What follows belongs to an exercise in optimizing a design on an open flow for small area; a production flow would make more cautious choices. At most, simulation tests tie the RTL to the original design; equivalence was not proved. Not every run is shown, and edits may drop behaviour that the tests do not exercise. The RTL of runs 4 to 6 and 15 was laid out without a check of its function.

Fig. 1: run 1, floorplan with the power grid
Bar = 100 um. Pins as bars on the die edge. Tap cells in gray.
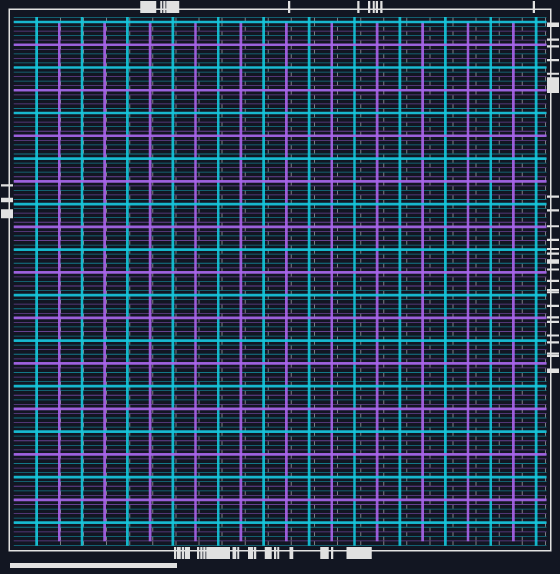
Fig. 2: run 1, the worst timing path
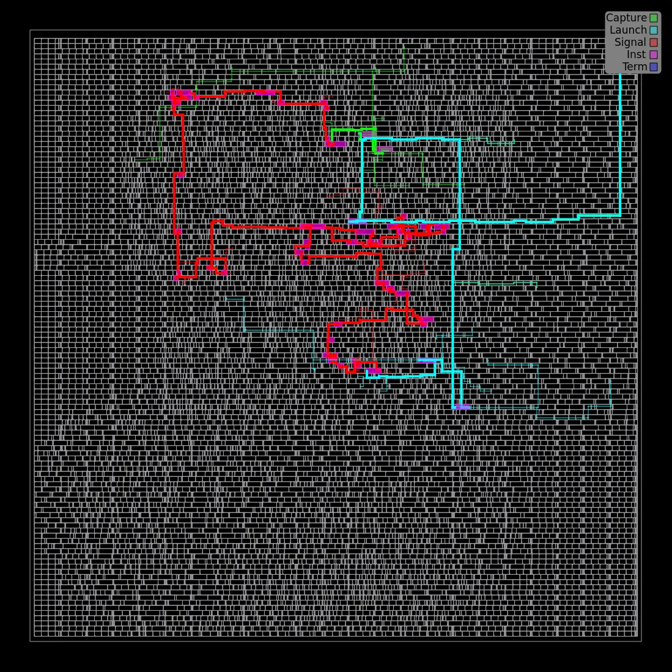
Fig. 3: run 1, sizing map
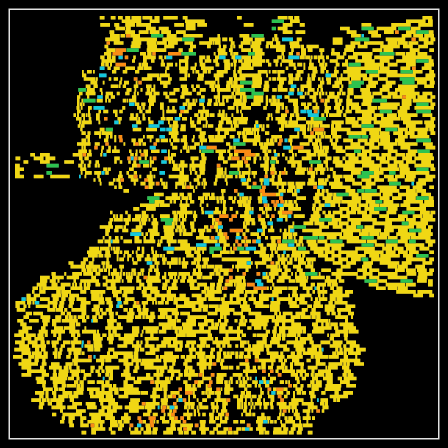
--- flow/design.v: outline only ---
// module dline: 13 lines
// module mult24: 1594 lines
// module fa3: 6 lines
// module ha2: 6 lines
// module mac: 218 lines
module mac(clk, a, b, c, op, z);
  // ...
==> flow/run.sh <==
#!/bin/bash
# synth_recipe.tcl (not shown) runs the flow's synth.tcl, then flattens the netlist and writes it again
# the make line also repeats each setting of config.mk as NAME=value (left out here)
make -C /OpenROAD-flow-scripts/flow DESIGN_CONFIG=/design/flow/config.mk WORK_HOME=/design/flow/orfs CLKGATE_MAP_FILE= SYNTH_SCRIPT=/design/flow/synth_recipe.tcl finish
==> flow/config.mk <==
export PLATFORM = sky130hd
export DESIGN_NAME = mac
export DESIGN_NICKNAME = mac
export VERILOG_FILES = /design/flow/design.v
export SDC_FILE = /design/flow/constraint.sdc
export NUM_CORES = 4
export LEC_CHECK = 0
export CAP_MARGIN = 20
export CORE_MARGIN = 2
export CORE_UTILIZATION = 40
export SLEW_MARGIN = 20
export SYNTH_HIERARCHICAL = 1
export SYNTH_MINIMUM_KEEP_SIZE = 0
==> flow/constraint.sdc <==
create_clock -name core_clock -period 13.0 [get_ports {clk}]
set_input_delay 2.6000 -clock core_clock [delete_from_list [all_inputs] [get_ports {clk}]]
set_output_delay 2.6000 -clock core_clock [all_outputs]
set_load 0.01 [all_outputs]
==> run_results.csv, run 1 <==
group,metric,value,unit
synth,yosysSeqAreaShare,29.2,%
clock_tree,htreeDepth,2,
timing,slew_viol_final,0,
synth,synth_mux_area_share,7.62,%
cells_and_area,num_antenna_cells,0,
clock_tree,cts.clk_slew.worst_paths,0.07,ns
synth,synth-xor-area-share,8.38,%
worst_hold_path,min_path_cells,0,
cells_and_area,inverters,162,
setup_path,cp_slowest_cell,"or4_4",
synth,yosysMostFrequentCell,"dfxtp_1",
cells_and_area,drive_gt1_share,7.82,%
setup_path,critical_path.top_delay_family,"compound AO/OA/AOI/OAI gates",
synth,yosys_warnings,9,
synth,synth_ff_type,"dfxtp_1",
detailed_routing,first_pass_iters,6,
synth,synthArstFlopShare,0,%
cells_and_area,final_cell_mix,"dfxtp_1 (591), nand2_1 (381), xnor2_1 (333)",
setup_path,critPathMaxFanout,14,
synth,synth-edff-count,0,
detailed_routing,via_per_inst,5.69,
cells_and_area,buf_share,5.12,%
setup_path,slowest_delay,0.59,ns
setup_path,ff2ff_path_depth,53,
cells_and_area,multi_input_gates,3330,
clock_tree,cts_buffers,51,
die,die_area,104000,um^2
setup_path,crit_type,"flip-flop to flip-flop",
synth,synth_seq_cells,593,
synth,synth-simple-area-share,12.5,%
synth,synth_compound_area_share,16.1,%
synth,syn_area_per_cell,9.38,um^2
cells_and_area,num-clock-buffers,66,
cells_and_area,multi_input_area_share,59.9,%
detailed_routing,drt-wirelength-per-cell,21.3,um
flow_run,cap_violations,0,
place,gp_congestion,0.959,
clock_tree,cts_tree,"done",
timing,clock.fmax,0.0811,GHz
synth,synth_top_cell_by_area,"dfxtp_1",
cells_and_area,multiInputGateArea,27500,um^2
setup_path,cp_num_cells,53,
global_routing,overflow,0,
run_status,status,"finished clean",
die,rows,116,
cells_and_area,nFillCells,9790,
clock_tree,postCtsHoldBufs,0,
global_routing,grt_pass1_wl,190000,um
synth,synth_cells,4330,
synth,synth_top_family_by_area,"adder cells",
cells_and_area,largest_register_ffs,416,
clock_tree,cts_root_buf,"clkbuf_16",
cells_and_area,layout_commonest_cell,"dfxtp_1",
global_routing,grt_pass1_vias,31900,
clock_tree,post_cts_buffers,0,
worst_hold_path,min_path_type,"flip-flop to flip-flop",
setup_path,cp-start-kind,"flip-flop",
timing,skew,0.0373,ns
place,placed_cell_area,43700,um^2
timing,timing_worst_slew_pin_value,1.19,ns
die,ios,130,
timing,final_hold_viol_count,0,
timing,slew_headroom,19.9,%
die,initial_core_util,40.4,%
setup_path,crit_arrival,12.85,ns
cells_and_area,clockNetworkAreaShare,4.13,%
timing,period_share,94.8,%
clock_tree,cts_resized,0,
synth,synth_commonest_cells,"dfxtp_1 (593), nand2_1 (383), xnor2_1 (333), fa_1 (308), o22ai_1 (294)",
die,num_tap_cells,1357,
clock_tree,cts_num_sinks,593,
detailed_routing,vias,32900,
detailed_routing,wl,123000,um
detailed_routing,drc_errors,0,
synth,synth_top_area_share,29.2,%
timing,setup_viol,0,
setup_path,crit_buf_inv,6,
cells_and_area,n_sequential_cell,593,
global_routing,grtUsageTotal,23.4,%
setup_path,required,13.53,ns
synth,yosysUniqueCellTypes,93,
cells_and_area,largest_class,"multi-input combinational cells",
place,port_buffers,129,
cells_and_area,nNetsFinal,5030,
detailed_routing,ant_nets,0,
global_routing,grt_antenna_before_repair,4,
synth,synthTopCellsByArea,"dfxtp_1 (29%), fa_1 (15%), xnor2_1 (7.2%), ha_1 (7.0%), mux2i_1 (6.5%)",
setup_path,end_kind,"flip-flop",
cells_and_area,seq_area_share,25.9,%
clock_tree,clockBufferDepth,3,
global_routing,grt_max_degree,63,
clock_tree,clock_latency,0.62,ns
synth,synth_area,40600,um^2
place,dpl.hpwl,95500,um
cells_and_area,regArea,11900,um^2
detailed_routing,drt_iter0_drc,3257,
synth,synthAdderAreaFrac,22.2,%
place,place_worst_setup_slack,0.164,ns
setup_path,r2r_slack,0.68,ns
Notes on Fig. 1 above:
Purple stands for VDD. Cyan stands for VSS.
23 straps on met5. 130 signal pins sit on the boundary. 117 met1 rails follow the rows. 1,357 tap cells.
Die W: 323 um
core box area: 100,000 um^2
chip height: 323 um

Notes on Fig. 2 above:
final worst-path setup slack: 0.677 ns
post-layout min period: 12.32 ns
TNS Setup: 0 ns

Notes on Fig. 3 above:
Orange stands for _3 and _4 cells, cells 152, share 3.4%. Yellow stands for _0 and _1 cells, cells 4,090, share 92%. Cyan stands for _2 cells, cells 108, share 2.4%. Green stands for _6 and larger, cells 87, share 2.0%.
Post-Layout Inst Area: 45,900 um^2
area grow syn2layout: 13.0%
Non-CTS buffers: 260

## run 1: metal layers
metal  global-route usage, %  wire [um]  up-vias  share of wire [%]
met5                       0         13        -              0.011
met4                    6.19       3180        2                2.6
met3                    4.56      10300      195                8.4
met2                    36.3      54000     1330                 44
met1                    33.1      55900    16000                 45
li1                        -          -    15500                  -
## run 1: through the flow
step | instances | setup TNS, ns | utilization (%) | hold WS [ns]
global placement | 5695 | 0 | 43.5 | 0.310
CTS | 5787 | 0 | 45.4 | 0.296
finish | 5794 | 0 | 45.7 | 0.298
detailed placement | 5695 | 0 | 43.5 | 0.312
global route | 5794 | -0.0548 | 45.7 | 0.292
floorplan | 4341 | 0 | - | 0.310
## Run 2: what changed since run 1
--- a/flow/config.mk
+++ b/flow/config.mk
@@ -7,7 +7,8 @@
 export LEC_CHECK = 0
 export CAP_MARGIN = 20
 export CORE_MARGIN = 2
-export CORE_UTILIZATION = 40
+export CORE_UTILIZATION = 50
+export GPL_TIMING_DRIVEN = 0
 export SLEW_MARGIN = 20
 export SYNTH_HIERARCHICAL = 1
 export SYNTH_MINIMUM_KEEP_SIZE = 0
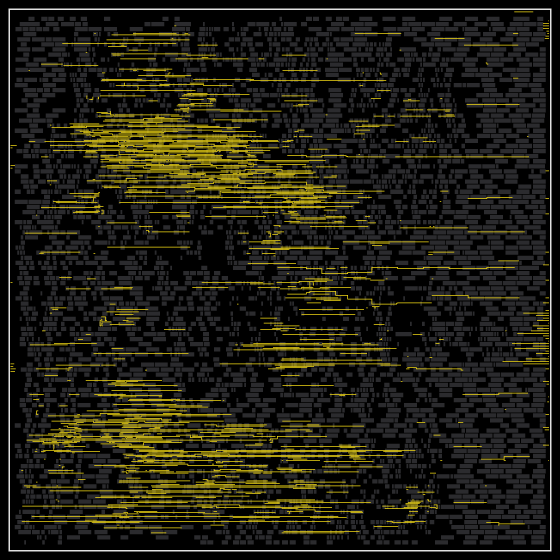
Fig. 4. The metal 3 layer (run 2).
Cells faint in the background.
The layer holds 10% of the routed length. The longest straight run is 165 um. 631 nets have wire on it. The layer carries 14,300 um of wire.
WL final: 138,000 um
M3 GR Usage: 8.36%
DR vias: 34,700

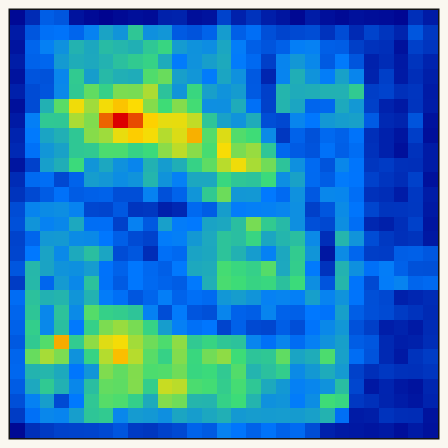
Fig. 5. Wiring heat map (run 2).
29 x 29 tiles, from dark blue (low) to red (high), scaled to the fullest tile. Values are wire area over tile area, all layers added.
The mean over all tiles is 0.28. 12% of the tiles are over half the peak. 0.80% of the tiles are nearly empty. The fullest tile reaches 0.95.
total track usage: 32.5%
WL/cell: 24.2 um

==> run 2 against run 1 <==
Net effect:
- synthesized area stayed put
- maximum frequency is 2.7% lower
- cell area is 2.5% higher
- via count is 5.4% higher
- clock skew is 0.032 ns higher
- sequential cell count stayed put
- non-clock buffer count is 213 higher
- critical path type unchanged
- cell count is 1.3% lower
==> run_results.csv, run 2 <==
group,metric,value,unit
setup_path,r2r_slack,0.33,ns
run_status,status,"finished clean",
setup_path,cp_slowest_cell,"or4_4",
cells_and_area,layout_commonest_cell,"dfxtp_1",
setup_path,end_kind,"flip-flop",
timing,hold_slack,0.263,ns
timing,setup_viol,0,
synth,yosysMostFrequentCell,"dfxtp_1",
timing,timing_worst_slew_pin_value,1.37,ns
worst_hold_path,min_path_type,"flip-flop to flip-flop",
timing,slew_viol_final,0,
cells_and_area,largest_register_ffs,416,
global_routing,grt_pass1_wl,206000,um
detailed_routing,first_pass_iters,7,
timing,skew,0.0689,ns
clock_tree,cts_buffers,56,
synth,synth_seq_cells,593,
clock_tree,cts.clk_slew.worst_paths,0.06,ns
detailed_routing,drt_iter0_drc,3733,
setup_path,cp_num_cells,65,
clock_tree,cts_root_buf,"clkbuf_16",
clock_tree,cts_tree,"done",
synth,syn_area_per_cell,9.38,um^2
synth,synthTopCellsByArea,"dfxtp_1 (29%), fa_1 (15%), xnor2_1 (7.2%), ha_1 (7.0%), mux2i_1 (6.5%)",
worst_hold_path,min_path_cells,0,
clock_tree,post_cts_buffers,63,
cells_and_area,drive_gt1_share,9.61,%
setup_path,crit_type,"flip-flop to flip-flop",
clock_tree,cts_num_sinks,593,
setup_path,critPathMaxFanout,11,
synth,synthArstFlopShare,0,%
cells_and_area,num_antenna_cells,0,
timing,slew_headroom,8.07,%
synth,synth_compound_area_share,16.1,%
synth,synth_area,40600,um^2
cells_and_area,nFillCells,7237,
cells_and_area,final_util,58.4,%
die,initial_core_util,50.4,%
timing,setup_tns,0,ns
die,die_w,289,um
setup_path,crit_arrival,13.20,ns
timing,final_hold_viol_count,0,
synth,synth-simple-area-share,12.5,%
synth,yosysUniqueCellTypes,93,
global_routing,overflow,0,
die,die_h,289,um
synth,synth_top_family_by_area,"adder cells",
detailed_routing,ant_nets,0,
global_routing,grt_pass1_vias,33300,
setup_path,cp-start-kind,"flip-flop",
synth,synth_mux_area_share,7.62,%
timing,fin_crit,12.67,ns
flow_run,cap_violations,0,
clock_tree,clock_latency,0.65,ns
setup_path,ff2ff_path_depth,65,
detailed_routing,via_per_inst,6.07,
synth,synth_ff_type,"dfxtp_1",
synth,synth_top_area_share,29.2,%
place,gp_congestion,1.00,
clock_tree,htreeDepth,2,
cells_and_area,nNetsFinal,5248,
synth,synth-xor-area-share,8.38,%
global_routing,grt_antenna_before_repair,1,
place,port_buffers,129,
synth,synth_cells,4330,
cells_and_area,area_delta_synth_final,15.9,%
die,rows,104,
synth,synth_top_cell_by_area,"dfxtp_1",
setup_path,critical_path.top_delay_family,"compound AO/OA/AOI/OAI gates",
synth,synth-edff-count,0,
place,placed_cell_area,43300,um^2
clock_tree,cts_resized,175,
place,dpl.hpwl,112000,um
synth,synthAdderAreaFrac,22.2,%
setup_path,slowest_delay,0.60,ns
setup_path,crit_buf_inv,12,
timing,period_share,97.4,%
clock_tree,postCtsHoldBufs,0,
clock_tree,clockBufferDepth,3,
synth,synth_commonest_cells,"dfxtp_1 (593), nand2_1 (383), xnor2_1 (333), fa_1 (308), o22ai_1 (294)",
timing,clock.fmax,0.0790,GHz
cells_and_area,final_cell_mix,"dfxtp_1 (590), nand2_1 (374), xnor2_1 (327)",
setup_path,required,13.53,ns
detailed_routing,drc_errors,0,
die,die_area,83500,um^2
synth,yosysSeqAreaShare,29.2,%
global_routing,grt_max_degree,19,
cells_and_area,final_cell_area,47100,um^2
die,ios,130,
die,core-area,80500,um^2
[run 2: cell counts after synthesis]
No cell type changed its count.
[run 2: metrics by stage]
step / instances / worst slack, ns
2_1_floorplan: 4341 / 0.0182
3_5_place_dp: 5530 / -4.26
5_1_grt: 5721 / -0.0665
3_3_place_gp: 5530 / -4.34
4_1_cts: 5692 / 0.0141
6_report: 5721 / 0.334
[run 2: kinds of logic after synthesis]
logic type	count (synthesis)
buffers and inverters	418
other	1
AOI/OAI and AO/OA	1042
xor gates and xnor gates	384
and+or+nand+nor	1056
muxes	299
adders and majority gates	537
DFF	593
[run 2: final cells by class]
cell class	count	area [um^2]	area share, %
timing repair buffer	224	2050	4.36
sequential	593	11900	25.2
multi-input combinational	3330	28000	59.4
clock buffer	77	1560	3.31
inverter	162	613	1.30
buffer	249	1290	2.73
tap	1060	1330	2.82
clock inverter	26	399	0.848
[run 2: routing by layer]
metal	vias up	routed length, um	track usage [%]
met3	233	14300	8.36
met1	17000	62600	47.3
met2	1654	57800	47.9
met5	-	37	0
li1	15900	-	-
met4	4	3500	8.14
## Run 3: what changed since run 2
--- a/flow/config.mk
+++ b/flow/config.mk
@@ -7,8 +7,9 @@
 export LEC_CHECK = 0
 export CAP_MARGIN = 20
 export CORE_MARGIN = 2
-export CORE_UTILIZATION = 50
-export GPL_TIMING_DRIVEN = 0
+export CORE_UTILIZATION = 40
+export CTS_BUF_LIST = sky130_fd_sc_hd__clkbuf_8
+export CTS_CLUSTER_SIZE = 30
 export SLEW_MARGIN = 20
 export SYNTH_HIERARCHICAL = 1
 export SYNTH_MINIMUM_KEEP_SIZE = 0
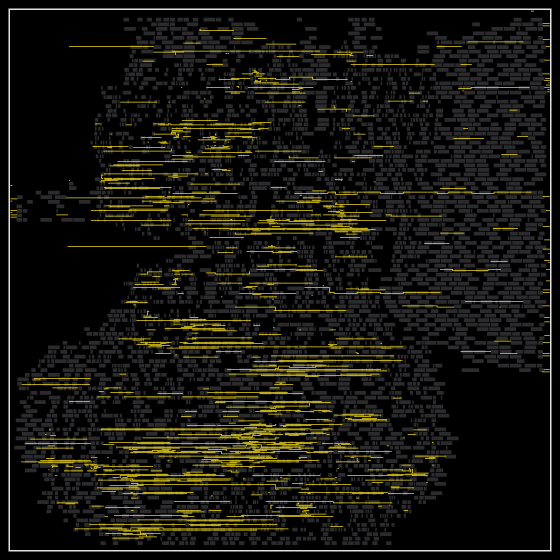
Fig. 6. The metal 3 layer (run 3).
Cells faint in the background.
The layer carries 10,700 um of wire. The layer holds 8.6% of the routed length. The longest straight run is 125 um.
M3 GR Usage: 4.90%
WL final: 124,000 um
DR vias: 33,300

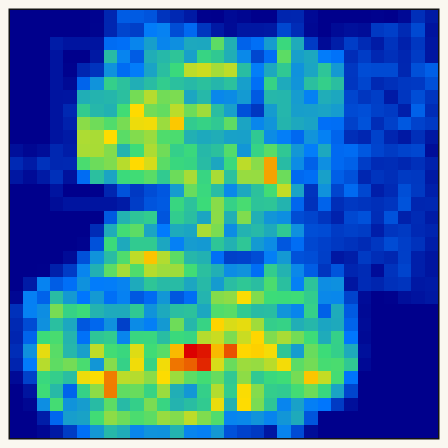
Fig. 7. Wiring heat map (run 3).
32 x 32 tiles, from dark blue (low) to red (high), scaled to the fullest tile. Values are wire area over tile area, all layers added.
17% of the tiles are nearly empty. The fullest tile reaches 0.70. The mean over all tiles is 0.20.
WL/cell: 21.1 um
total track usage: 23.5%

==> run 3 against run 2 <==
Net effect:
- utilization down 13 points
- maximum frequency rose by 2.9%
- critical path type unchanged
- synthesized cell count is the same
- first-iteration DRC count fell by 11%
- via count is 4.1% lower
- clock-buffer cell count increased by 22
- clock skew is 0.011 ns lower
- critical path depth decreased by 12
==> run_results.csv, run 3 <==
group,metric,value,unit
setup_path,cp_slowest_cell,"or4_4",
synth,synth-edff-count,0,
die,rows,116,
synth,synth_top_cell_by_area,"dfxtp_1",
clock_tree,cts_root_buf,"clkbuf_8",
cells_and_area,area_delta_synth_final,12.6,%
global_routing,overflow,0,
synth,syn_area_per_cell,9.38,um^2
cells_and_area,drive_gt1_share,8.44,%
timing,slew_viol_final,0,
setup_path,critical_path.top_delay_family,"compound AO/OA/AOI/OAI gates",
cells_and_area,final_cells,5853,
setup_path,crit_arrival,12.92,ns
setup_path,cp_num_cells,53,
synth,synth-simple-area-share,12.5,%
synth,synth_top_family_by_area,"adder cells",
synth,synthTopCellsByArea,"dfxtp_1 (29%), fa_1 (15%), xnor2_1 (7.2%), ha_1 (7.0%), mux2i_1 (6.5%)",
synth,yosysMostFrequentCell,"dfxtp_1",
timing,setup_ws,0.696,ns
timing,setup_viol,0,
synth,yosys_warnings,9,
synth,synth_compound_area_share,16.1,%
synth,synth_mux_area_share,7.62,%
setup_path,crit_type,"flip-flop to flip-flop",
die,die_area,104000,um^2
timing,slew_headroom,19.0,%
place,place_inst,5695,
setup_path,critPathMaxFanout,17,
synth,synthArstFlopShare,0,%
flow_run,cap_violations,0,
synth,synth_top_area_share,29.2,%
setup_path,end_kind,"flip-flop",
clock_tree,cts_num_sinks,593,
global_routing,grt_pass1_wl,190000,um
synth,synthAdderAreaFrac,22.2,%
timing,period_share,94.6,%
synth,synth_ff_type,"dfxtp_1",
setup_path,r2r_slack,0.70,ns
setup_path,cp-start-kind,"flip-flop",
detailed_routing,first_pass_iters,6,
cells_and_area,largest_register_ffs,416,
place,placed_cell_area,43700,um^2
die,core-area,100000,um^2
timing,clock.fmax,0.0813,GHz
synth,synth_commonest_cells,"dfxtp_1 (593), nand2_1 (383), xnor2_1 (333), fa_1 (308), o22ai_1 (294)",
cells_and_area,final_cell_area,45800,um^2
clock_tree,cts_tree,"done",
clock_tree,cts.clk_slew.worst_paths,0.07,ns
die,ios,130,
detailed_routing,drt_iter0_drc,3334,
die,initial_core_util,40.4,%
cells_and_area,layout_commonest_cell,"dfxtp_1",
global_routing,grt_pass1_vias,32200,
setup_path,slowest_delay,0.60,ns
clock_tree,clockBufferDepth,3,
timing,setup_tns,0,ns
timing,timing_worst_slew_pin_value,1.21,ns
detailed_routing,via_per_inst,5.69,
global_routing,grt_max_degree,63,
clock_tree,htreeDepth,3,
clock_tree,clock_latency,0.70,ns
synth,synth_cells,4330,
place,gp_congestion,0.959,
detailed_routing,ant_nets,0,
cells_and_area,nNetsFinal,5062,
setup_path,required,13.62,ns
synth,yosysUniqueCellTypes,93,
setup_path,crit_path_frequent_cell,"ha_1",
worst_hold_path,min_path_cells,0,
clock_tree,cts_buffers,83,
cells_and_area,final_util,45.6,%
timing,hold_slack,0.310,ns
synth,synth_seq_cells,593,
die,die_w,323,um
setup_path,crit_buf_inv,6,
timing,final_hold_viol_count,0,
setup_path,ff2ff_path_depth,53,
run_status,status,"finished clean",
global_routing,grt_antenna_before_repair,5,
synth,yosysSeqAreaShare,29.2,%
place,dpl.hpwl,95500,um
synth,synth-xor-area-share,8.38,%
timing,fin_crit,12.30,ns
cells_and_area,final_cell_mix,"dfxtp_1 (591), nand2_1 (381), xnor2_1 (333)",
detailed_routing,drc_errors,0,
die,die_h,323,um
place,place_worst_setup_slack,0.164,ns
synth,synth_area,40600,um^2
timing,skew,0.0581,ns
place,port_buffers,129,
worst_hold_path,min_path_type,"flip-flop to flip-flop",
## run 3: cell counts after synthesis
No cell type changed its count.
## run 3: metal layers
metal | global-route usage [%] | part of all wire [%]
met1 | 33.0 | 45
met5 | 0 | 0.011
met3 | 4.90 | 8.6
met4 | 6.57 | 2.6
met2 | 36.4 | 44
## run 3: area by class of cell
class                      instances  area [um^2]
fill                            9816        54700
antenna                            3         7.51
timing repair buffer             260         2350
inverter                         162          613
sequential                       593        11900
multi-input combinational       3330        27500
clock buffer                      99         1360
tap                             1357         1700
clock inverter                    49          367
## run 3: cells by family after synthesis
logic type	Yosys count
AND/OR/NAND/NOR	1056
adder cells (fa/ha/maj)	537
flip-flops	593
buffers and inverters	418
XOR/XNOR	384
other	1
multiplexers	299
AO/OA/AOI/OAI	1042
## run 3: timing repair
action                                  CTS  global route
resized for setup                         0            43
buffers inserted                          0             6
endpoints found under the setup margin    0            19
hold buffers                              0             0
## Run 4: what changed since run 3
--- a/flow/design.v
+++ b/flow/design.v
@@ -1731,35 +1731,28 @@
   wire [7:0] e8   = lim ? 8'd1 : et[7:0];
   wire       ovf0 = ~lim & ~et[9] & et[8];
   wire       ovf1 = ~lim & ~et[9] & ~et[8] & (&et[7:0]);
-  reg         ps2, pn2, pi2, pl2, pst2, po02, po12;
-  reg  [26:0] pq2;
-  reg  [7:0]  pe2;
+  wire        extra = ~q[26] & ~lim;
+  wire [23:0] pm    = extra ? q[25:2] : q[26:3];
+  wire        pg    = extra ? q[1] : q[2];
+  wire        pr    = extra ? q[0] : q[1];
+  wire        pst   = st0 | (~extra & q[0]);
+  wire        pup   = pg & (pr | pst | pm[0]);
+  wire [7:0]  pe    = e8 - {7'b0, extra};
+  wire        povf  = ovf0 | (ovf1 & ~extra);
+  wire [30:0] pz    = mnan          ? {9'h1ff, 22'b0} :
+                      (minf | povf) ? {8'hff, 23'b0} :
+                                      {pm[23] ? pe : 8'h00, pm[22:0]};
+  wire        pu    = pup & ~(mnan | minf | povf);
+  reg         ps2, pu2;
+  reg  [30:0] pz2;
   reg  [31:0] c2;
   always @(posedge clk) begin
-    c2   <= c1;
-    ps2  <= ms;
-    pn2  <= mnan;
-    pi2  <= minf;
-    pl2  <= lim;
-    pq2  <= q;
-    pst2 <= st0;
-    pe2  <= e8;
-    po02 <= ovf0;
-    po12 <= ovf1;
+    c2  <= c1;
+    ps2 <= ms;
+    pz2 <= pz;
+    pu2 <= pu;
   end
-  wire        extra = ~pq2[26] & ~pl2;
-  wire [23:0] pm    = extra ? pq2[25:2] : pq2[26:3];
-  wire        pg    = extra ? pq2[1] : pq2[2];
-  wire        pr    = extra ? pq2[0] : pq2[1];
-  wire        pst   = pst2 | (~extra & pq2[0]);
-  wire        pup   = pg & (pr | pst | pm[0]);
-  wire [7:0]  pe    = pe2 - {7'b0, extra};
-  wire        povf  = po02 | (po12 & ~extra);
-  wire [30:0] pz    = pn2          ? {9'h1ff, 22'b0} :
-                      (pi2 | povf) ? {8'hff, 23'b0} :
-                                     {pm[23] ? pe : 8'h00, pm[22:0]};
-  wire        pu    = pup & ~(pn2 | pi2 | povf);
-  wire [31:0] x     = {ps2, pz + {30'b0, pu}};
+  wire [31:0] x     = {ps2, pz2 + {30'b0, pu2}};
   wire [31:0] y     = c2;
   wire       sx   = x[31];
   wire       sy   = y[31];
--- a/flow/config.mk
+++ b/flow/config.mk
@@ -8,8 +8,6 @@
 export CAP_MARGIN = 20
 export CORE_MARGIN = 2
 export CORE_UTILIZATION = 40
-export CTS_BUF_LIST = sky130_fd_sc_hd__clkbuf_8
-export CTS_CLUSTER_SIZE = 30
 export SLEW_MARGIN = 20
 export SYNTH_HIERARCHICAL = 1
 export SYNTH_MINIMUM_KEEP_SIZE = 0
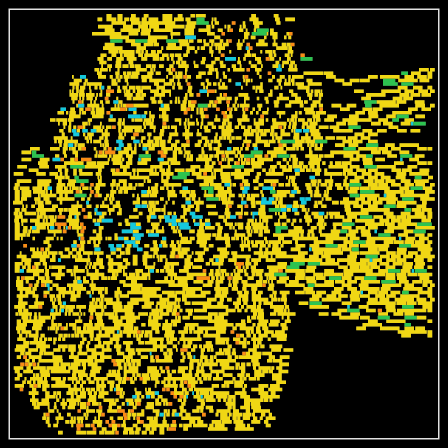
Fig. 8. Sizing map (run 4).
Green stands for _6 and larger, cells 82, share 1.9%. Orange stands for _3 and _4 cells, cells 163, share 3.7%. Cyan stands for _2 cells, cells 135, share 3.0%. Yellow stands for _0 and _1 cells, cells 4,048, share 91%.
area grow syn2layout: 12.4%
Non-CTS buffers: 270
final worst-path setup slack: 1.01 ns
Post-Layout Inst Area: 46,000 um^2

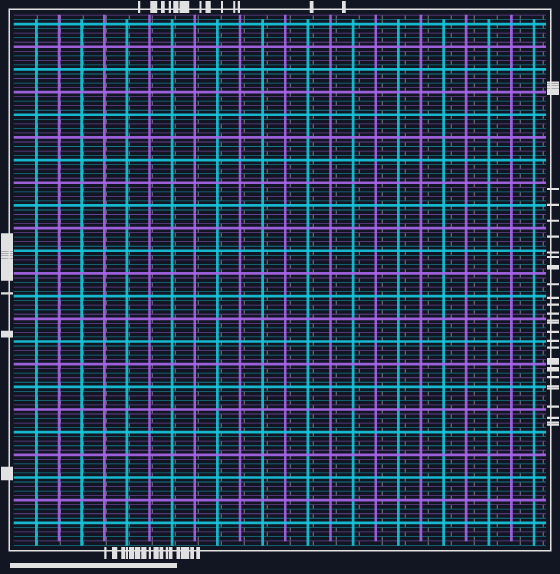
Fig. 9. Floorplan with the power grid (run 4).
Bar = 100 um. Pins as bars on the die edge. Tap cells in gray.
Purple stands for VDD. Cyan stands for VSS.
118 met1 rails follow the rows. 130 signal pins sit on the boundary. The core has 117 rows. 1,368 tap cells.
Die W: 324 um
chip height: 324 um
core box area: 102,000 um^2

==> run 4 against run 3 <==
Net effect:
- clock skew shrank 0.0018 ns
- clock-buffer cell count shrank 33
- synthesized area grew 0.82%
- critical path type unchanged
==> run_results.csv, run 4 <==
group,metric,value,unit
run_status,status,"finished clean",
global_routing,grt_pass1_vias,32200,
timing,setup_viol,0,
synth,synth-edff-count,0,
timing,final_hold_viol_count,0,
cells_and_area,regArea,11700,um^2
timing,slew_headroom,27.7,%
detailed_routing,drc_errors,0,
synth,yosysUniqueCellTypes,107,
setup_path,critical_path.top_delay_family,"simple AND/OR/NAND/NOR gates",
cells_and_area,final_util,45.3,%
setup_path,end_kind,"flip-flop",
setup_path,cp_num_cells,45,
detailed_routing,wl,123000,um
die,ios,130,
synth,synth_commonest_cells,"dfxtp_1 (584), xnor2_1 (325), nand2_1 (313), fa_1 (308), o22ai_1 (287)",
synth,synth-simple-area-share,12.4,%
global_routing,grt_pass1_wl,189000,um
synth,yosysSeqAreaShare,28.5,%
clock_tree,clock_latency,0.63,ns
synth,synth_seq_cells,584,
setup_path,crit_arrival,12.50,ns
synth,synth_top_family_by_area,"adder cells",
clock_tree,cts_tree,"done",
timing,skew,0.0563,ns
global_routing,use_met1,32.0,%
place,dpl.hpwl,95700,um
timing,period_share,92.2,%
clock_tree,post_cts_buffers,0,
synth,synth_top_cell_by_area,"dfxtp_1",
global_routing,grt_util_met2,36.2,%
cells_and_area,layout_commonest_cell,"dfxtp_1",
clock_tree,cts_resized,0,
place,gp_congestion,0.959,
detailed_routing,met3_length,9750,um
detailed_routing,top_layer_used,"met4",
setup_path,required,13.51,ns
synth,yosys_warnings,9,
cells_and_area,nNetsFinal,5017,
clock_tree,cts.clk_slew.worst_paths,0.07,ns
die,initial_core_util,40.3,%
detailed_routing,vias,33300,
timing,setup_tns,0,ns
detailed_routing,drt_iter0_drc,3111,
synth,synth_ff_type,"dfxtp_1",
detailed_routing,ant_nets,0,
timing,slew_viol_final,0,
clock_tree,htreeDepth,2,
cells_and_area,final_cell_mix,"dfxtp_1 (584), xnor2_1 (325), nand2_1 (313)",
setup_path,cp_slowest_cell,"or4_1",
timing,timing_worst_slew_pin_value,1.07,ns
global_routing,grtUsageTotal,23.1,%
setup_path,critPathMaxFanout,16,
global_routing,overflow,0,
synth,synthAdderAreaFrac,22.0,%
global_routing,busiest_layer,"met2",
synth,synth_top_area_share,28.5,%
place,placed_cell_area,44100,um^2
synth,synth_cells,4318,
synth,yosysMostFrequentCell,"dfxtp_1",
clock_tree,cts_root_buf,"clkbuf_16",
timing,fin_crit,11.99,ns
clock_tree,clockBufferDepth,3,
detailed_routing,first_pass_iters,6,
detailed_routing,wl_met2,54300,um
setup_path,ff2ff_path_depth,45,
[run 4: cell types whose count changed after synthesis, sizes merged, moves of 11 or more]
cell and delta:
a211oi +14, a21oi -39, a22oi +17, clkbuf +20
mux2 +11, mux2i -32, nand2 -70, nand3 +11
nand4 +17, o211ai +13, o21ai -23, xor2 +15
[run 4: through the flow]
stage          setup WS, ns  hold slack, ns  std cells
2_1_floorplan         0.721           0.310       4329
3_3_place_gp          0.738           0.310       5698
3_5_place_dp          0.617           0.312       5698
4_1_cts               0.876           0.277       5796
5_1_grt              0.0906           0.284       5796
6_report               1.01           0.281       5796
[run 4: area by class of cell]
type | instances | area share, %
Multi-Input combinational cell | 3313 | 60.2
Sequential cell | 584 | 25.4
Timing Repair Buffer | 270 | 5.13
Tap cell | 1368 | 3.72
Clock buffer | 66 | 3.23
Inverter | 163 | 1.33
Clock inverter | 32 | 1.01
## Run 5: what changed since run 4
--- a/flow/config.mk
+++ b/flow/config.mk
@@ -7,7 +7,9 @@
 export LEC_CHECK = 0
 export CAP_MARGIN = 20
 export CORE_MARGIN = 2
-export CORE_UTILIZATION = 40
+export CORE_UTILIZATION = 45
+export CTS_BUF_LIST = sky130_fd_sc_hd__clkbuf_8
+export CTS_CLUSTER_SIZE = 30
 export SLEW_MARGIN = 20
 export SYNTH_HIERARCHICAL = 1
 export SYNTH_MINIMUM_KEEP_SIZE = 0
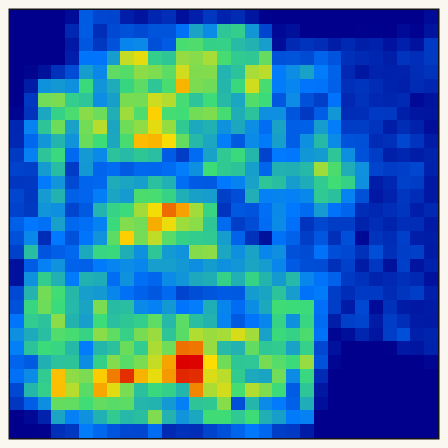
Fig. 10. Wiring heat map (run 5).
31 x 31 tiles, from dark blue (low) to red (high), scaled to the fullest tile. Values are wire area over tile area, all layers added.
The fullest tile reaches 0.76. 17% of the tiles are over half the peak. The emptiest ninth of the die: south-east. The densest ninth of the die: south.
total track usage: 26.0%
WL/cell: 21.3 um

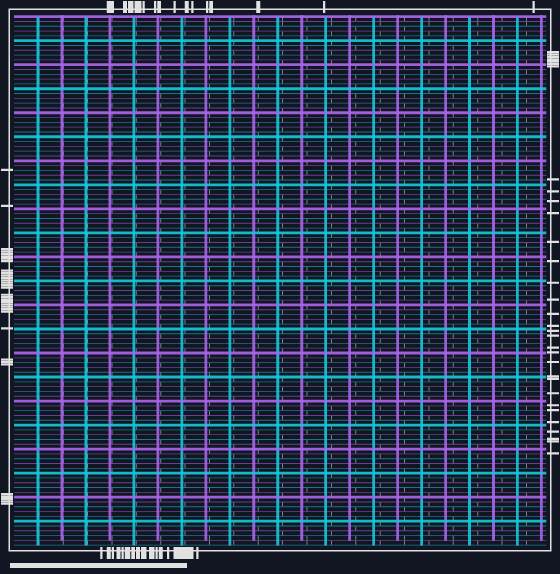
Fig. 11. Floorplan with the power grid (run 5).
Bar = 100 um. Pins as bars on the die edge. Tap cells in gray.
Cyan stands for VSS. Purple stands for VDD.
111 met1 rails follow the rows. 22 straps on met4. 130 signal pins sit on the boundary.
core box area: 90,100 um^2
chip height: 306 um
Die W: 306 um

==> run 5 against run 4 <==
Net effect:
- still clean
- worst setup slack worse by 0.23 ns
- cell area up 0.34%
- critical endpoint is now sum3[18]$_DFF_P_
==> run_results.csv, run 5 <==
group,metric,value,unit
synth,synth_cells,4318,
timing,setup_tns,0,ns
setup_path,cp_num_cells,48,
setup_path,critPathMaxFanout,17,
clock_tree,post_cts_buffers,0,
synth,yosysMostFrequentCell,"dfxtp_1",
timing,slew_viol_final,0,
worst_hold_path,min_path_type,"flip-flop to flip-flop",
timing,hold_slack,0.270,ns
place,gp_congestion,0.967,
setup_path,crit_buf_inv,5,
clock_tree,cts_root_buf,"clkbuf_8",
die,rows,110,
place,port_buffers,129,
timing,timing_worst_slew_pin_value,1.09,ns
worst_hold_path,min_path_cells,0,
detailed_routing,ant_nets,0,
setup_path,r2r_slack,0.78,ns
timing,setup_ws,0.779,ns
setup_path,required,13.60,ns
detailed_routing,drc_errors,0,
die,ios,130,
cells_and_area,nFillCells,8430,
synth,synthArstFlopShare,0,%
setup_path,crit_arrival,12.82,ns
flow_run,cap_violations,0,
synth,yosys_warnings,9,
detailed_routing,first_pass_iters,6,
global_routing,grt_max_degree,85,
detailed_routing,drt_iter0_drc,3197,
setup_path,ff2ff_path_depth,48,
synth,synth_seq_cells,584,
detailed_routing,via_per_inst,5.89,
synth,synth_top_area_share,28.5,%
die,initial_core_util,45.4,%
setup_path,critical_path.top_delay_family,"simple AND/OR/NAND/NOR gates",
global_routing,grt_pass1_wl,191000,um
timing,final_hold_viol_count,0,
clock_tree,postCtsHoldBufs,0,
cells_and_area,area_delta_synth_final,12.8,%
synth,synth_commonest_cells,"dfxtp_1 (584), xnor2_1 (325), nand2_1 (313), fa_1 (308), o22ai_1 (287)",
cells_and_area,nNetsFinal,5112,
place,dpl.hpwl,95700,um
global_routing,overflow,0,
synth,syn_area_per_cell,9.49,um^2
synth,synthTopCellsByArea,"dfxtp_1 (29%), fa_1 (15%), xnor2_1 (6.9%), ha_1 (6.9%), mux2i_1 (5.6%)",
setup_path,cp_slowest_cell,"or4_1",
synth,yosysUniqueCellTypes,107,
setup_path,crit_type,"flip-flop to flip-flop",
setup_path,cp-start-kind,"flip-flop",
timing,clock.fmax,0.0818,GHz
clock_tree,cts.clk_slew.worst_paths,0.07,ns
cells_and_area,final_cell_mix,"dfxtp_1 (584), xnor2_1 (325), nand2_1 (313)",
clock_tree,cts_num_sinks,584,
cells_and_area,largest_register_ffs,416,
timing,fin_crit,12.22,ns
timing,skew,0.0671,ns
place,place_inst,5569,
clock_tree,htreeDepth,3,
global_routing,grt_antenna_before_repair,2,
clock_tree,cts_buffers,85,
synth,synth_area,41000,um^2
cells_and_area,final_util,51.2,%
clock_tree,cts_tree,"done",
timing,setup_viol,0,
detailed_routing,vias,33700,
synth,yosysSeqAreaShare,28.5,%
timing,period_share,94.0,%
cells_and_area,drive_gt1_share,10.5,%
synth,synth_top_cell_by_area,"dfxtp_1",
clock_tree,clockBufferDepth,3,
timing,rsz0062_at_grt,"no",
synth,synth_ff_type,"dfxtp_1",
setup_path,end_kind,"flip-flop",
place,placed_cell_area,44300,um^2
place,place_worst_setup_slack,0.607,ns
run_status,status,"finished clean",
cells_and_area,layout_commonest_cell,"dfxtp_1",
setup_path,slowest_delay,0.79,ns
die,die_area,93400,um^2
timing,slew_headroom,27.2,%
synth,synth-edff-count,0,
clock_tree,clock_latency,0.72,ns
global_routing,grt_pass1_vias,33300,
cells_and_area,final_cell_area,46200,um^2
detailed_routing,wl,122000,um
cells_and_area,final_cells,5724,
setup_path,crit_path_frequent_cell,"ha_1",
[run 5: cell counts after synthesis]
No cell type changed its count.
[run 5: repair_timing]
action / 4_1_cts / 5_1_grt
hold endpoints to repair: 0 / 0
endpoints found under the setup margin: 0 / 1
gates resized for setup: 0 / 2
[run 5: cell families after synthesis]
family,share of synthesized area [%]
AO/OA/AOI/OAI,16.8
AND/OR/NAND/NOR,12.4
flip-flops,28.5
adder cells (fa/ha/maj),22.0
buffers and inverters,4.12
XOR/XNOR,8.45
multiplexers,7.58
other,0.00916
[run 5: cell type report]
class	count	area, um^2	area share (%)
clock inverters	48	394	0.853
inverters	163	614	1.33
well taps	1176	1470	3.19
repair buffers	333	2860	6.19
clock buffers	105	1450	3.13
flip-flops and latches	584	11700	25.3
multi-input cells	3313	27700	60.0
diodes	2	5.00	0.0108
[run 5: layer usage]
metal  wire, um  GRT usage, %
met1      54200          36.1
met2      53000          39.8
met3       9900          4.97
met4       4890          10.0
met5          0             0
## Run 6: what changed since run 5
--- a/flow/design.v
+++ b/flow/design.v
@@ -1694,6 +1694,24 @@
       end
     end
   endfunction
+  function [30:0] inc31b;
+    input [30:0] x;
+    input ci;
+    integer i;
+    reg k;
+    reg [3:0] cb;
+    begin
+      cb[0] = ci;
+      cb[1] = cb[0] & (&x[7:0]);
+      cb[2] = cb[1] & (&x[15:8]);
+      cb[3] = cb[2] & (&x[23:16]);
+      for (i = 0; i < 31; i = i + 1) begin
+        if (i % 8 == 0) k = cb[i / 8];
+        inc31b[i] = x[i] ^ k;
+        k = x[i] & k;
+      end
+    end
+  endfunction
   reg  [31:0] c1;
   always @(posedge clk)
     c1 <= {~op ^ c[31], c[30:0]};
@@ -1752,7 +1770,7 @@
     pz2 <= pz;
     pu2 <= pu;
   end
-  wire [31:0] x     = {ps2, pz2 + {30'b0, pu2}};
+  wire [31:0] x     = {ps2, inc31b(pz2, pu2)};
   wire [31:0] y     = c2;
   wire       sx   = x[31];
   wire       sy   = y[31];
--- a/flow/config.mk
+++ b/flow/config.mk
@@ -7,9 +7,7 @@
 export LEC_CHECK = 0
 export CAP_MARGIN = 20
 export CORE_MARGIN = 2
-export CORE_UTILIZATION = 45
-export CTS_BUF_LIST = sky130_fd_sc_hd__clkbuf_8
-export CTS_CLUSTER_SIZE = 30
+export CORE_UTILIZATION = 40
 export SLEW_MARGIN = 20
 export SYNTH_HIERARCHICAL = 1
 export SYNTH_MINIMUM_KEEP_SIZE = 0
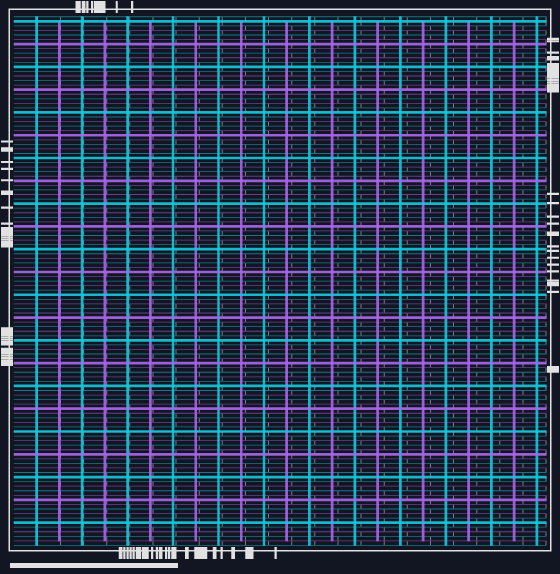
Fig. 12. Floorplan with the power grid (run 6).
Bar = 100 um. Pins as bars on the die edge. Tap cells in gray.
Cyan stands for VSS. Purple stands for VDD.
117 met1 rails follow the rows. 23 straps on met5. 130 signal pins sit on the boundary. 1,357 tap cells. 23 straps on met4.
chip height: 322 um
core box area: 100,000 um^2

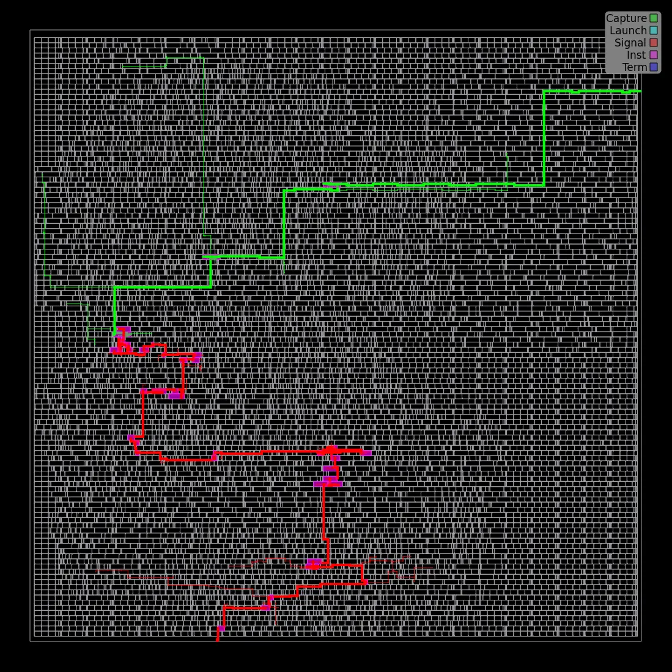
Fig. 13. The worst timing path (run 6).
final core area utilization: 46.0%
Layout Cells excl Fill: 5,819
final worst-path setup slack: 0.750 ns
post-layout min period: 12.25 ns

==> run 6 against run 5 <==
Net effect:
- maximum frequency decreased by 0.24%
- wire length down 3.0%
- synthesized cell count down 1.5%
- utilization down 5.3 points
- hold slack improved by 0.044 ns
- sequential share of layout area about the same
- global-route usage down 3.3 points
- cell count is 1.7% higher
- critical path depth down 10
- critical path type is now primary input to flip-flop
==> run_results.csv, run 6 <==
group,metric,value,unit
run_status,status,"finished clean",
timing,timing_worst_slew_pin_value,0.966,ns
cells_and_area,nNetsFinal,5082,
cells_and_area,largest_class,"multi-input combinational cells",
detailed_routing,vias,32700,
detailed_routing,met3_length,9050,um
synth,synth_area,40500,um^2
global_routing,grt_pass1_wl,185000,um
setup_path,cp_num_cells,38,
synth,synth_cells,4253,
setup_path,end_kind,"flip-flop",
cells_and_area,regArea,11700,um^2
timing,rsz0062_at_grt,"no",
setup_path,slowest_delay,0.65,ns
cells_and_area,clockNetworkAreaShare,3.69,%
setup_path,crit_buf_inv,4,
cells_and_area,nFillCells,9696,
cells_and_area,buf_share,6.66,%
global_routing,busiest_layer,"met2",
synth,synth-edff-count,0,
detailed_routing,drc_errors,0,
timing,hold_slack,0.314,ns
detailed_routing,first_pass_iters,8,
detailed_routing,wl_met2,51200,um
die,rows,116,
setup_path,crit_type,"primary input to flip-flop",
global_routing,overflow,0,
place,gp_congestion,0.968,
clock_tree,cts_root_buf,"clkbuf_16",
cells_and_area,largest_register_ffs,416,
cells_and_area,multiInputGateArea,27400,um^2
clock_tree,clock_latency,0.58,ns
cells_and_area,drive_gt1_share,10.4,%
flow_run,cap_violations,0,
setup_path,r2r_slack,1.03,ns
clock_tree,cts_buffers,49,
timing,clock.fmax,0.0816,GHz
setup_path,cp_slowest_cell,"fa_1",
synth,synth_ff_type,"dfxtp_1",
place,dpl.hpwl,94100,um
cells_and_area,seq_area_share,25.4,%
detailed_routing,ant_nets,0,
timing,setup_viol,0,
detailed_routing,drt-wirelength-per-cell,20.3,um
global_routing,grt_pass1_vias,31800,
clock_tree,postCtsHoldBufs,0,
synth,yosysSeqAreaShare,28.9,%
synth,syn_area_per_cell,9.53,um^2
cells_and_area,n_sequential_cell,584,
global_routing,grtUsageTotal,22.7,%
global_routing,grt_util_met2,35.0,%
cells_and_area,num-clock-buffers,62,
clock_tree,clockBufferDepth,3,
setup_path,crit_path_frequent_cell,"fa_1",
cells_and_area,num_antenna_cells,2,
worst_hold_path,min_path_cells,0,
cells_and_area,area_delta_synth_final,13.8,%
die,die_w,322,um
cells_and_area,final_cell_mix,"dfxtp_1 (584), nand2_1 (393), xnor2_1 (326)",
synth,yosysUniqueCellTypes,109,
clock_tree,cts_num_sinks,584,
clock_tree,cts_resized,0,
global_routing,use_met1,31.6,%
worst_hold_path,min_path_type,"flip-flop to flip-flop",
synth,synth_commonest_cells,"dfxtp_1 (584), nand2_1 (394), xnor2_1 (327), fa_1 (308), o22ai_1 (282)",
detailed_routing,drt_iter0_drc,3180,
timing,slew_viol_final,0,
clock_tree,cts_tree,"done",
cells_and_area,multi_input_gates,3288,
die,num_tap_cells,1357,
synth,synthTopCellsByArea,"dfxtp_1 (29%), fa_1 (15%), ha_1 (7.8%), xnor2_1 (7.1%), mux2i_1 (5.6%)",
clock_tree,htreeDepth,2,
timing,setup_tns,0,ns
place,port_buffers,129,
timing,slew_headroom,35.4,%
global_routing,grt_max_degree,65,
synth,synth_top_cell_by_area,"dfxtp_1",
global_routing,grt_antenna_before_repair,3,
setup_path,critPathMaxFanout,17,
clock_tree,post_cts_buffers,0,
timing,period_share,94.2,%
synth,synthArstFlopShare,0,%
detailed_routing,wl,118000,um
synth,yosys_warnings,9,
cells_and_area,layout_commonest_cell,"dfxtp_1",
setup_path,ff2ff_path_depth,55,
die,initial_core_util,40.4,%
cells_and_area,inverters,141,
setup_path,crit_arrival,12.75,ns
timing,skew,0.0197,ns
global_routing,grt_use_met3,4.28,%
synth,synth_seq_cells,584,
synth,yosysMostFrequentCell,"dfxtp_1",
setup_path,cp-start-kind,"primary input",
clock_tree,cts.clk_slew.worst_paths,0.07,ns
setup_path,required,13.50,ns
detailed_routing,via_per_inst,5.62,
detailed_routing,wl_met1,53500,um
die,ios,130,
die,die_area,104000,um^2
detailed_routing,top_layer_used,"met4",
synth,synth_top_area_share,28.9,%
cells_and_area,buffers_excl_clock,361,
cells_and_area,multi_input_area_share,59.4,%
timing,final_hold_viol_count,0,
setup_path,critical_path.top_delay_family,"adder cells",
## run 6: cell count changes in the layout (fill, tap and decap cells not counted), moves of 25 or more
cell	delta
nand2_1	+80
clkbuf_8	-97
xor2_1	-36
inv_1	-40
ha_1	+25
clkbuf_16	+49
buf_4	+28
## run 6: per-stage QoR
step / instance area (um^2) / instances / util (%) / setup WS (ns)
floorplan: 40600 / 4264 / - / 1.35
global placement: 44400 / 5731 / 44.3 / 0.303
detailed placement: 44400 / 5731 / 44.3 / 0.186
CTS: 46100 / 5817 / 46.0 / 0.768
global route: 46100 / 5817 / 46.0 / 0.00711
finish: 46100 / 5819 / 46.0 / 0.750
## run 6: cells by family (layout without fill, tap and decap cells)
kind of cell             count (synthesis)  in the layout  synth area share (%)
AND/OR/NAND/NOR                       1058           1058                  12.4
multiplexers                           296            296                  7.97
flip-flops                             584            584                  28.9
AO/OA/AOI/OAI                         1010           1010                  16.4
XOR/XNOR                               353            353                  7.63
adder cells (fa/ha/maj)                559            559                  23.0
other                                    1             14               0.00926
buffers and inverters                  392            588                  3.77
## Run 7: what changed since run 6
--- a/flow/design.v
+++ b/flow/design.v
@@ -1739,11 +1739,11 @@
   wire [9:0] zm1 = rip10(es, -10'd127, 1'b0);
   wire [9:0] et  = rip10(zb, {4'b1111, ~lza}, 1'b1);
   wire       lim = et[9] | (et[8:1] == 8'd0);    
-  wire signed [6:0] l0 = lim ? ((zm1[9] & ~(&zm1[8:5] & |zm1[4:0])) ? -7'sd31 : zm1[6:0])
-                             : (lza[5] ? 7'sd31 : {1'b0, lza});
-  wire [5:0] u = {l0[5], ~l0[4:0]};              
-  wire [109:0] w = {31'b0, p, 31'b0} >> u;
-  wire [26:0]  q = w[47:21];
+  wire signed [6:0] l0 = lim ? ((zm1[9] & ~(&zm1[8:5] & (zm1[4:0] > 5'd6))) ? -7'sd25 : zm1[6:0])
+                             : ((lza > 6'd24) ? 7'sd24 : {1'b0, lza});
+  wire [5:0] u = 6'd24 - l0[5:0];                
+  wire [96:0] w = {24'b0, p, 25'b0} >> u;
+  wire [26:0] q = w[48:22];
   wire [7:0] tl   = rip8({2'b00, tz}, {l0[6], l0}, 1'b0);
   wire       st0  = tl[7] | (tl < 8'd21);
   wire [7:0] e8   = lim ? 8'd1 : et[7:0];
--- a/flow/config.mk
+++ b/flow/config.mk
@@ -8,6 +8,8 @@
 export CAP_MARGIN = 20
 export CORE_MARGIN = 2
 export CORE_UTILIZATION = 40
+export CTS_BUF_LIST = sky130_fd_sc_hd__clkbuf_8
+export CTS_CLUSTER_SIZE = 30
 export SLEW_MARGIN = 20
 export SYNTH_HIERARCHICAL = 1
 export SYNTH_MINIMUM_KEEP_SIZE = 0
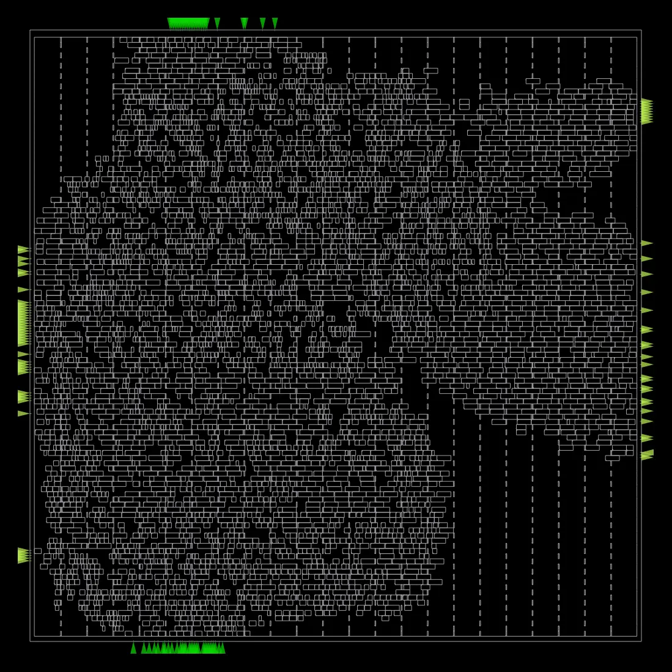
Fig. 14. Placement view (run 7).
fillers: 9,679
Layout Cells excl Fill: 5,780
# Taps: 1,298
fraction of area in registers: 25.4%
seq_cells: 584

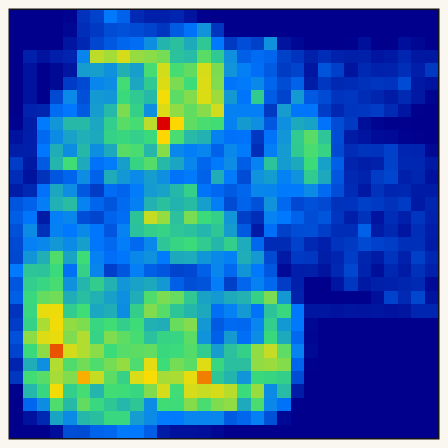
Fig. 15. Wiring heat map (run 7).
32 x 32 tiles, from dark blue (low) to red (high), scaled to the fullest tile. Values are wire area over tile area, all layers added.
14% of the tiles are over half the peak. The fullest tile reaches 0.78. 19% of the tiles are nearly empty. The densest ninth of the die: south-west. The mean over all tiles is 0.19. The emptiest ninth of the die: south-east.
DR vias: 32,600
total track usage: 22.6%

==> run 7 against run 6 <==
Net effect:
- synthesized cell count fell by 0.85%
- clock skew rose by 0.022 ns
- hold slack got worse by 0.010 ns
- critical path depth fell by 5
- clock-buffer cell count rose by 38
- via count fell by 0.28%
- die area fell by 0.11%
- sequential cell count did not move
- largest cell class unchanged
- still clean on timing, DRC and antenna
==> run_results.csv, run 7 <==
group,metric,value,unit
synth,synthTopCellsByArea,"dfxtp_1 (29%), fa_1 (15%), ha_1 (7.8%), xnor2_1 (7.0%), mux2i_1 (5.6%)",
timing,period_share,93.4,%
timing,skew,0.0418,ns
synth,synth_commonest_cells,"dfxtp_1 (584), nand2_1 (413), xnor2_1 (322), fa_1 (308), o22ai_1 (284)",
timing,final_hold_viol_count,0,
detailed_routing,met3_length,7860,um
cells_and_area,final_cell_mix,"dfxtp_1 (584), nand2_1 (413), xnor2_1 (317)",
timing,setup_viol,0,
timing,timing_worst_slew_pin_value,1.14,ns
clock_tree,cts_resized,0,
cells_and_area,clockNetworkAreaShare,3.84,%
cells_and_area,buf_share,6.52,%
cells_and_area,regArea,11700,um^2
synth,synth_seq_cells,584,
global_routing,grt_pass1_vias,31200,
cells_and_area,largest_register_ffs,416,
cells_and_area,area_delta_synth_final,13.8,%
synth,yosysUniqueCellTypes,100,
synth,synth-edff-count,0,
place,gp_congestion,0.979,
cells_and_area,multiInputGateArea,27500,um^2
timing,fin_crit,12.14,ns
flow_run,cap_violations,0,
timing,hold_slack,0.304,ns
detailed_routing,drc_errors,0,
clock_tree,clock_latency,0.69,ns
die,die_area,104000,um^2
setup_path,crit_path_frequent_cell,"fa_1",
clock_tree,cts_root_buf,"clkbuf_8",
clock_tree,clockBufferDepth,3,
timing,rsz0062_at_grt,"no",
worst_hold_path,min_path_cells,0,
clock_tree,cts.clk_slew.worst_paths,0.06,ns
clock_tree,cts_num_sinks,584,
run_status,status,"finished clean",
detailed_routing,wl_met1,53500,um
clock_tree,cts_buffers,82,
setup_path,crit_type,"primary input to flip-flop",
cells_and_area,inverters,140,
global_routing,grt_antenna_before_repair,5,
setup_path,required,13.59,ns
cells_and_area,num-clock-buffers,100,
setup_path,cp-start-kind,"primary input",
detailed_routing,wl,119000,um
global_routing,grt_max_degree,52,
synth,synth_top_area_share,28.9,%
timing,slew_headroom,23.7,%
setup_path,critPathMaxFanout,12,
die,core-area,100000,um^2
worst_hold_path,min_path_type,"flip-flop to flip-flop",
cells_and_area,final_cell_area,46100,um^2
synth,synth_ff_type,"dfxtp_1",
synth,synth_area,40500,um^2
synth,yosys_warnings,9,
die,die_h,322,um
cells_and_area,nNetsFinal,5072,
setup_path,r2r_slack,0.88,ns
synth,synth_top_cell_by_area,"dfxtp_1",
synth,synth_cells,4217,
detailed_routing,top_layer_used,"met4",
place,place_worst_setup_slack,0.214,ns
timing,setup_tns,0,ns
die,ios,130,
die,rows,116,
synth,synthArstFlopShare,0,%
detailed_routing,wl_met2,52000,um
setup_path,critical_path.top_delay_family,"adder cells",
synth,syn_area_per_cell,9.60,um^2
cells_and_area,multi_input_area_share,59.6,%
cells_and_area,num_antenna_cells,3,
clock_tree,htreeDepth,3,
global_routing,grt_use_met3,3.68,%
place,place_inst,5628,
detailed_routing,via_per_inst,5.64,
die,die_w,322,um
synth,yosysMostFrequentCell,"dfxtp_1",
detailed_routing,first_pass_iters,5,
die,initial_core_util,40.4,%
setup_path,cp_num_cells,33,
clock_tree,cts_tree,"done",
cells_and_area,drive_gt1_share,10.8,%
setup_path,cp_slowest_cell,"nor4_1",
place,dpl.hpwl,95300,um
detailed_routing,drt_iter0_drc,2815,
cells_and_area,multi_input_gates,3254,
cells_and_area,final_util,46.0,%
timing,setup_ws,0.856,ns
detailed_routing,drt-wirelength-per-cell,20.5,um
global_routing,overflow,0,
detailed_routing,ant_nets,0,
setup_path,slowest_delay,0.84,ns
global_routing,use_met1,31.2,%
setup_path,ff2ff_path_depth,56,
setup_path,crit_buf_inv,4,
global_routing,grt_util_met2,35.2,%
global_routing,busiest_layer,"met2",
global_routing,grt_pass1_wl,183000,um
timing,slew_viol_final,0,
clock_tree,postCtsHoldBufs,0,
cells_and_area,layout_commonest_cell,"dfxtp_1",
synth,yosysSeqAreaShare,28.9,%
setup_path,crit_arrival,12.74,ns
place,port_buffers,129,
cells_and_area,buffers_excl_clock,352,
setup_path,end_kind,"flip-flop",
place,placed_cell_area,44300,um^2
timing,clock.fmax,0.0823,GHz
cells_and_area,largest_class,"multi-input combinational cells",
clock_tree,post_cts_buffers,0,
## run 7: changes by cell type in the layout (fill, tap and decap cells not counted), moves of 16 or more
cell	delta
a21o_1	+16
nand3_1	-19
inv_1	+26
clkbuf_16	-49
mux4_2	+22
o21ai_0	-23
xor2_1	+18
clkbuf_8	+92
nand2_1	+20
mux2_2	-27
## run 7: kinds of logic after synthesis
| logic type | synth area share [%] |
|---|---|
| xor gates and xnor gates | 7.98 |
| DFF | 28.9 |
| buffers and inverters | 3.70 |
| muxes | 8.40 |
| adders and majority gates | 23.0 |
| other | 0.00927 |
| and+or+nand+nor | 12.0 |
| AOI/OAI and AO/OA | 16.0 |
## Run 8: what changed since run 7
--- a/flow/config.mk
+++ b/flow/config.mk
@@ -10,6 +10,7 @@
 export CORE_UTILIZATION = 40
 export CTS_BUF_LIST = sky130_fd_sc_hd__clkbuf_8
 export CTS_CLUSTER_SIZE = 30
+export GPL_TIMING_DRIVEN = 0
 export SLEW_MARGIN = 20
 export SYNTH_HIERARCHICAL = 1
 export SYNTH_MINIMUM_KEEP_SIZE = 0
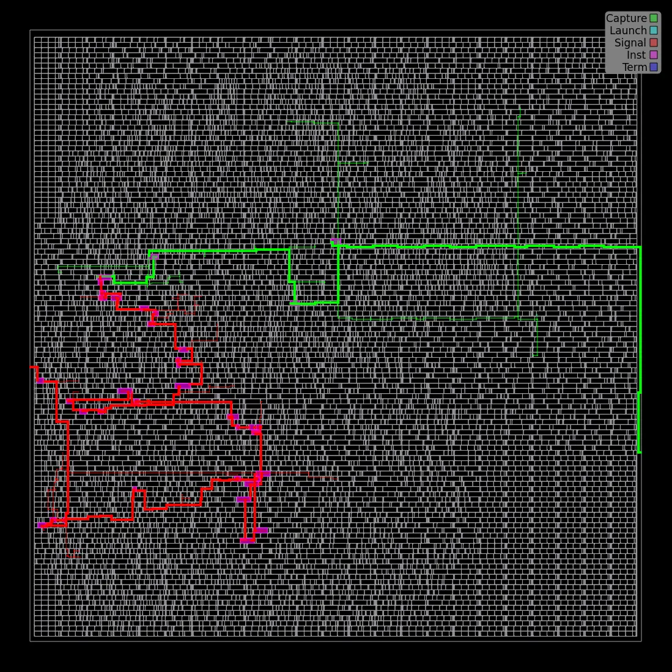
Fig. 16. The worst timing path (run 8).
post-layout min period: 12.53 ns
final core area utilization: 45.6%
final worst-path setup slack: 0.466 ns
Layout Cells excl Fill: 5,814

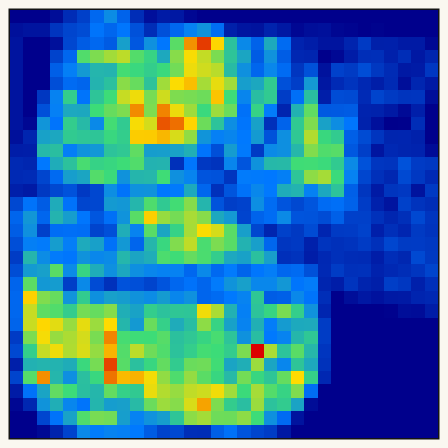
Fig. 17. Wiring heat map (run 8).
32 x 32 tiles, from dark blue (low) to red (high), scaled to the fullest tile. Values are wire area over tile area, all layers added.
The emptiest ninth of the die: south-east. 19% of the tiles are over half the peak. 14% of the tiles are nearly empty. The fullest tile reaches 0.73. The mean over all tiles is 0.20.
WL final: 128,000 um
WL/cell: 22.0 um
DR vias: 33,300

==> run 8 against run 7 <==
Net effect:
- still clean
- worst setup slack worse by 0.39 ns
- hold slack worse by 0.0049 ns
- critical path depth is 2 higher
- cell area is 0.78% lower
- sequential share of layout area is 0.20 points higher
==> run_results.csv, run 8 <==
group,metric,value,unit
die,die_h,322,um
synth,synth_top_area_share,28.9,%
timing,timing_worst_slew_pin_value,1.13,ns
cells_and_area,layout_commonest_cell,"dfxtp_1",
place,gp_congestion,0.982,
setup_path,crit_buf_inv,5,
setup_path,crit_type,"primary input to flip-flop",
clock_tree,cts_num_sinks,584,
clock_tree,postCtsHoldBufs,0,
setup_path,crit_arrival,13.14,ns
synth,synth_top_cell_by_area,"dfxtp_1",
synth,syn_area_per_cell,9.60,um^2
clock_tree,clockBufferDepth,3,
setup_path,required,13.60,ns
global_routing,overflow,0,
synth,yosysSeqAreaShare,28.9,%
global_routing,grtUsageTotal,24.4,%
detailed_routing,via_per_inst,5.73,
global_routing,grt_pass1_vias,32600,
cells_and_area,area_delta_synth_final,13.0,%
cells_and_area,largest_register_ffs,416,
cells_and_area,nNetsFinal,5106,
detailed_routing,ant_nets,0,
die,ios,130,
synth,synth_mux_area_share,8.40,%
die,core-area,100000,um^2
detailed_routing,top_layer_used,"met5",
clock_tree,post_cts_buffers,3,
setup_path,cp_slowest_cell,"clkdlybuf4s50_1",
die,rows,116,
detailed_routing,met3_length,9610,um
detailed_routing,drc_errors,0,
global_routing,grt_use_met3,4.42,%
synth,synth_top_family_by_area,"adder cells",
place,place_inst,5657,
timing,final_hold_viol_count,0,
synth,synthAdderAreaFrac,23.0,%
global_routing,grt_pass1_wl,196000,um
detailed_routing,wl_met2,55300,um
synth,synth-edff-count,0,
timing,hold_slack,0.299,ns
setup_path,r2r_slack,0.71,ns
clock_tree,clock_latency,0.68,ns
die,die_area,104000,um^2
clock_tree,cts_tree,"done",
synth,synth_cells,4217,
synth,synth-simple-area-share,12.0,%
synth,synth_compound_area_share,16.0,%
synth,synthArstFlopShare,0,%
clock_tree,htreeDepth,3,
die,initial_core_util,40.4,%
synth,yosys_warnings,9,
timing,clock.fmax,0.0798,GHz
clock_tree,cts_root_buf,"clkbuf_8",
worst_hold_path,min_path_cells,0,
timing,slew_viol_final,0,
synth,synth_commonest_cells,"dfxtp_1 (584), nand2_1 (413), xnor2_1 (322), fa_1 (308), o22ai_1 (284)",
detailed_routing,wl_met1,57300,um
clock_tree,cts_resized,60,
setup_path,slowest_delay,0.62,ns
die,die_w,322,um
setup_path,end_kind,"flip-flop",
synth,synth-xor-area-share,7.98,%
setup_path,critPathMaxFanout,10,
global_routing,use_met1,33.9,%
setup_path,cp_num_cells,35,
cells_and_area,drive_gt1_share,8.53,%
global_routing,grt_util_met2,37.6,%
global_routing,grt_max_degree,20,
cells_and_area,final_cell_mix,"dfxtp_1 (584), nand2_1 (411), xnor2_1 (318)",
detailed_routing,first_pass_iters,6,
setup_path,critical_path.top_delay_family,"adder cells",
setup_path,ff2ff_path_depth,50,
timing,slew_headroom,24.0,%
place,place_worst_setup_slack,-2.16,ns
setup_path,cp-start-kind,"primary input",
timing,setup_viol,0,
synth,synthTopCellsByArea,"dfxtp_1 (29%), fa_1 (15%), ha_1 (7.8%), xnor2_1 (7.0%), mux2i_1 (5.6%)",
place,port_buffers,129,
synth,yosysUniqueCellTypes,100,
synth,synth_ff_type,"dfxtp_1",
timing,period_share,96.4,%
synth,synth_seq_cells,584,
global_routing,grt_antenna_before_repair,4,
clock_tree,cts.clk_slew.worst_paths,0.07,ns
setup_path,crit_path_frequent_cell,"fa_1",
worst_hold_path,min_path_type,"flip-flop to flip-flop",
flow_run,cap_violations,0,
clock_tree,cts_buffers,81,
timing,skew,0.0581,ns
detailed_routing,drt_iter0_drc,2817,
synth,yosysMostFrequentCell,"dfxtp_1",
run_status,status,"finished clean",
global_routing,busiest_layer,"met2",
synth,synth_area,40500,um^2
place,dpl.hpwl,104000,um
==> run 8: stage by stage <==
step | instance area, um^2 | TNS [ns]
5_1_grt | 45700 | -0.0190
3_5_place_dp | 43400 | -66.03
4_1_cts | 45400 | 0
6_report | 45700 | 0
3_3_place_gp | 43400 | -65.01
2_1_floorplan | 40500 | 0
==> run 8: final cells by class <==
class	instances	area, um^2
Tap cell	1298	1620
Multi-Input combinational cell	3254	27700
Clock inverter	49	342
Sequential cell	584	11700
Clock buffer	99	1360
Antenna cell	3	7.51
Inverter	140	538
Timing Repair Buffer	141	1400
Buffer	246	1090
Fill cell	9756	54400
==> run 8: logic make-up after synthesis <==
logic type	after synthesis
muxes	289
DFF	584
and+or+nand+nor	1047
adders and majority gates	560
AOI/OAI and AO/OA	978
xor gates and xnor gates	368
other	1
buffers and inverters	390
## Run 9: what changed since run 8
--- a/flow/config.mk
+++ b/flow/config.mk
@@ -5,6 +5,7 @@
 export SDC_FILE = /design/flow/constraint.sdc
 export NUM_CORES = 4
 export LEC_CHECK = 0
+export ABC_AREA = 1
 export CAP_MARGIN = 20
 export CORE_MARGIN = 2
 export CORE_UTILIZATION = 40
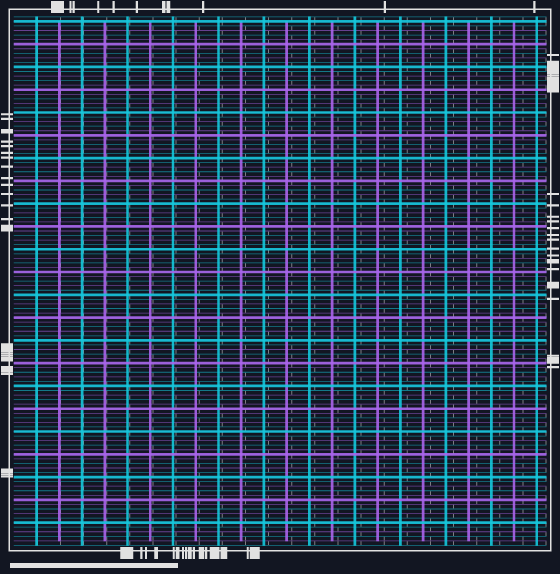
Fig. 18. Floorplan with the power grid (run 9).
Bar = 100 um. Pins as bars on the die edge. Tap cells in gray.
Cyan stands for VSS. Purple stands for VDD.
23 straps on met4. 1,357 tap cells. 23 straps on met5. 130 signal pins sit on the boundary. The core has 116 rows.
chip height: 322 um
Die W: 322 um

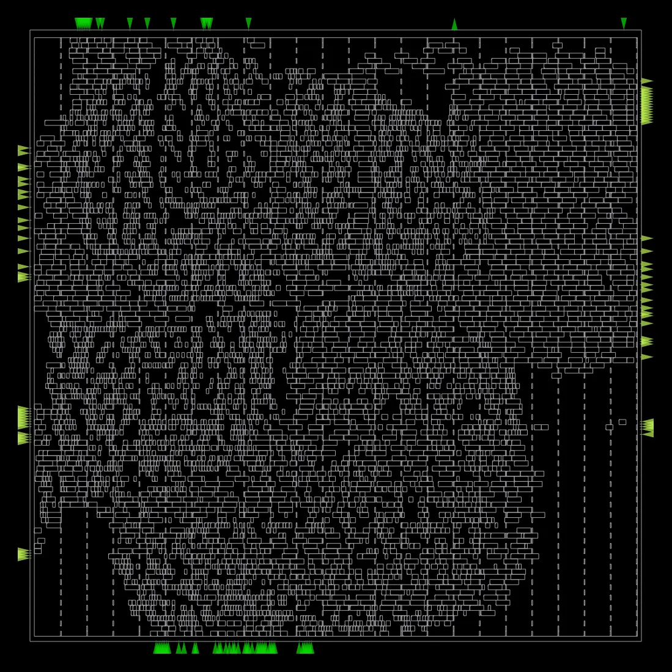
Fig. 19. Placement view (run 9).
final core area utilization: 45.1%
Row Count: 116
fillers: 10,200
# Taps: 1,357
Layout Cells excl Fill: 6,669

==> run 9 against run 8 <==
Net effect:
- die area up 0.14%
- via count increased by 6.9%
- sequential cell count did not move
- still clean on timing, DRC and antenna
- non-clock buffer count down 21
- clock-buffer cell count is 6 lower
- critical path type unchanged
==> run_results.csv, run 9 <==
group,metric,value,unit
detailed_routing,vias,35600,
die,ios,130,
global_routing,grt_pass1_wl,201000,um
setup_path,critical_path.top_delay_family,"adder cells",
cells_and_area,final_cell_area,45200,um^2
setup_path,slowest_delay,0.49,ns
global_routing,grt_util_met2,39.7,%
setup_path,crit_arrival,12.73,ns
setup_path,r2r_slack,1.22,ns
synth,synth_mux_area_share,0.0988,%
setup_path,cp-start-kind,"primary input",
detailed_routing,via_per_inst,5.34,
timing,setup_ws,0.810,ns
setup_path,ff2ff_path_depth,64,
setup_path,cp_num_cells,48,
cells_and_area,num_antenna_cells,0,
run_status,status,"finished clean",
timing,slew_viol_final,0,
cells_and_area,layout_commonest_cell,"nand2_1",
synth,synthArstFlopShare,0,%
cells_and_area,largest_register_ffs,416,
timing,hold_slack,0.300,ns
place,place_worst_setup_slack,-0.0291,ns
setup_path,required,13.54,ns
clock_tree,clockBufferDepth,3,
detailed_routing,wl_met2,57800,um
detailed_routing,drt_iter0_drc,3322,
timing,setup_viol,0,
worst_hold_path,min_path_cells,0,
synth,synthAdderAreaFrac,23.0,%
detailed_routing,ant_nets,0,
timing,slew_headroom,29.9,%
detailed_routing,drt-wirelength-per-cell,19.6,um
place,gp_congestion,1.00,
place,placed_cell_area,43600,um^2
timing,fin_crit,12.19,ns
clock_tree,cts_root_buf,"clkbuf_8",
synth,synth_ff_type,"dfxtp_1",
clock_tree,clock_latency,0.68,ns
place,dpl.hpwl,109000,um
flow_run,cap_violations,0,
setup_path,crit_type,"primary input to flip-flop",
synth,synth_cells,5036,
synth,yosysMostFrequentCell,"nand2_1",
synth,synth_compound_area_share,12.2,%
detailed_routing,first_pass_iters,6,
global_routing,grt_max_degree,13,
place,place_inst,6533,
synth,syn_area_per_cell,8.05,um^2
global_routing,busiest_layer,"met2",
place,port_buffers,129,
clock_tree,cts_tree,"done",
die,initial_core_util,40.4,%
global_routing,grt_use_met3,4.75,%
detailed_routing,wl_met1,58700,um
synth,yosys_warnings,9,
die,core-area,100000,um^2
setup_path,crit_path_frequent_cell,"ha_1",
clock_tree,cts_buffers,78,
synth,synth_top_area_share,28.8,%
setup_path,cp_slowest_cell,"fa_1",
cells_and_area,area_delta_synth_final,11.5,%
synth,synth_area,40500,um^2
synth,yosysUniqueCellTypes,71,
detailed_routing,top_layer_used,"met4",
synth,yosysSeqAreaShare,28.8,%
cells_and_area,final_cell_mix,"nand2_1 (1,129), dfxtp_1 (584), inv_1 (490)",
worst_hold_path,min_path_type,"flip-flop to flip-flop",
clock_tree,cts_num_sinks,584,
detailed_routing,met3_length,10500,um
cells_and_area,nNetsFinal,5914,
detailed_routing,wl,131000,um
synth,synthTopCellsByArea,"dfxtp_1 (29%), fa_1 (15%), nand2_1 (10%), ha_1 (7.8%), nand3_1 (5.1%)",
synth,synth-simple-area-share,20.7,%
global_routing,grt_antenna_before_repair,0,
timing,rsz0062_at_grt,"no",
synth,synth-edff-count,0,
synth,synth_commonest_cells,"nand2_1 (1,129), dfxtp_1 (584), inv_1 (472), nand3_1 (412), fa_1 (308)",
clock_tree,post_cts_buffers,0,
clock_tree,cts.clk_slew.worst_paths,0.08,ns
global_routing,grtUsageTotal,25.1,%
global_routing,grt_pass1_vias,34200,
detailed_routing,drc_errors,0,
timing,setup_tns,0,ns
timing,clock.fmax,0.0820,GHz
die,die_area,104000,um^2
setup_path,end_kind,"flip-flop",
clock_tree,htreeDepth,3,
timing,timing_worst_slew_pin_value,1.04,ns
setup_path,crit_buf_inv,14,
timing,final_hold_viol_count,0,
setup_path,critPathMaxFanout,10,
synth,synth_top_cell_by_area,"dfxtp_1",
global_routing,use_met1,34.9,%
synth,synth_seq_cells,584,
synth,synth_top_family_by_area,"adder cells",
cells_and_area,drive_gt1_share,5.89,%
timing,skew,0.0387,ns
timing,period_share,93.8,%
global_routing,overflow,0,
synth,synth-xor-area-share,7.84,%
run 9: layout make-up:
class | count | area, um^2 | area share [%]
Tap cell | 1357 | 1700 | 3.76
Buffer | 237 | 1090 | 2.40
Multi-Input combinational cell | 3722 | 25900 | 57.3
Clock inverter | 43 | 339 | 0.750
Inverter | 504 | 1890 | 4.19
Sequential cell | 584 | 11700 | 25.9
Clock buffer | 93 | 1280 | 2.83
Timing Repair Buffer | 129 | 1290 | 2.86
run 9: cell families after synthesis:
logic type                 Yosys count
and+or+nand+nor                   1941
AOI/OAI and AO/OA                  842
buffers and inverters              741
DFF                                584
adders and majority gates          560
xor gates and xnor gates           363
muxes                                4
other                                1
run 9: timing repair:
action / in CTS / in global routing
hold buffers: 0 / 0
endpoints found under the hold margin: 0 / 0
gates resized for setup: 0 / 1
endpoints found under the setup margin: 0 / 3
## Run 10: what changed since run 9
--- a/flow/config.mk
+++ b/flow/config.mk
@@ -11,7 +11,6 @@
 export CORE_UTILIZATION = 40
 export CTS_BUF_LIST = sky130_fd_sc_hd__clkbuf_8
 export CTS_CLUSTER_SIZE = 30
-export GPL_TIMING_DRIVEN = 0
 export SLEW_MARGIN = 20
 export SYNTH_HIERARCHICAL = 1
 export SYNTH_MINIMUM_KEEP_SIZE = 0
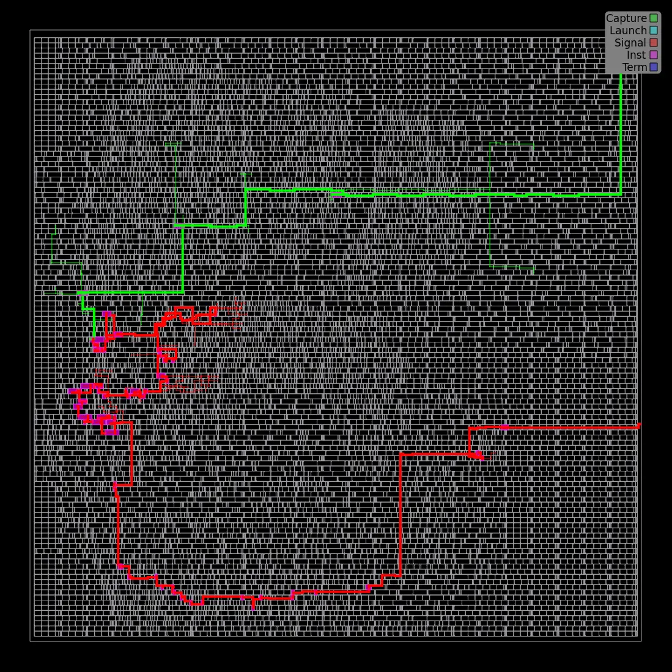
Fig. 20. The worst timing path (run 10).
post-layout min period: 11.54 ns
Layout Cells excl Fill: 6,512
final core area utilization: 44.6%
final worst-path setup slack: 1.46 ns

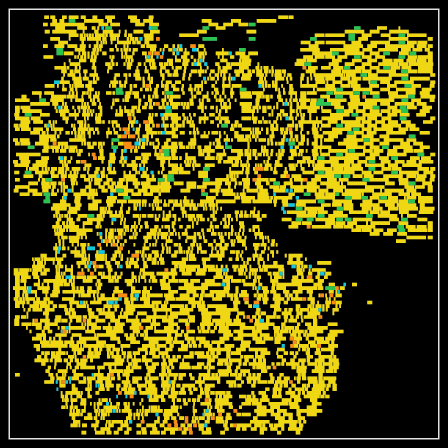
Fig. 21. Sizing map (run 10).
Yellow stands for _0 and _1 cells, cells 4,838, share 94%. Green stands for _6 and larger, cells 113, share 2.2%. Orange stands for _3 and _4 cells, cells 89, share 1.7%. Cyan stands for _2 cells, cells 109, share 2.1%.
Non-CTS buffers: 199
area grow syn2layout: 10.3%
Post-Layout Inst Area: 44,700 um^2

==> run 10 against run 9 <==
Net effect:
- highest routed layer is now met5
- cell area down 1.0%
- maximum frequency is 5.7% higher
- critical endpoint unchanged
- sequential cell count unchanged
- first-iteration DRC count is 5.3% lower
- worst setup slack improved by 0.65 ns
==> run_results.csv, run 10 <==
group,metric,value,unit
run_status,status,"finished clean",
setup_path,crit_buf_inv,9,
global_routing,grtUsageTotal,22.0,%
die,ios,130,
timing,timing_worst_slew_pin_value,1.12,ns
synth,syn_area_per_cell,8.05,um^2
setup_path,slowest_delay,0.64,ns
clock_tree,cts_root_buf,"clkbuf_8",
detailed_routing,vias,34200,
detailed_routing,drt_iter0_drc,3145,
clock_tree,cts_buffers,79,
clock_tree,post_cts_buffers,0,
clock_tree,postCtsHoldBufs,0,
global_routing,grt_pass1_wl,182000,um
cells_and_area,drive_gt1_share,6.04,%
setup_path,crit_type,"primary input to flip-flop",
clock_tree,cts_tree,"done",
timing,slew_headroom,25.1,%
clock_tree,clockBufferDepth,3,
synth,synth_mux_area_share,0.0988,%
detailed_routing,ant_nets,0,
setup_path,critPathMaxFanout,26,
synth,synth_ff_type,"dfxtp_1",
timing,slew_viol_final,0,
worst_hold_path,min_path_type,"flip-flop to flip-flop",
clock_tree,cts.clk_slew.worst_paths,0.06,ns
setup_path,cp_slowest_cell,"clkdlybuf4s50_1",
synth,synth-xor-area-share,7.84,%
synth,synth_commonest_cells,"nand2_1 (1,129), dfxtp_1 (584), inv_1 (472), nand3_1 (412), fa_1 (308)",
synth,synthArstFlopShare,0,%
synth,yosysSeqAreaShare,28.8,%
place,port_buffers,129,
cells_and_area,layout_commonest_cell,"nand2_1",
timing,setup_viol,0,
timing,hold_slack,0.308,ns
timing,clock.fmax,0.0867,GHz
synth,synth-simple-area-share,20.7,%
place,dpl.hpwl,92000,um
clock_tree,cts_resized,0,
synth,synth_cells,5036,
place,placed_cell_area,43000,um^2
synth,synthAdderAreaFrac,23.0,%
die,die_w,322,um
synth,synth_seq_cells,584,
clock_tree,cts_num_sinks,584,
die,core-area,100000,um^2
setup_path,end_kind,"flip-flop",
detailed_routing,via_per_inst,5.26,
worst_hold_path,min_path_cells,0,
setup_path,cp-start-kind,"primary input",
timing,final_hold_viol_count,0,
synth,yosysUniqueCellTypes,71,
synth,yosys_warnings,9,
cells_and_area,nNetsFinal,5748,
timing,rsz0062_at_grt,"no",
cells_and_area,final_cell_mix,"nand2_1 (1,128), dfxtp_1 (584), inv_1 (490)",
setup_path,crit_arrival,12.04,ns
setup_path,r2r_slack,2.17,ns
synth,synth-edff-count,0,
global_routing,grt_pass1_vias,33000,
setup_path,required,13.50,ns
detailed_routing,drt-wirelength-per-cell,17.6,um
synth,synth_area,40500,um^2
global_routing,overflow,0,
synth,synthTopCellsByArea,"dfxtp_1 (29%), fa_1 (15%), nand2_1 (10%), ha_1 (7.8%), nand3_1 (5.1%)",
clock_tree,htreeDepth,3,
die,initial_core_util,40.4,%
synth,synth_compound_area_share,12.2,%
detailed_routing,first_pass_iters,6,
synth,yosysMostFrequentCell,"nand2_1",
global_routing,grt_max_degree,94,
global_routing,grt_antenna_before_repair,3,
die,die_h,322,um
timing,period_share,88.8,%
synth,synth_top_area_share,28.8,%
place,gp_congestion,0.983,
setup_path,crit_path_frequent_cell,"nand2_1",
flow_run,cap_violations,0,
clock_tree,clock_latency,0.68,ns
cells_and_area,largest_register_ffs,416,
detailed_routing,drc_errors,0,
synth,synth_top_cell_by_area,"dfxtp_1",
timing,setup_tns,0,ns
timing,skew,0.0589,ns
setup_path,critical_path.top_delay_family,"simple AND/OR/NAND/NOR gates",
place,place_inst,6366,
die,rows,116,
place,place_worst_setup_slack,0.889,ns
detailed_routing,wl,115000,um
die,die_area,104000,um^2
synth,synth_top_family_by_area,"adder cells",
setup_path,cp_num_cells,58,
setup_path,ff2ff_path_depth,58,
## run 10: cell counts after synthesis
No cell type changed its count.
## run 10: cells by family (layout without fill, tap and decap cells)
kind of cell | count (synthesis) | in the layout
simple gates | 1941 | 1941
compound gates | 842 | 842
buf+inv | 741 | 843
flops | 584 | 584
fa+ha+maj | 560 | 560
xor+xnor | 363 | 363
mux | 4 | 4
other cells | 1 | 18
## run 10: metal layers
layer	routed length, um	vias up	GRT usage [%]
met2	50300	1276	34.8
met3	8370	259	3.90
li1	-	16800	-
met4	4560	2	8.25
met5	16	-	0
met1	51200	15900	30.0
## run 10: cell type report
type / instances / area, um^2
Fill cell: 10100 / 55600
Multi-Input combinational cell: 3722 / 25900
Sequential cell: 584 / 11700
Inverter: 504 / 1890
Timing Repair Buffer: 199 / 1810
Tap cell: 1357 / 1700
Clock buffer: 103 / 1420
Clock inverter: 37 / 287
Antenna cell: 6 / 15.0
## Run 11: what changed since run 10
==> flow/config.mk (replaced) <==
export PLATFORM = sky130hd
export DESIGN_NAME = mac
export DESIGN_NICKNAME = mac
export VERILOG_FILES = /design/flow/design.v
export SDC_FILE = /design/flow/constraint.sdc
export NUM_CORES = 4
export LEC_CHECK = 0
export CAP_MARGIN = 10
export CORE_MARGIN = 2
export CORE_UTILIZATION = 40
export CTS_BUF_LIST = sky130_fd_sc_hd__clkbuf_8
export CTS_CLUSTER_SIZE = 30
export SLEW_MARGIN = 10
export SYNTH_HIERARCHICAL = 1
export SYNTH_MINIMUM_KEEP_SIZE = 0
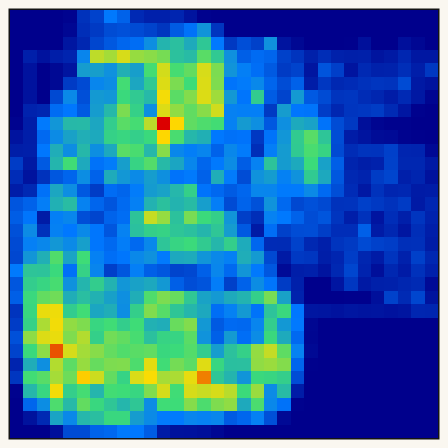
Fig. 22. Wiring heat map (run 11).
32 x 32 tiles, from dark blue (low) to red (high), scaled to the fullest tile. Values are wire area over tile area, all layers added.
The mean over all tiles is 0.19. The emptiest ninth of the die: south-east. 14% of the tiles are over half the peak. The densest ninth of the die: south-west. 19% of the tiles are nearly empty.
DR vias: 32,600
WL/cell: 20.5 um
WL final: 119,000 um

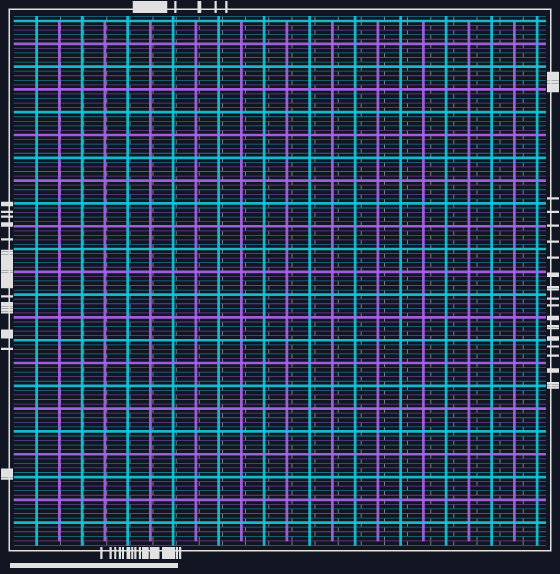
Fig. 23. Floorplan with the power grid (run 11).
Bar = 100 um. Pins as bars on the die edge. Tap cells in gray.
Purple stands for VDD. Cyan stands for VSS.
23 straps on met4. 130 signal pins sit on the boundary. 23 straps on met5.
core box area: 100,000 um^2

==> run 11 against run 10 <==
Net effect:
- hold slack worse by 0.0039 ns
- die area shrank 0.14%
- non-clock buffer count increased by 153
- sequential cell count unchanged
==> run_results.csv, run 11 <==
group,metric,value,unit
global_routing,use_met1,31.2,%
cells_and_area,clockNetworkAreaShare,3.84,%
run_status,status,"finished clean",
detailed_routing,wl_met2,52100,um
detailed_routing,ant_nets,0,
clock_tree,post_cts_buffers,0,
cells_and_area,layout_commonest_cell,"dfxtp_1",
cells_and_area,nFillCells,9679,
synth,synth_seq_cells,584,
timing,slew_headroom,5.89,%
place,gp_congestion,0.979,
setup_path,critPathMaxFanout,12,
timing,rsz0062_at_grt,"no",
synth,yosys_warnings,9,
cells_and_area,num_antenna_cells,3,
cells_and_area,regArea,11700,um^2
timing,skew,0.0418,ns
cells_and_area,final_util,46.0,%
setup_path,crit_arrival,12.74,ns
setup_path,r2r_slack,0.88,ns
timing,fin_crit,12.15,ns
timing,setup_tns,0,ns
clock_tree,postCtsHoldBufs,0,
global_routing,grt_pass1_vias,31200,
clock_tree,cts_resized,0,
clock_tree,cts_buffers,82,
global_routing,busiest_layer,"met2",
cells_and_area,buffers_excl_clock,352,
clock_tree,cts_num_sinks,584,
cells_and_area,final_cells,5780,
setup_path,cp_num_cells,33,
setup_path,crit_buf_inv,4,
setup_path,end_kind,"flip-flop",
synth,synth_cells,4217,
die,die_area,104000,um^2
worst_hold_path,min_path_cells,0,
synth,yosysSeqAreaShare,28.9,%
setup_path,cp-start-kind,"primary input",
synth,synthArstFlopShare,0,%
detailed_routing,top_layer_used,"met4",
synth,yosysMostFrequentCell,"dfxtp_1",
setup_path,ff2ff_path_depth,56,
clock_tree,cts.clk_slew.worst_paths,0.06,ns
synth,syn_area_per_cell,9.60,um^2
setup_path,crit_type,"primary input to flip-flop",
setup_path,required,13.59,ns
timing,slew_viol_final,0,
cells_and_area,largest_register_ffs,416,
timing,clock.fmax,0.0823,GHz
cells_and_area,multiInputGateArea,27500,um^2
detailed_routing,via_per_inst,5.64,
place,place_worst_setup_slack,0.214,ns
detailed_routing,drt_iter0_drc,2815,
place,dpl.hpwl,95300,um
detailed_routing,first_pass_iters,5,
die,ios,130,
detailed_routing,met3_length,7880,um
timing,timing_worst_slew_pin_value,1.39,ns
synth,synth_ff_type,"dfxtp_1",
clock_tree,cts_tree,"done",
clock_tree,htreeDepth,3,
cells_and_area,multi_input_area_share,59.6,%
die,num_tap_cells,1298,
detailed_routing,wl_met1,53500,um
synth,synthTopCellsByArea,"dfxtp_1 (29%), fa_1 (15%), ha_1 (7.8%), xnor2_1 (7.0%), mux2i_1 (5.6%)",
place,place_inst,5628,
synth,synth_top_cell_by_area,"dfxtp_1",
clock_tree,clockBufferDepth,3,
global_routing,grt_use_met3,3.68,%
timing,hold_slack,0.304,ns
setup_path,critical_path.top_delay_family,"adder cells",
die,die_w,322,um
cells_and_area,final_cell_area,46100,um^2
cells_and_area,area_delta_synth_final,13.8,%
cells_and_area,buf_share,6.52,%
timing,period_share,93.4,%
global_routing,overflow,0,
timing,final_hold_viol_count,0,
timing,setup_viol,0,
global_routing,grtUsageTotal,22.6,%
synth,synth_commonest_cells,"dfxtp_1 (584), nand2_1 (413), xnor2_1 (322), fa_1 (308), o22ai_1 (284)",
flow_run,cap_violations,0,
synth,yosysUniqueCellTypes,100,
die,initial_core_util,40.4,%
cells_and_area,final_cell_mix,"dfxtp_1 (584), nand2_1 (413), xnor2_1 (317)",
cells_and_area,n_sequential_cell,584,
global_routing,grt_max_degree,52,
clock_tree,cts_root_buf,"clkbuf_8",
cells_and_area,inverters,140,
place,port_buffers,129,
synth,synth_area,40500,um^2
cells_and_area,num-clock-buffers,100,
die,rows,116,
setup_path,cp_slowest_cell,"nor4_1",
synth,synth_top_area_share,28.9,%
cells_and_area,largest_class,"multi-input combinational cells",
detailed_routing,drc_errors,0,
global_routing,grt_pass1_wl,183000,um
synth,synth-edff-count,0,
cells_and_area,drive_gt1_share,10.8,%
global_routing,grt_util_met2,35.2,%
setup_path,crit_path_frequent_cell,"fa_1",
global_routing,grt_antenna_before_repair,5,
cells_and_area,nNetsFinal,5072,
place,placed_cell_area,44300,um^2
setup_path,slowest_delay,0.84,ns
clock_tree,clock_latency,0.69,ns
cells_and_area,multi_input_gates,3254,
timing,setup_ws,0.853,ns
cells_and_area,seq_area_share,25.4,%
die,die_h,322,um
==> run 11: cell types whose count changed in the layout (fill, tap and decap cells not counted), moves of 33 or more <==
cell	before	now
nand2b_1	0	47
xnor2_1	156	317
inv_1	490	153
nand2_1	1128	413
nand3_1	412	55
mux2i_1	4	224
buf_4	70	220
mux4_2	0	38
o21ai_0	261	129
a211oi_1	3	36
xor2_1	206	44
a21oi_1	149	195
and2_1	5	73
==> run 11: logic make-up (layout without fill, tap and decap cells) <==
logic type	after synthesis	count (layout)	synth area share (%)
AO/OA/AOI/OAI	978	978	16.0
multiplexers	289	289	8.40
adder cells (fa/ha/maj)	560	560	23.0
buffers and inverters	390	641	3.70
other	1	15	0.00927
XOR/XNOR	368	368	7.98
flip-flops	584	584	28.9
AND/OR/NAND/NOR	1047	1047	12.0
==> run 11: worst reg2reg max path, delay by kind of cell (launching register included) <==
family / cells / cell delay, ns
AND/OR/NAND/NOR: 19 / 4.31
AO/OA/AOI/OAI: 14 / 3.20
adder cells (fa/ha/maj): 9 / 1.78
buffers and inverters: 8 / 1.31
multiplexers: 3 / 0.71
XOR/XNOR: 3 / 0.42
flip-flops: 1 / 0.34
## Run 12: what changed since run 11
--- a/flow/design.v
+++ b/flow/design.v
@@ -1712,6 +1712,29 @@
       end
     end
   endfunction
+  function [27:0] bk28;
+    input [27:0] x, y;
+    input ci;
+    reg [27:0] gg, pp, hp;
+    integer k, dd;
+    begin
+      gg = x & y;
+      pp = x ^ y;
+      hp = pp;
+      gg[0] = gg[0] | (pp[0] & ci);
+      for (dd = 1; dd < 28; dd = dd * 2)
+        for (k = 2 * dd - 1; k < 28; k = k + 2 * dd) begin
+          gg[k] = gg[k] | (pp[k] & gg[k-dd]);
+          pp[k] = pp[k] & pp[k-dd];
+        end
+      for (dd = 8; dd >= 1; dd = dd / 2)
+        for (k = 3 * dd - 1; k < 28; k = k + 2 * dd) begin
+          gg[k] = gg[k] | (pp[k] & gg[k-dd]);
+          pp[k] = pp[k] & pp[k-dd];
+        end
+      bk28 = hp ^ {gg[26:0], ci};
+    end
+  endfunction
   reg  [31:0] c1;
   always @(posedge clk)
     c1 <= {~op ^ c[31], c[30:0]};
@@ -1809,7 +1832,7 @@
   wire [27:0] bgx = {1'b0, mbg, 3'b000};
   wire [27:0] smx = {1'b0, sa[26:1], sa[0] | stk};
   wire        sub = sx ^ sy;
-  wire [27:0] sum = bgx + (smx ^ {28{sub}}) + {27'b0, sub};
+  wire [27:0] sum = bk28(bgx, smx ^ {28{sub}}, sub);
   reg         sg3, nan3, inf3;
   reg  [7:0]  eb3;
   reg  [27:0] sum3;
==> flow/config.mk (replaced) <==
export PLATFORM = sky130hd
export DESIGN_NAME = mac
export DESIGN_NICKNAME = mac
export VERILOG_FILES = /design/flow/design.v
export SDC_FILE = /design/flow/constraint.sdc
export NUM_CORES = 4
export LEC_CHECK = 0
export ABC_AREA = 1
export CAP_MARGIN = 20
export CORE_MARGIN = 2
export CORE_UTILIZATION = 40
export CTS_BUF_LIST = sky130_fd_sc_hd__clkbuf_8
export CTS_CLUSTER_SIZE = 40
export SLEW_MARGIN = 20
export SYNTH_HIERARCHICAL = 1
export SYNTH_MINIMUM_KEEP_SIZE = 0
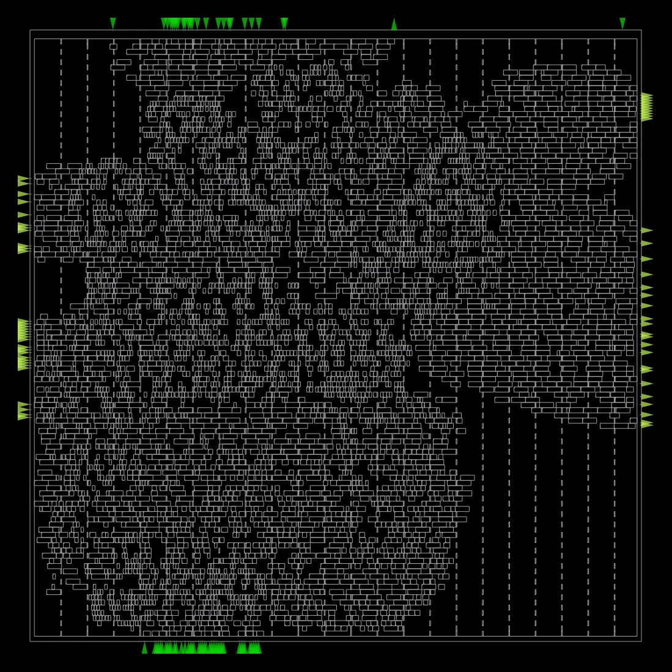
Fig. 24. Placement view (run 12).
core box area: 98,700 um^2
fillers: 9,881
Layout Cells excl Fill: 6,231
Row Count: 115

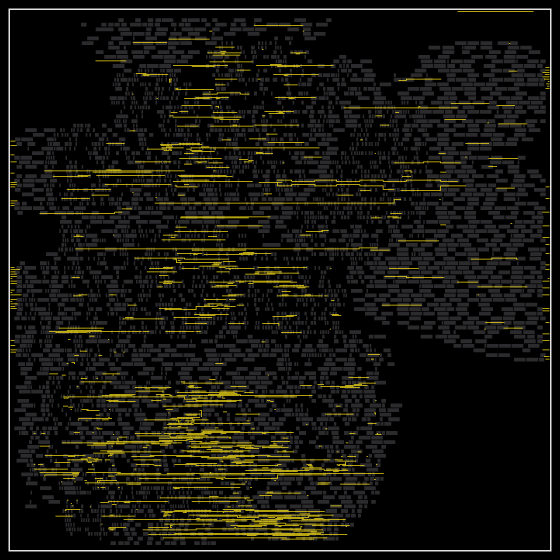
Fig. 25. The metal 3 layer (run 12).
Cells faint in the background.
440 nets have wire on it. The layer holds 7.6% of the routed length. The longest straight run is 168 um.
WL final: 115,000 um
DR vias: 33,400
M3 GR Usage: 4.33%

==> run 12 against run 11 <==
Net effect:
- synthesized area is 1.2% lower
- still clean
- via count increased by 2.4%
- non-clock buffer count is 127 lower
- global-route usage down 0.35 points
- critical path depth rose by 12
- worst setup slack better by 0.45 ns
- cell area fell by 4.1%
- largest cell class unchanged
- first-iteration DRC count up 1.3%
- cell count up 7.8%
==> run_results.csv, run 12 <==
group,metric,value,unit
synth,syn_area_per_cell,8.33,um^2
detailed_routing,via_per_inst,5.35,
setup_path,cp_slowest_cell,"inv_1",
synth,yosysMostFrequentCell,"nand2_1",
timing,clock.fmax,0.0855,GHz
setup_path,required,13.65,ns
detailed_routing,drt_iter0_drc,2851,
global_routing,grtUsageTotal,22.3,%
clock_tree,htreeDepth,3,
clock_tree,cts_tree,"done",
detailed_routing,met3_length,8670,um
setup_path,crit_buf_inv,12,
timing,hold_slack,0.284,ns
clock_tree,post_cts_buffers,0,
setup_path,crit_arrival,12.35,ns
clock_tree,cts_buffers,82,
synth,synth_ff_type,"dfxtp_1",
flow_run,cap_violations,0,
synth,synth-edff-count,0,
worst_hold_path,min_path_type,"flip-flop to flip-flop",
detailed_routing,top_layer_used,"met5",
synth,synth_top_cell_by_area,"dfxtp_1",
cells_and_area,regArea,11700,um^2
place,dpl.hpwl,90200,um
synth,synth_seq_cells,584,
setup_path,end_kind,"flip-flop",
cells_and_area,final_cell_mix,"nand2_1 (927), dfxtp_1 (584), inv_1 (469)",
setup_path,critPathMaxFanout,27,
global_routing,grt_max_degree,78,
clock_tree,cts_root_buf,"clkbuf_8",
detailed_routing,wl_met2,51000,um
place,gp_congestion,0.960,
synth,synth_commonest_cells,"nand2_1 (927), dfxtp_1 (584), inv_1 (439), nand3_1 (433), fa_1 (320)",
synth,yosysUniqueCellTypes,71,
setup_path,ff2ff_path_depth,67,
clock_tree,clockBufferDepth,3,
timing,setup_tns,0,ns
clock_tree,postCtsHoldBufs,0,
synth,synth_cells,4800,
detailed_routing,wl_met1,50800,um
timing,fin_crit,11.69,ns
timing,slew_viol_final,0,
global_routing,grt_util_met2,35.6,%
die,die_area,102000,um^2
global_routing,grt_pass1_vias,32800,
setup_path,r2r_slack,1.80,ns
clock_tree,cts_resized,0,
detailed_routing,drc_errors,0,
global_routing,busiest_layer,"met2",
clock_tree,cts.clk_slew.worst_paths,0.07,ns
timing,timing_worst_slew_pin_value,1.18,ns
setup_path,slowest_delay,0.53,ns
die,initial_core_util,40.5,%
cells_and_area,layout_commonest_cell,"nand2_1",
timing,skew,0.0861,ns
clock_tree,cts_num_sinks,584,
place,port_buffers,129,
clock_tree,clock_latency,0.72,ns
detailed_routing,first_pass_iters,6,
synth,synthTopCellsByArea,"dfxtp_1 (29%), fa_1 (16%), nand2_1 (8.7%), ha_1 (7.9%), nand3_1 (5.4%)",
run_status,status,"finished clean",
detailed_routing,ant_nets,0,
setup_path,crit_path_frequent_cell,"ha_1",
detailed_routing,drt-wirelength-per-cell,18.4,um
cells_and_area,area_delta_synth_final,10.6,%
timing,rsz0062_at_grt,"no",
synth,yosysSeqAreaShare,29.2,%
setup_path,cp_num_cells,45,
synth,synth_area,40000,um^2
die,die_h,320,um
global_routing,use_met1,30.0,%
worst_hold_path,min_path_cells,0,
die,ios,130,
cells_and_area,drive_gt1_share,7.38,%
setup_path,crit_type,"primary input to flip-flop",
setup_path,critical_path.top_delay_family,"adder cells",
synth,yosys_warnings,9,
place,place_inst,6084,
cells_and_area,multiInputGateArea,25400,um^2
synth,synth_top_area_share,29.2,%
timing,final_hold_viol_count,0,
setup_path,cp-start-kind,"primary input",
global_routing,overflow,0,
global_routing,grt_pass1_wl,181000,um
die,die_w,320,um
synth,synthArstFlopShare,0,%
timing,setup_viol,0,
global_routing,grt_antenna_before_repair,4,
cells_and_area,nNetsFinal,5551,
timing,slew_headroom,21.1,%
timing,period_share,90.0,%
cells_and_area,largest_register_ffs,416,
[run 12: logic make-up after synthesis]
group	Yosys count	share of synthesized area, %
flops	584	29.2
xor+xnor	358	7.84
compound gates	781	11.5
mux	8	0.200
other cells	1	0.00938
fa+ha+maj	572	23.9
buf+inv	715	7.32
simple gates	1781	20.0
[run 12: area by class of cell]
class	count	area share, %
multi-input cells	3512	57.5
diodes	1	0.00566
repair buffers	225	4.54
well taps	1287	3.64
inverters	476	4.04
clock inverters	53	0.909
flip-flops and latches	584	26.4
clock buffers	93	2.90
[run 12: metrics by stage]
| step | instance area, um^2 | setup slack, ns | utilization, % |
|---|---|---|---|
| after CTS | 44200 | 1.39 | 44.8 |
| after global placement | 42500 | 0.791 | 43.1 |
| after global routing | 44200 | 0.446 | 44.8 |
| after floorplan | 40000 | 1.89 | - |
| after detailed placement | 42500 | 0.659 | 43.1 |
| final | 44200 | 1.31 | 44.8 |
## Run 13: what changed since run 12
--- a/flow/config.mk
+++ b/flow/config.mk
@@ -10,7 +10,7 @@
 export CORE_MARGIN = 2
 export CORE_UTILIZATION = 40
 export CTS_BUF_LIST = sky130_fd_sc_hd__clkbuf_8
-export CTS_CLUSTER_SIZE = 40
+export CTS_CLUSTER_SIZE = 30
 export SLEW_MARGIN = 20
 export SYNTH_HIERARCHICAL = 1
 export SYNTH_MINIMUM_KEEP_SIZE = 0
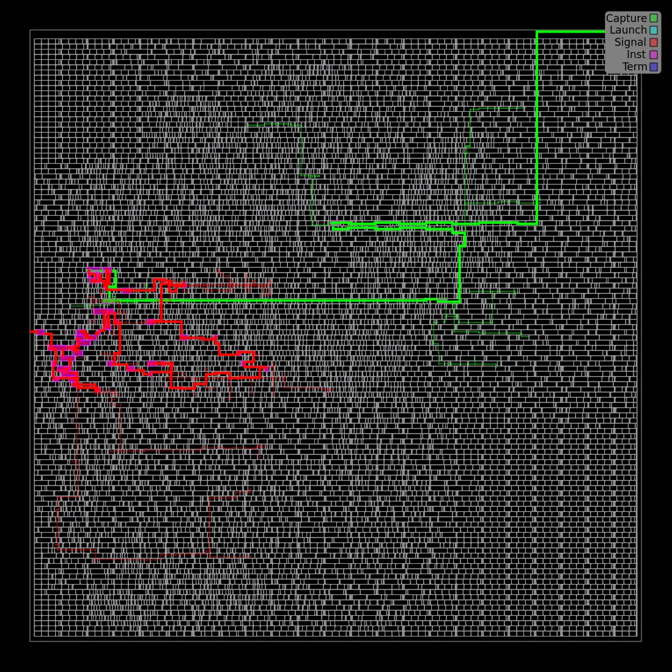
Fig. 26. The worst timing path (run 13).
final worst-path setup slack: 1.31 ns
post-layout min period: 11.69 ns
final core area utilization: 44.8%

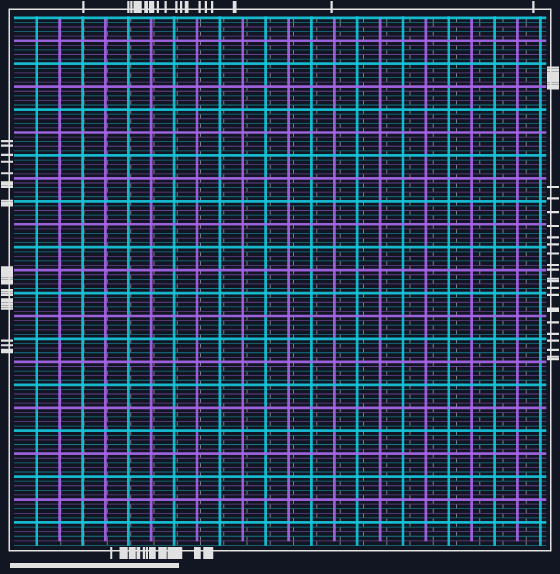
Fig. 27. Floorplan with the power grid (run 13).
Bar = 100 um. Pins as bars on the die edge. Tap cells in gray.
Purple stands for VDD. Cyan stands for VSS.
23 straps on met4. The core has 115 rows.
chip height: 320 um
Die W: 320 um

==> run 13 against run 12 <==
Net effect:
- clock-buffer cell count unchanged
- global-route usage unchanged
- first-iteration DRC count unchanged
- critical path type unchanged
- maximum frequency unchanged
- worst setup slack unchanged
- hold slack unchanged
==> run_results.csv, run 13 <==
group,metric,value,unit
clock_tree,post_cts_buffers,0,
clock_tree,htreeDepth,3,
clock_tree,clock_latency,0.72,ns
clock_tree,cts_root_buf,"clkbuf_8",
detailed_routing,first_pass_iters,6,
timing,slew_headroom,21.1,%
global_routing,grt_pass1_wl,181000,um
setup_path,r2r_slack,1.80,ns
setup_path,crit_path_frequent_cell,"ha_1",
timing,slew_viol_final,0,
global_routing,use_met1,30.0,%
cells_and_area,nFillCells,9881,
setup_path,end_kind,"flip-flop",
setup_path,cp_num_cells,45,
global_routing,grt_antenna_before_repair,4,
timing,clock.fmax,0.0855,GHz
timing,period_share,90.0,%
clock_tree,cts_resized,0,
clock_tree,cts_num_sinks,584,
place,place_inst,6084,
detailed_routing,vias,33400,
setup_path,cp_slowest_cell,"inv_1",
synth,yosysUniqueCellTypes,71,
synth,synth_top_cell_by_area,"dfxtp_1",
detailed_routing,drt-wirelength-per-cell,18.4,um
global_routing,grt_util_met2,35.6,%
setup_path,critical_path.top_delay_family,"adder cells",
synth,synth_seq_cells,584,
detailed_routing,via_per_inst,5.35,
setup_path,crit_arrival,12.35,ns
global_routing,overflow,0,
setup_path,ff2ff_path_depth,67,
detailed_routing,wl_met1,50800,um
detailed_routing,top_layer_used,"met5",
die,core-area,98700,um^2
place,place_worst_setup_slack,0.659,ns
detailed_routing,wl_met2,51000,um
synth,synth_area,40000,um^2
global_routing,grt_use_met3,4.33,%
place,port_buffers,129,
place,dpl.hpwl,90200,um
worst_hold_path,min_path_cells,0,
die,ios,130,
die,rows,115,
detailed_routing,met3_length,8670,um
setup_path,crit_type,"primary input to flip-flop",
cells_and_area,final_cell_mix,"nand2_1 (927), dfxtp_1 (584), inv_1 (469)",
timing,rsz0062_at_grt,"no",
place,gp_congestion,0.960,
synth,yosysMostFrequentCell,"nand2_1",
cells_and_area,area_delta_synth_final,10.6,%
cells_and_area,largest_register_ffs,416,
cells_and_area,final_cell_area,44200,um^2
setup_path,crit_buf_inv,12,
synth,synthTopCellsByArea,"dfxtp_1 (29%), fa_1 (16%), nand2_1 (8.7%), ha_1 (7.9%), nand3_1 (5.4%)",
timing,setup_tns,0,ns
clock_tree,postCtsHoldBufs,0,
synth,syn_area_per_cell,8.33,um^2
die,die_area,102000,um^2
synth,synth_cells,4800,
run_status,status,"finished clean",
timing,skew,0.0861,ns
timing,final_hold_viol_count,0,
synth,synth_ff_type,"dfxtp_1",
timing,setup_viol,0,
run 13: logic make-up after synthesis:
group / count (synthesis) / share of synthesized area [%]
and+or+nand+nor: 1781 / 20.0
AOI/OAI and AO/OA: 781 / 11.5
buffers and inverters: 715 / 7.32
DFF: 584 / 29.2
adders and majority gates: 572 / 23.9
xor gates and xnor gates: 358 / 7.84
muxes: 8 / 0.200
other: 1 / 0.00938
run 13: layout make-up:
| class | instances | area [um^2] | area share, % |
|---|---|---|---|
| clock buffer | 93 | 1280 | 2.90 |
| sequential | 584 | 11700 | 26.4 |
| inverter | 476 | 1790 | 4.04 |
| tap | 1287 | 1610 | 3.64 |
| antenna | 1 | 2.50 | 0.00566 |
| timing repair buffer | 225 | 2010 | 4.54 |
| multi-input combinational | 3512 | 25400 | 57.5 |
| clock inverter | 53 | 402 | 0.909 |
## Run 14: what changed since run 13
--- a/flow/config.mk
+++ b/flow/config.mk
@@ -9,7 +9,8 @@
 export CAP_MARGIN = 20
 export CORE_MARGIN = 2
 export CORE_UTILIZATION = 40
-export CTS_BUF_LIST = sky130_fd_sc_hd__clkbuf_8
+export CTS_BUF_LIST = sky130_fd_sc_hd__clkbuf_16
+export CTS_CLUSTER_DIAMETER = 80
 export CTS_CLUSTER_SIZE = 30
 export SLEW_MARGIN = 20
 export SYNTH_HIERARCHICAL = 1
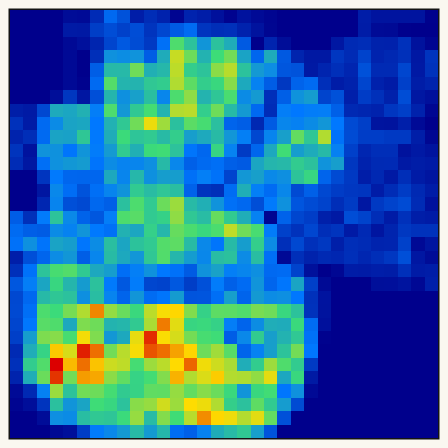
Fig. 28. Wiring heat map (run 14).
32 x 32 tiles, from dark blue (low) to red (high), scaled to the fullest tile. Values are wire area over tile area, all layers added.
18% of the tiles are nearly empty. 16% of the tiles are over half the peak. The densest ninth of the die: south.
WL/cell: 18.5 um
WL final: 113,000 um
total track usage: 21.9%
DR vias: 33,000

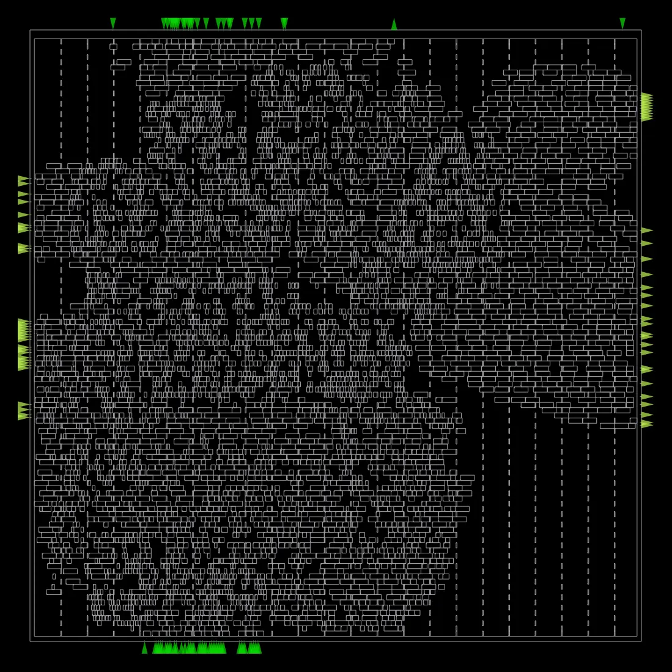
Fig. 29. Placement view (run 14).
final core area utilization: 44.0%
# Taps: 1,287

==> run 14 against run 13 <==
Net effect:
- largest cell class unchanged
- critical path type unchanged
- highest routed layer is now met4
- utilization shrank 0.83 points
- maximum frequency shrank 1.0%
- wire length decreased by 1.3%
==> run_results.csv, run 14 <==
group,metric,value,unit
run_status,status,"finished clean",
global_routing,overflow,0,
die,ios,130,
timing,period_share,90.9,%
synth,synthAdderAreaFrac,23.9,%
cells_and_area,nFillCells,9931,
synth,synth_mux_area_share,0.200,%
place,dpl.hpwl,90200,um
synth,synth-simple-area-share,20.0,%
synth,yosysMostFrequentCell,"nand2_1",
setup_path,critical_path.top_delay_family,"adder cells",
clock_tree,cts_num_sinks,584,
clock_tree,postCtsHoldBufs,0,
synth,synth_top_cell_by_area,"dfxtp_1",
cells_and_area,largest_register_ffs,416,
setup_path,crit_type,"primary input to flip-flop",
die,core-area,98700,um^2
cells_and_area,area_delta_synth_final,8.51,%
synth,synth_compound_area_share,11.5,%
synth,synth-xor-area-share,7.84,%
setup_path,crit_path_frequent_cell,"ha_1",
cells_and_area,final_cell_mix,"nand2_1 (927), dfxtp_1 (584), inv_1 (440)",
setup_path,crit_arrival,12.39,ns
synth,syn_area_per_cell,8.33,um^2
timing,final_hold_viol_count,0,
timing,slew_viol_final,0,
timing,setup_viol,0,
synth,synth_top_family_by_area,"adder cells",
synth,yosysUniqueCellTypes,71,
setup_path,crit_buf_inv,12,
place,gp_congestion,0.960,
setup_path,cp_slowest_cell,"inv_1",
worst_hold_path,min_path_cells,0,
clock_tree,clock_latency,0.63,ns
die,die_area,102000,um^2
timing,setup_tns,0,ns
setup_path,r2r_slack,1.72,ns
detailed_routing,first_pass_iters,8,
place,port_buffers,129,
setup_path,cp_num_cells,45,
synth,synth_area,40000,um^2
synth,synth_cells,4800,
die,die_h,320,um
synth,synth_seq_cells,584,
synth,synthTopCellsByArea,"dfxtp_1 (29%), fa_1 (16%), nand2_1 (8.7%), ha_1 (7.9%), nand3_1 (5.4%)",
clock_tree,cts_resized,0,
setup_path,ff2ff_path_depth,64,
timing,rsz0062_at_grt,"no",
place,place_inst,6084,
cells_and_area,final_cell_area,43400,um^2
## run 14: cell types whose count changed in the layout (fill, tap and decap cells not counted), sizes merged
cell	previous run	this run
clkbuf	93	27
inv	508	478
clkinv	14	9
clkinvlp	4	0
bufinv	3	0
## run 14: layout make-up
type,count,area [um^2],area share [%]
inverter,476,1790,4.12
antenna,1,2.50,0.00577
sequential,584,11700,26.9
timing repair buffer,225,2010,4.63
tap,1287,1610,3.71
multi-input combinational,3512,25400,58.6
clock inverter,11,184,0.424
clock buffer,27,676,1.56
## run 14: per-stage QoR
stage,setup WS (ns)
floorplan,1.89
global placement,0.791
detailed placement,0.659
CTS,1.29
global route,0.345
finish,1.18
## run 14: layer usage
metal | up-vias | track usage [%] | routed length, um
met1 | 15600 | 30.0 | 50600
met3 | 216 | 3.37 | 7960
met5 | - | 0 | 0
met2 | 1198 | 35.4 | 50500
met4 | 0 | 7.15 | 4070
li1 | 15900 | - | -
## run 14: logic make-up after synthesis
group | Yosys count
compound gates | 781
xor+xnor | 358
fa+ha+maj | 572
buf+inv | 715
flops | 584
mux | 8
other cells | 1
simple gates | 1781
## Run 15: what changed since run 14
--- a/flow/design.v
+++ b/flow/design.v
@@ -1735,6 +1735,23 @@
       bk28 = hp ^ {gg[26:0], ci};
     end
   endfunction
+  function gt33;
+    input [32:0] x, y;
+    reg [63:0] gg, pp;
+    integer k, w;
+    begin
+      gg = 64'd0;
+      pp = {64{1'b1}};
+      gg[32:0] = x & ~y;
+      pp[32:0] = x | ~y;
+      for (w = 32; w >= 1; w = w / 2)
+        for (k = 0; k < w; k = k + 1) begin
+          gg[k] = gg[2*k+1] | (pp[2*k+1] & gg[2*k]);
+          pp[k] = pp[2*k+1] & pp[2*k];
+        end
+      gt33 = gg[0];
+    end
+  endfunction
   reg  [31:0] c1;
   always @(posedge clk)
     c1 <= {~op ^ c[31], c[30:0]};
@@ -1807,7 +1824,7 @@
   wire       yi   = ymax & ymz;
   wire [32:0] kx = xmax ? {10'b0000000001, x[22:0]} : {x[30:0], 2'b00};
   wire [32:0] ky = ymax ? {10'b0000000001, y[22:0]} : {y[30:0], 2'b00};
-  wire xgt = kx > ky;
+  wire xgt = gt33(kx, ky);
   wire tie = kx == ky;
   wire sdp = tie ? (sx & sy) : (xgt ? sx : sy);
   wire sgn = (xi & yi)  ? sy :
--- a/flow/config.mk
+++ b/flow/config.mk
@@ -9,8 +9,7 @@
 export CAP_MARGIN = 20
 export CORE_MARGIN = 2
 export CORE_UTILIZATION = 40
-export CTS_BUF_LIST = sky130_fd_sc_hd__clkbuf_16
-export CTS_CLUSTER_DIAMETER = 80
+export CTS_BUF_LIST = sky130_fd_sc_hd__clkbuf_8
 export CTS_CLUSTER_SIZE = 30
 export SLEW_MARGIN = 20
 export SYNTH_HIERARCHICAL = 1
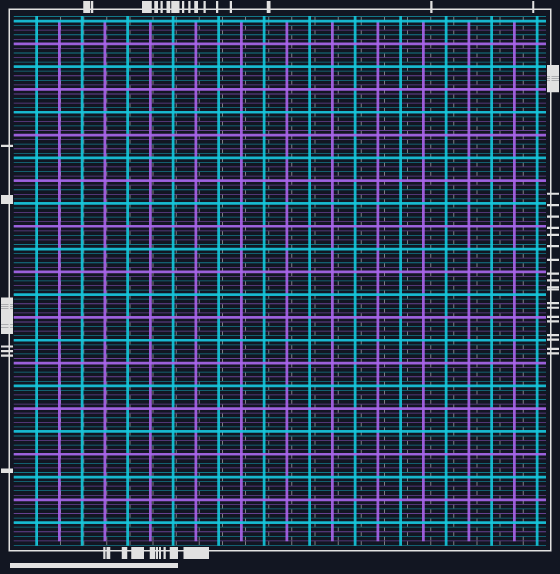
Fig. 30. Floorplan with the power grid (run 15).
Bar = 100 um. Pins as bars on the die edge. Tap cells in gray.
Purple stands for VDD. Cyan stands for VSS.
117 met1 rails follow the rows. 130 signal pins sit on the boundary. 23 straps on met4.
core box area: 100,000 um^2
Die W: 322 um
chip height: 322 um

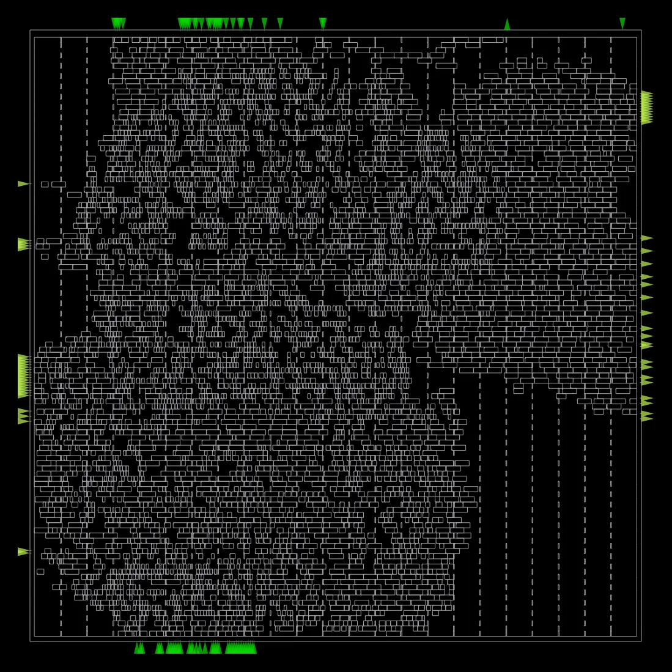
Fig. 31. Placement view (run 15).
Row Count: 116
fraction of area in registers: 26.2%
final core area utilization: 44.6%
# Taps: 1,298
fillers: 10,000

==> run 15 against run 14 <==
Net effect:
- synthesized cell count increased by 2.1%
- cell count increased by 3.3%
- cell area increased by 2.9%
- sequential cell count unchanged
- hold slack improved by 0.0085 ns
- first-iteration DRC count increased by 2.7%
- wire length increased by 1.7%
- via count increased by 1.8%
- utilization increased by 0.64 points
- non-clock buffer count decreased by 15
- die area increased by 1.2%
==> run_results.csv, run 15 <==
group,metric,value,unit
run_status,status,"finished clean",
global_routing,grtUsageTotal,22.2,%
cells_and_area,regArea,11700,um^2
detailed_routing,wl_met2,50900,um
place,gp_congestion,0.989,
place,place_inst,6184,
timing,setup_ws,1.26,ns
setup_path,ff2ff_path_depth,63,
synth,yosys_warnings,9,
global_routing,overflow,0,
timing,timing_worst_slew_pin_value,1.15,ns
detailed_routing,wl,115000,um
detailed_routing,drc_errors,0,
timing,clock.fmax,0.0852,GHz
die,initial_core_util,40.4,%
clock_tree,cts.clk_slew.worst_paths,0.06,ns
detailed_routing,top_layer_used,"met4",
detailed_routing,vias,33600,
place,placed_cell_area,42900,um^2
timing,period_share,90.3,%
timing,setup_viol,0,
detailed_routing,via_per_inst,5.30,
timing,skew,0.0747,ns
synth,synth_seq_cells,584,
detailed_routing,wl_met1,51600,um
setup_path,cp_num_cells,63,
setup_path,crit_arrival,12.27,ns
clock_tree,cts_buffers,81,
detailed_routing,first_pass_iters,7,
global_routing,grt_pass1_wl,181000,um
setup_path,slowest_delay,0.63,ns
setup_path,crit_type,"flip-flop to flip-flop",
clock_tree,postCtsHoldBufs,0,
synth,synth_top_cell_by_area,"dfxtp_1",
place,port_buffers,129,
global_routing,grt_antenna_before_repair,1,
setup_path,cp_slowest_cell,"nand2_1",
synth,synthArstFlopShare,0,%
clock_tree,cts_num_sinks,584,
die,ios,130,
synth,synthTopCellsByArea,"dfxtp_1 (29%), fa_1 (16%), nand2_1 (9.2%), ha_1 (8.8%), inv_1 (4.8%)",
setup_path,cp-start-kind,"flip-flop",
clock_tree,htreeDepth,3,
timing,fin_crit,11.74,ns
synth,synth_cells,4903,
synth,syn_area_per_cell,8.26,um^2
setup_path,critical_path.top_delay_family,"simple AND/OR/NAND/NOR gates",
setup_path,r2r_slack,1.26,ns
setup_path,crit_path_frequent_cell,"nand2_1",
die,die_area,104000,um^2
synth,synth_area,40500,um^2
synth,synth_ff_type,"dfxtp_1",
detailed_routing,drt_iter0_drc,3073,
setup_path,crit_buf_inv,9,
cells_and_area,drive_gt1_share,6.40,%
synth,synth_commonest_cells,"nand2_1 (993), dfxtp_1 (584), inv_1 (519), o21ai_0 (321), fa_1 (320)",
timing,slew_viol_final,0,
detailed_routing,drt-wirelength-per-cell,18.2,um
clock_tree,post_cts_buffers,0,
place,dpl.hpwl,91000,um
place,place_worst_setup_slack,0.844,ns
cells_and_area,area_delta_synth_final,10.3,%
detailed_routing,met3_length,8200,um
cells_and_area,largest_register_ffs,416,
cells_and_area,nNetsFinal,5671,
worst_hold_path,min_path_cells,0,
synth,synth_top_area_share,28.9,%
timing,final_hold_viol_count,0,
timing,rsz0062_at_grt,"no",
clock_tree,cts_resized,0,
cells_and_area,final_cell_mix,"nand2_1 (993), dfxtp_1 (584), inv_1 (543)",
flow_run,cap_violations,0,
timing,setup_tns,0,ns
synth,yosysMostFrequentCell,"nand2_1",
clock_tree,cts_tree,"done",
clock_tree,clock_latency,0.69,ns
synth,yosysUniqueCellTypes,63,
cells_and_area,final_cell_area,44700,um^2
worst_hold_path,min_path_type,"flip-flop to flip-flop",
cells_and_area,multiInputGateArea,25700,um^2
clock_tree,cts_root_buf,"clkbuf_8",
[run 15: cell types whose count changed after synthesis, sizes merged, moves of 39 or more]
cell / change
inv: +71
nor2: +39
o21ai: +63
nand3: -191
nand2: +55
[run 15: metal layers]
| layer | vias up | track usage (%) |
|---|---|---|
| met4 | 0 | 8.33 |
| met3 | 245 | 3.87 |
| li1 | 16200 | - |
| met1 | 15800 | 30.3 |
| met2 | 1257 | 34.9 |
| met5 | - | 0 |
[run 15: final cells by class]
cell class                      instances  area share, %
Antenna cell                            1        0.00560
Clock buffer                          100           3.08
Clock inverter                         43          0.729
Inverter                              548           4.61
Multi-Input combinational cell       3544           57.5
Sequential cell                       584           26.2
Tap cell                             1298           3.64
Timing Repair Buffer                  210           4.27
[run 15: kinds of logic (layout without fill, tap and decap cells)]
group	count (synthesis)	in the layout	share of synthesized area [%]
other cells	1	13	0.00926
simple gates	1673	1673	17.8
xor+xnor	360	360	7.79
flops	584	584	28.9
compound gates	878	878	12.7
buf+inv	786	901	7.84
mux	17	17	0.420
fa+ha+maj	604	604	24.6

-- afterwards: timing with drivers on the ports --
How much do the figures lean on ideal ports? The routed layouts below were timed once more, with nothing changed but the port constraints.
Step 1 assumes that a clkbuf_16 drives the clock port and a buf_2 every other input.
Step 2 times the ports against the registers' clock, not the clock port: input delays grow and output delays shrink by t, the midpoint of the rising clock arrivals with the driver on.
a / b / c = ideal ports / drivers / drivers and shift; a / b = the first two.
run | t, ns | setup WS [ns] | worst register clock-pin slew, ns
run 1 | 0.667 | 0.676 / 0.677 / 0.677 | 0.07 / 0.07
run 2 | 0.683 | 0.334 / 0.334 / -0.106 | 0.08 / 0.08
run 3 | 0.728 | 0.696 / 0.696 / 0.696 | 0.09 / 0.09
run 4 | 0.665 | 1.010 / 1.010 / 0.470 | 0.07 / 0.07
run 5 | 0.752 | 0.779 / 0.779 / 0.416 | 0.07 / 0.07
run 6 | 0.632 | 0.750 / 0.782 / 0.150 | 0.07 / 0.07
run 7 | 0.728 | 0.856 / 0.885 / 0.164 | 0.07 / 0.07
run 8 | 0.716 | 0.466 / 0.503 / -0.212 | 0.07 / 0.07
run 9 | 0.709 | 0.810 / 0.839 / 0.130 | 0.08 / 0.08
run 10 | 0.708 | 1.462 / 1.472 / 0.765 | 0.07 / 0.07
run 11 | 0.729 | 0.853 / 0.885 / 0.161 | 0.07 / 0.07
run 12 | 0.733 | 1.305 / 1.344 / 0.611 | 0.07 / 0.07
run 13 | 0.733 | 1.305 / 1.344 / 0.611 | 0.07 / 0.07
run 14 | 0.661 | 1.184 / 1.223 / 0.562 | 0.11 / 0.11
run 15 | 0.715 | 1.257 / 1.257 / 0.802 | 0.07 / 0.07
With both steps, setup timing fails in run 2 and run 8, where it was met with ideal ports. The setup slack of run 10, which loses most, moves by +0.010 ns with the drivers and by -0.697 ns with both steps.
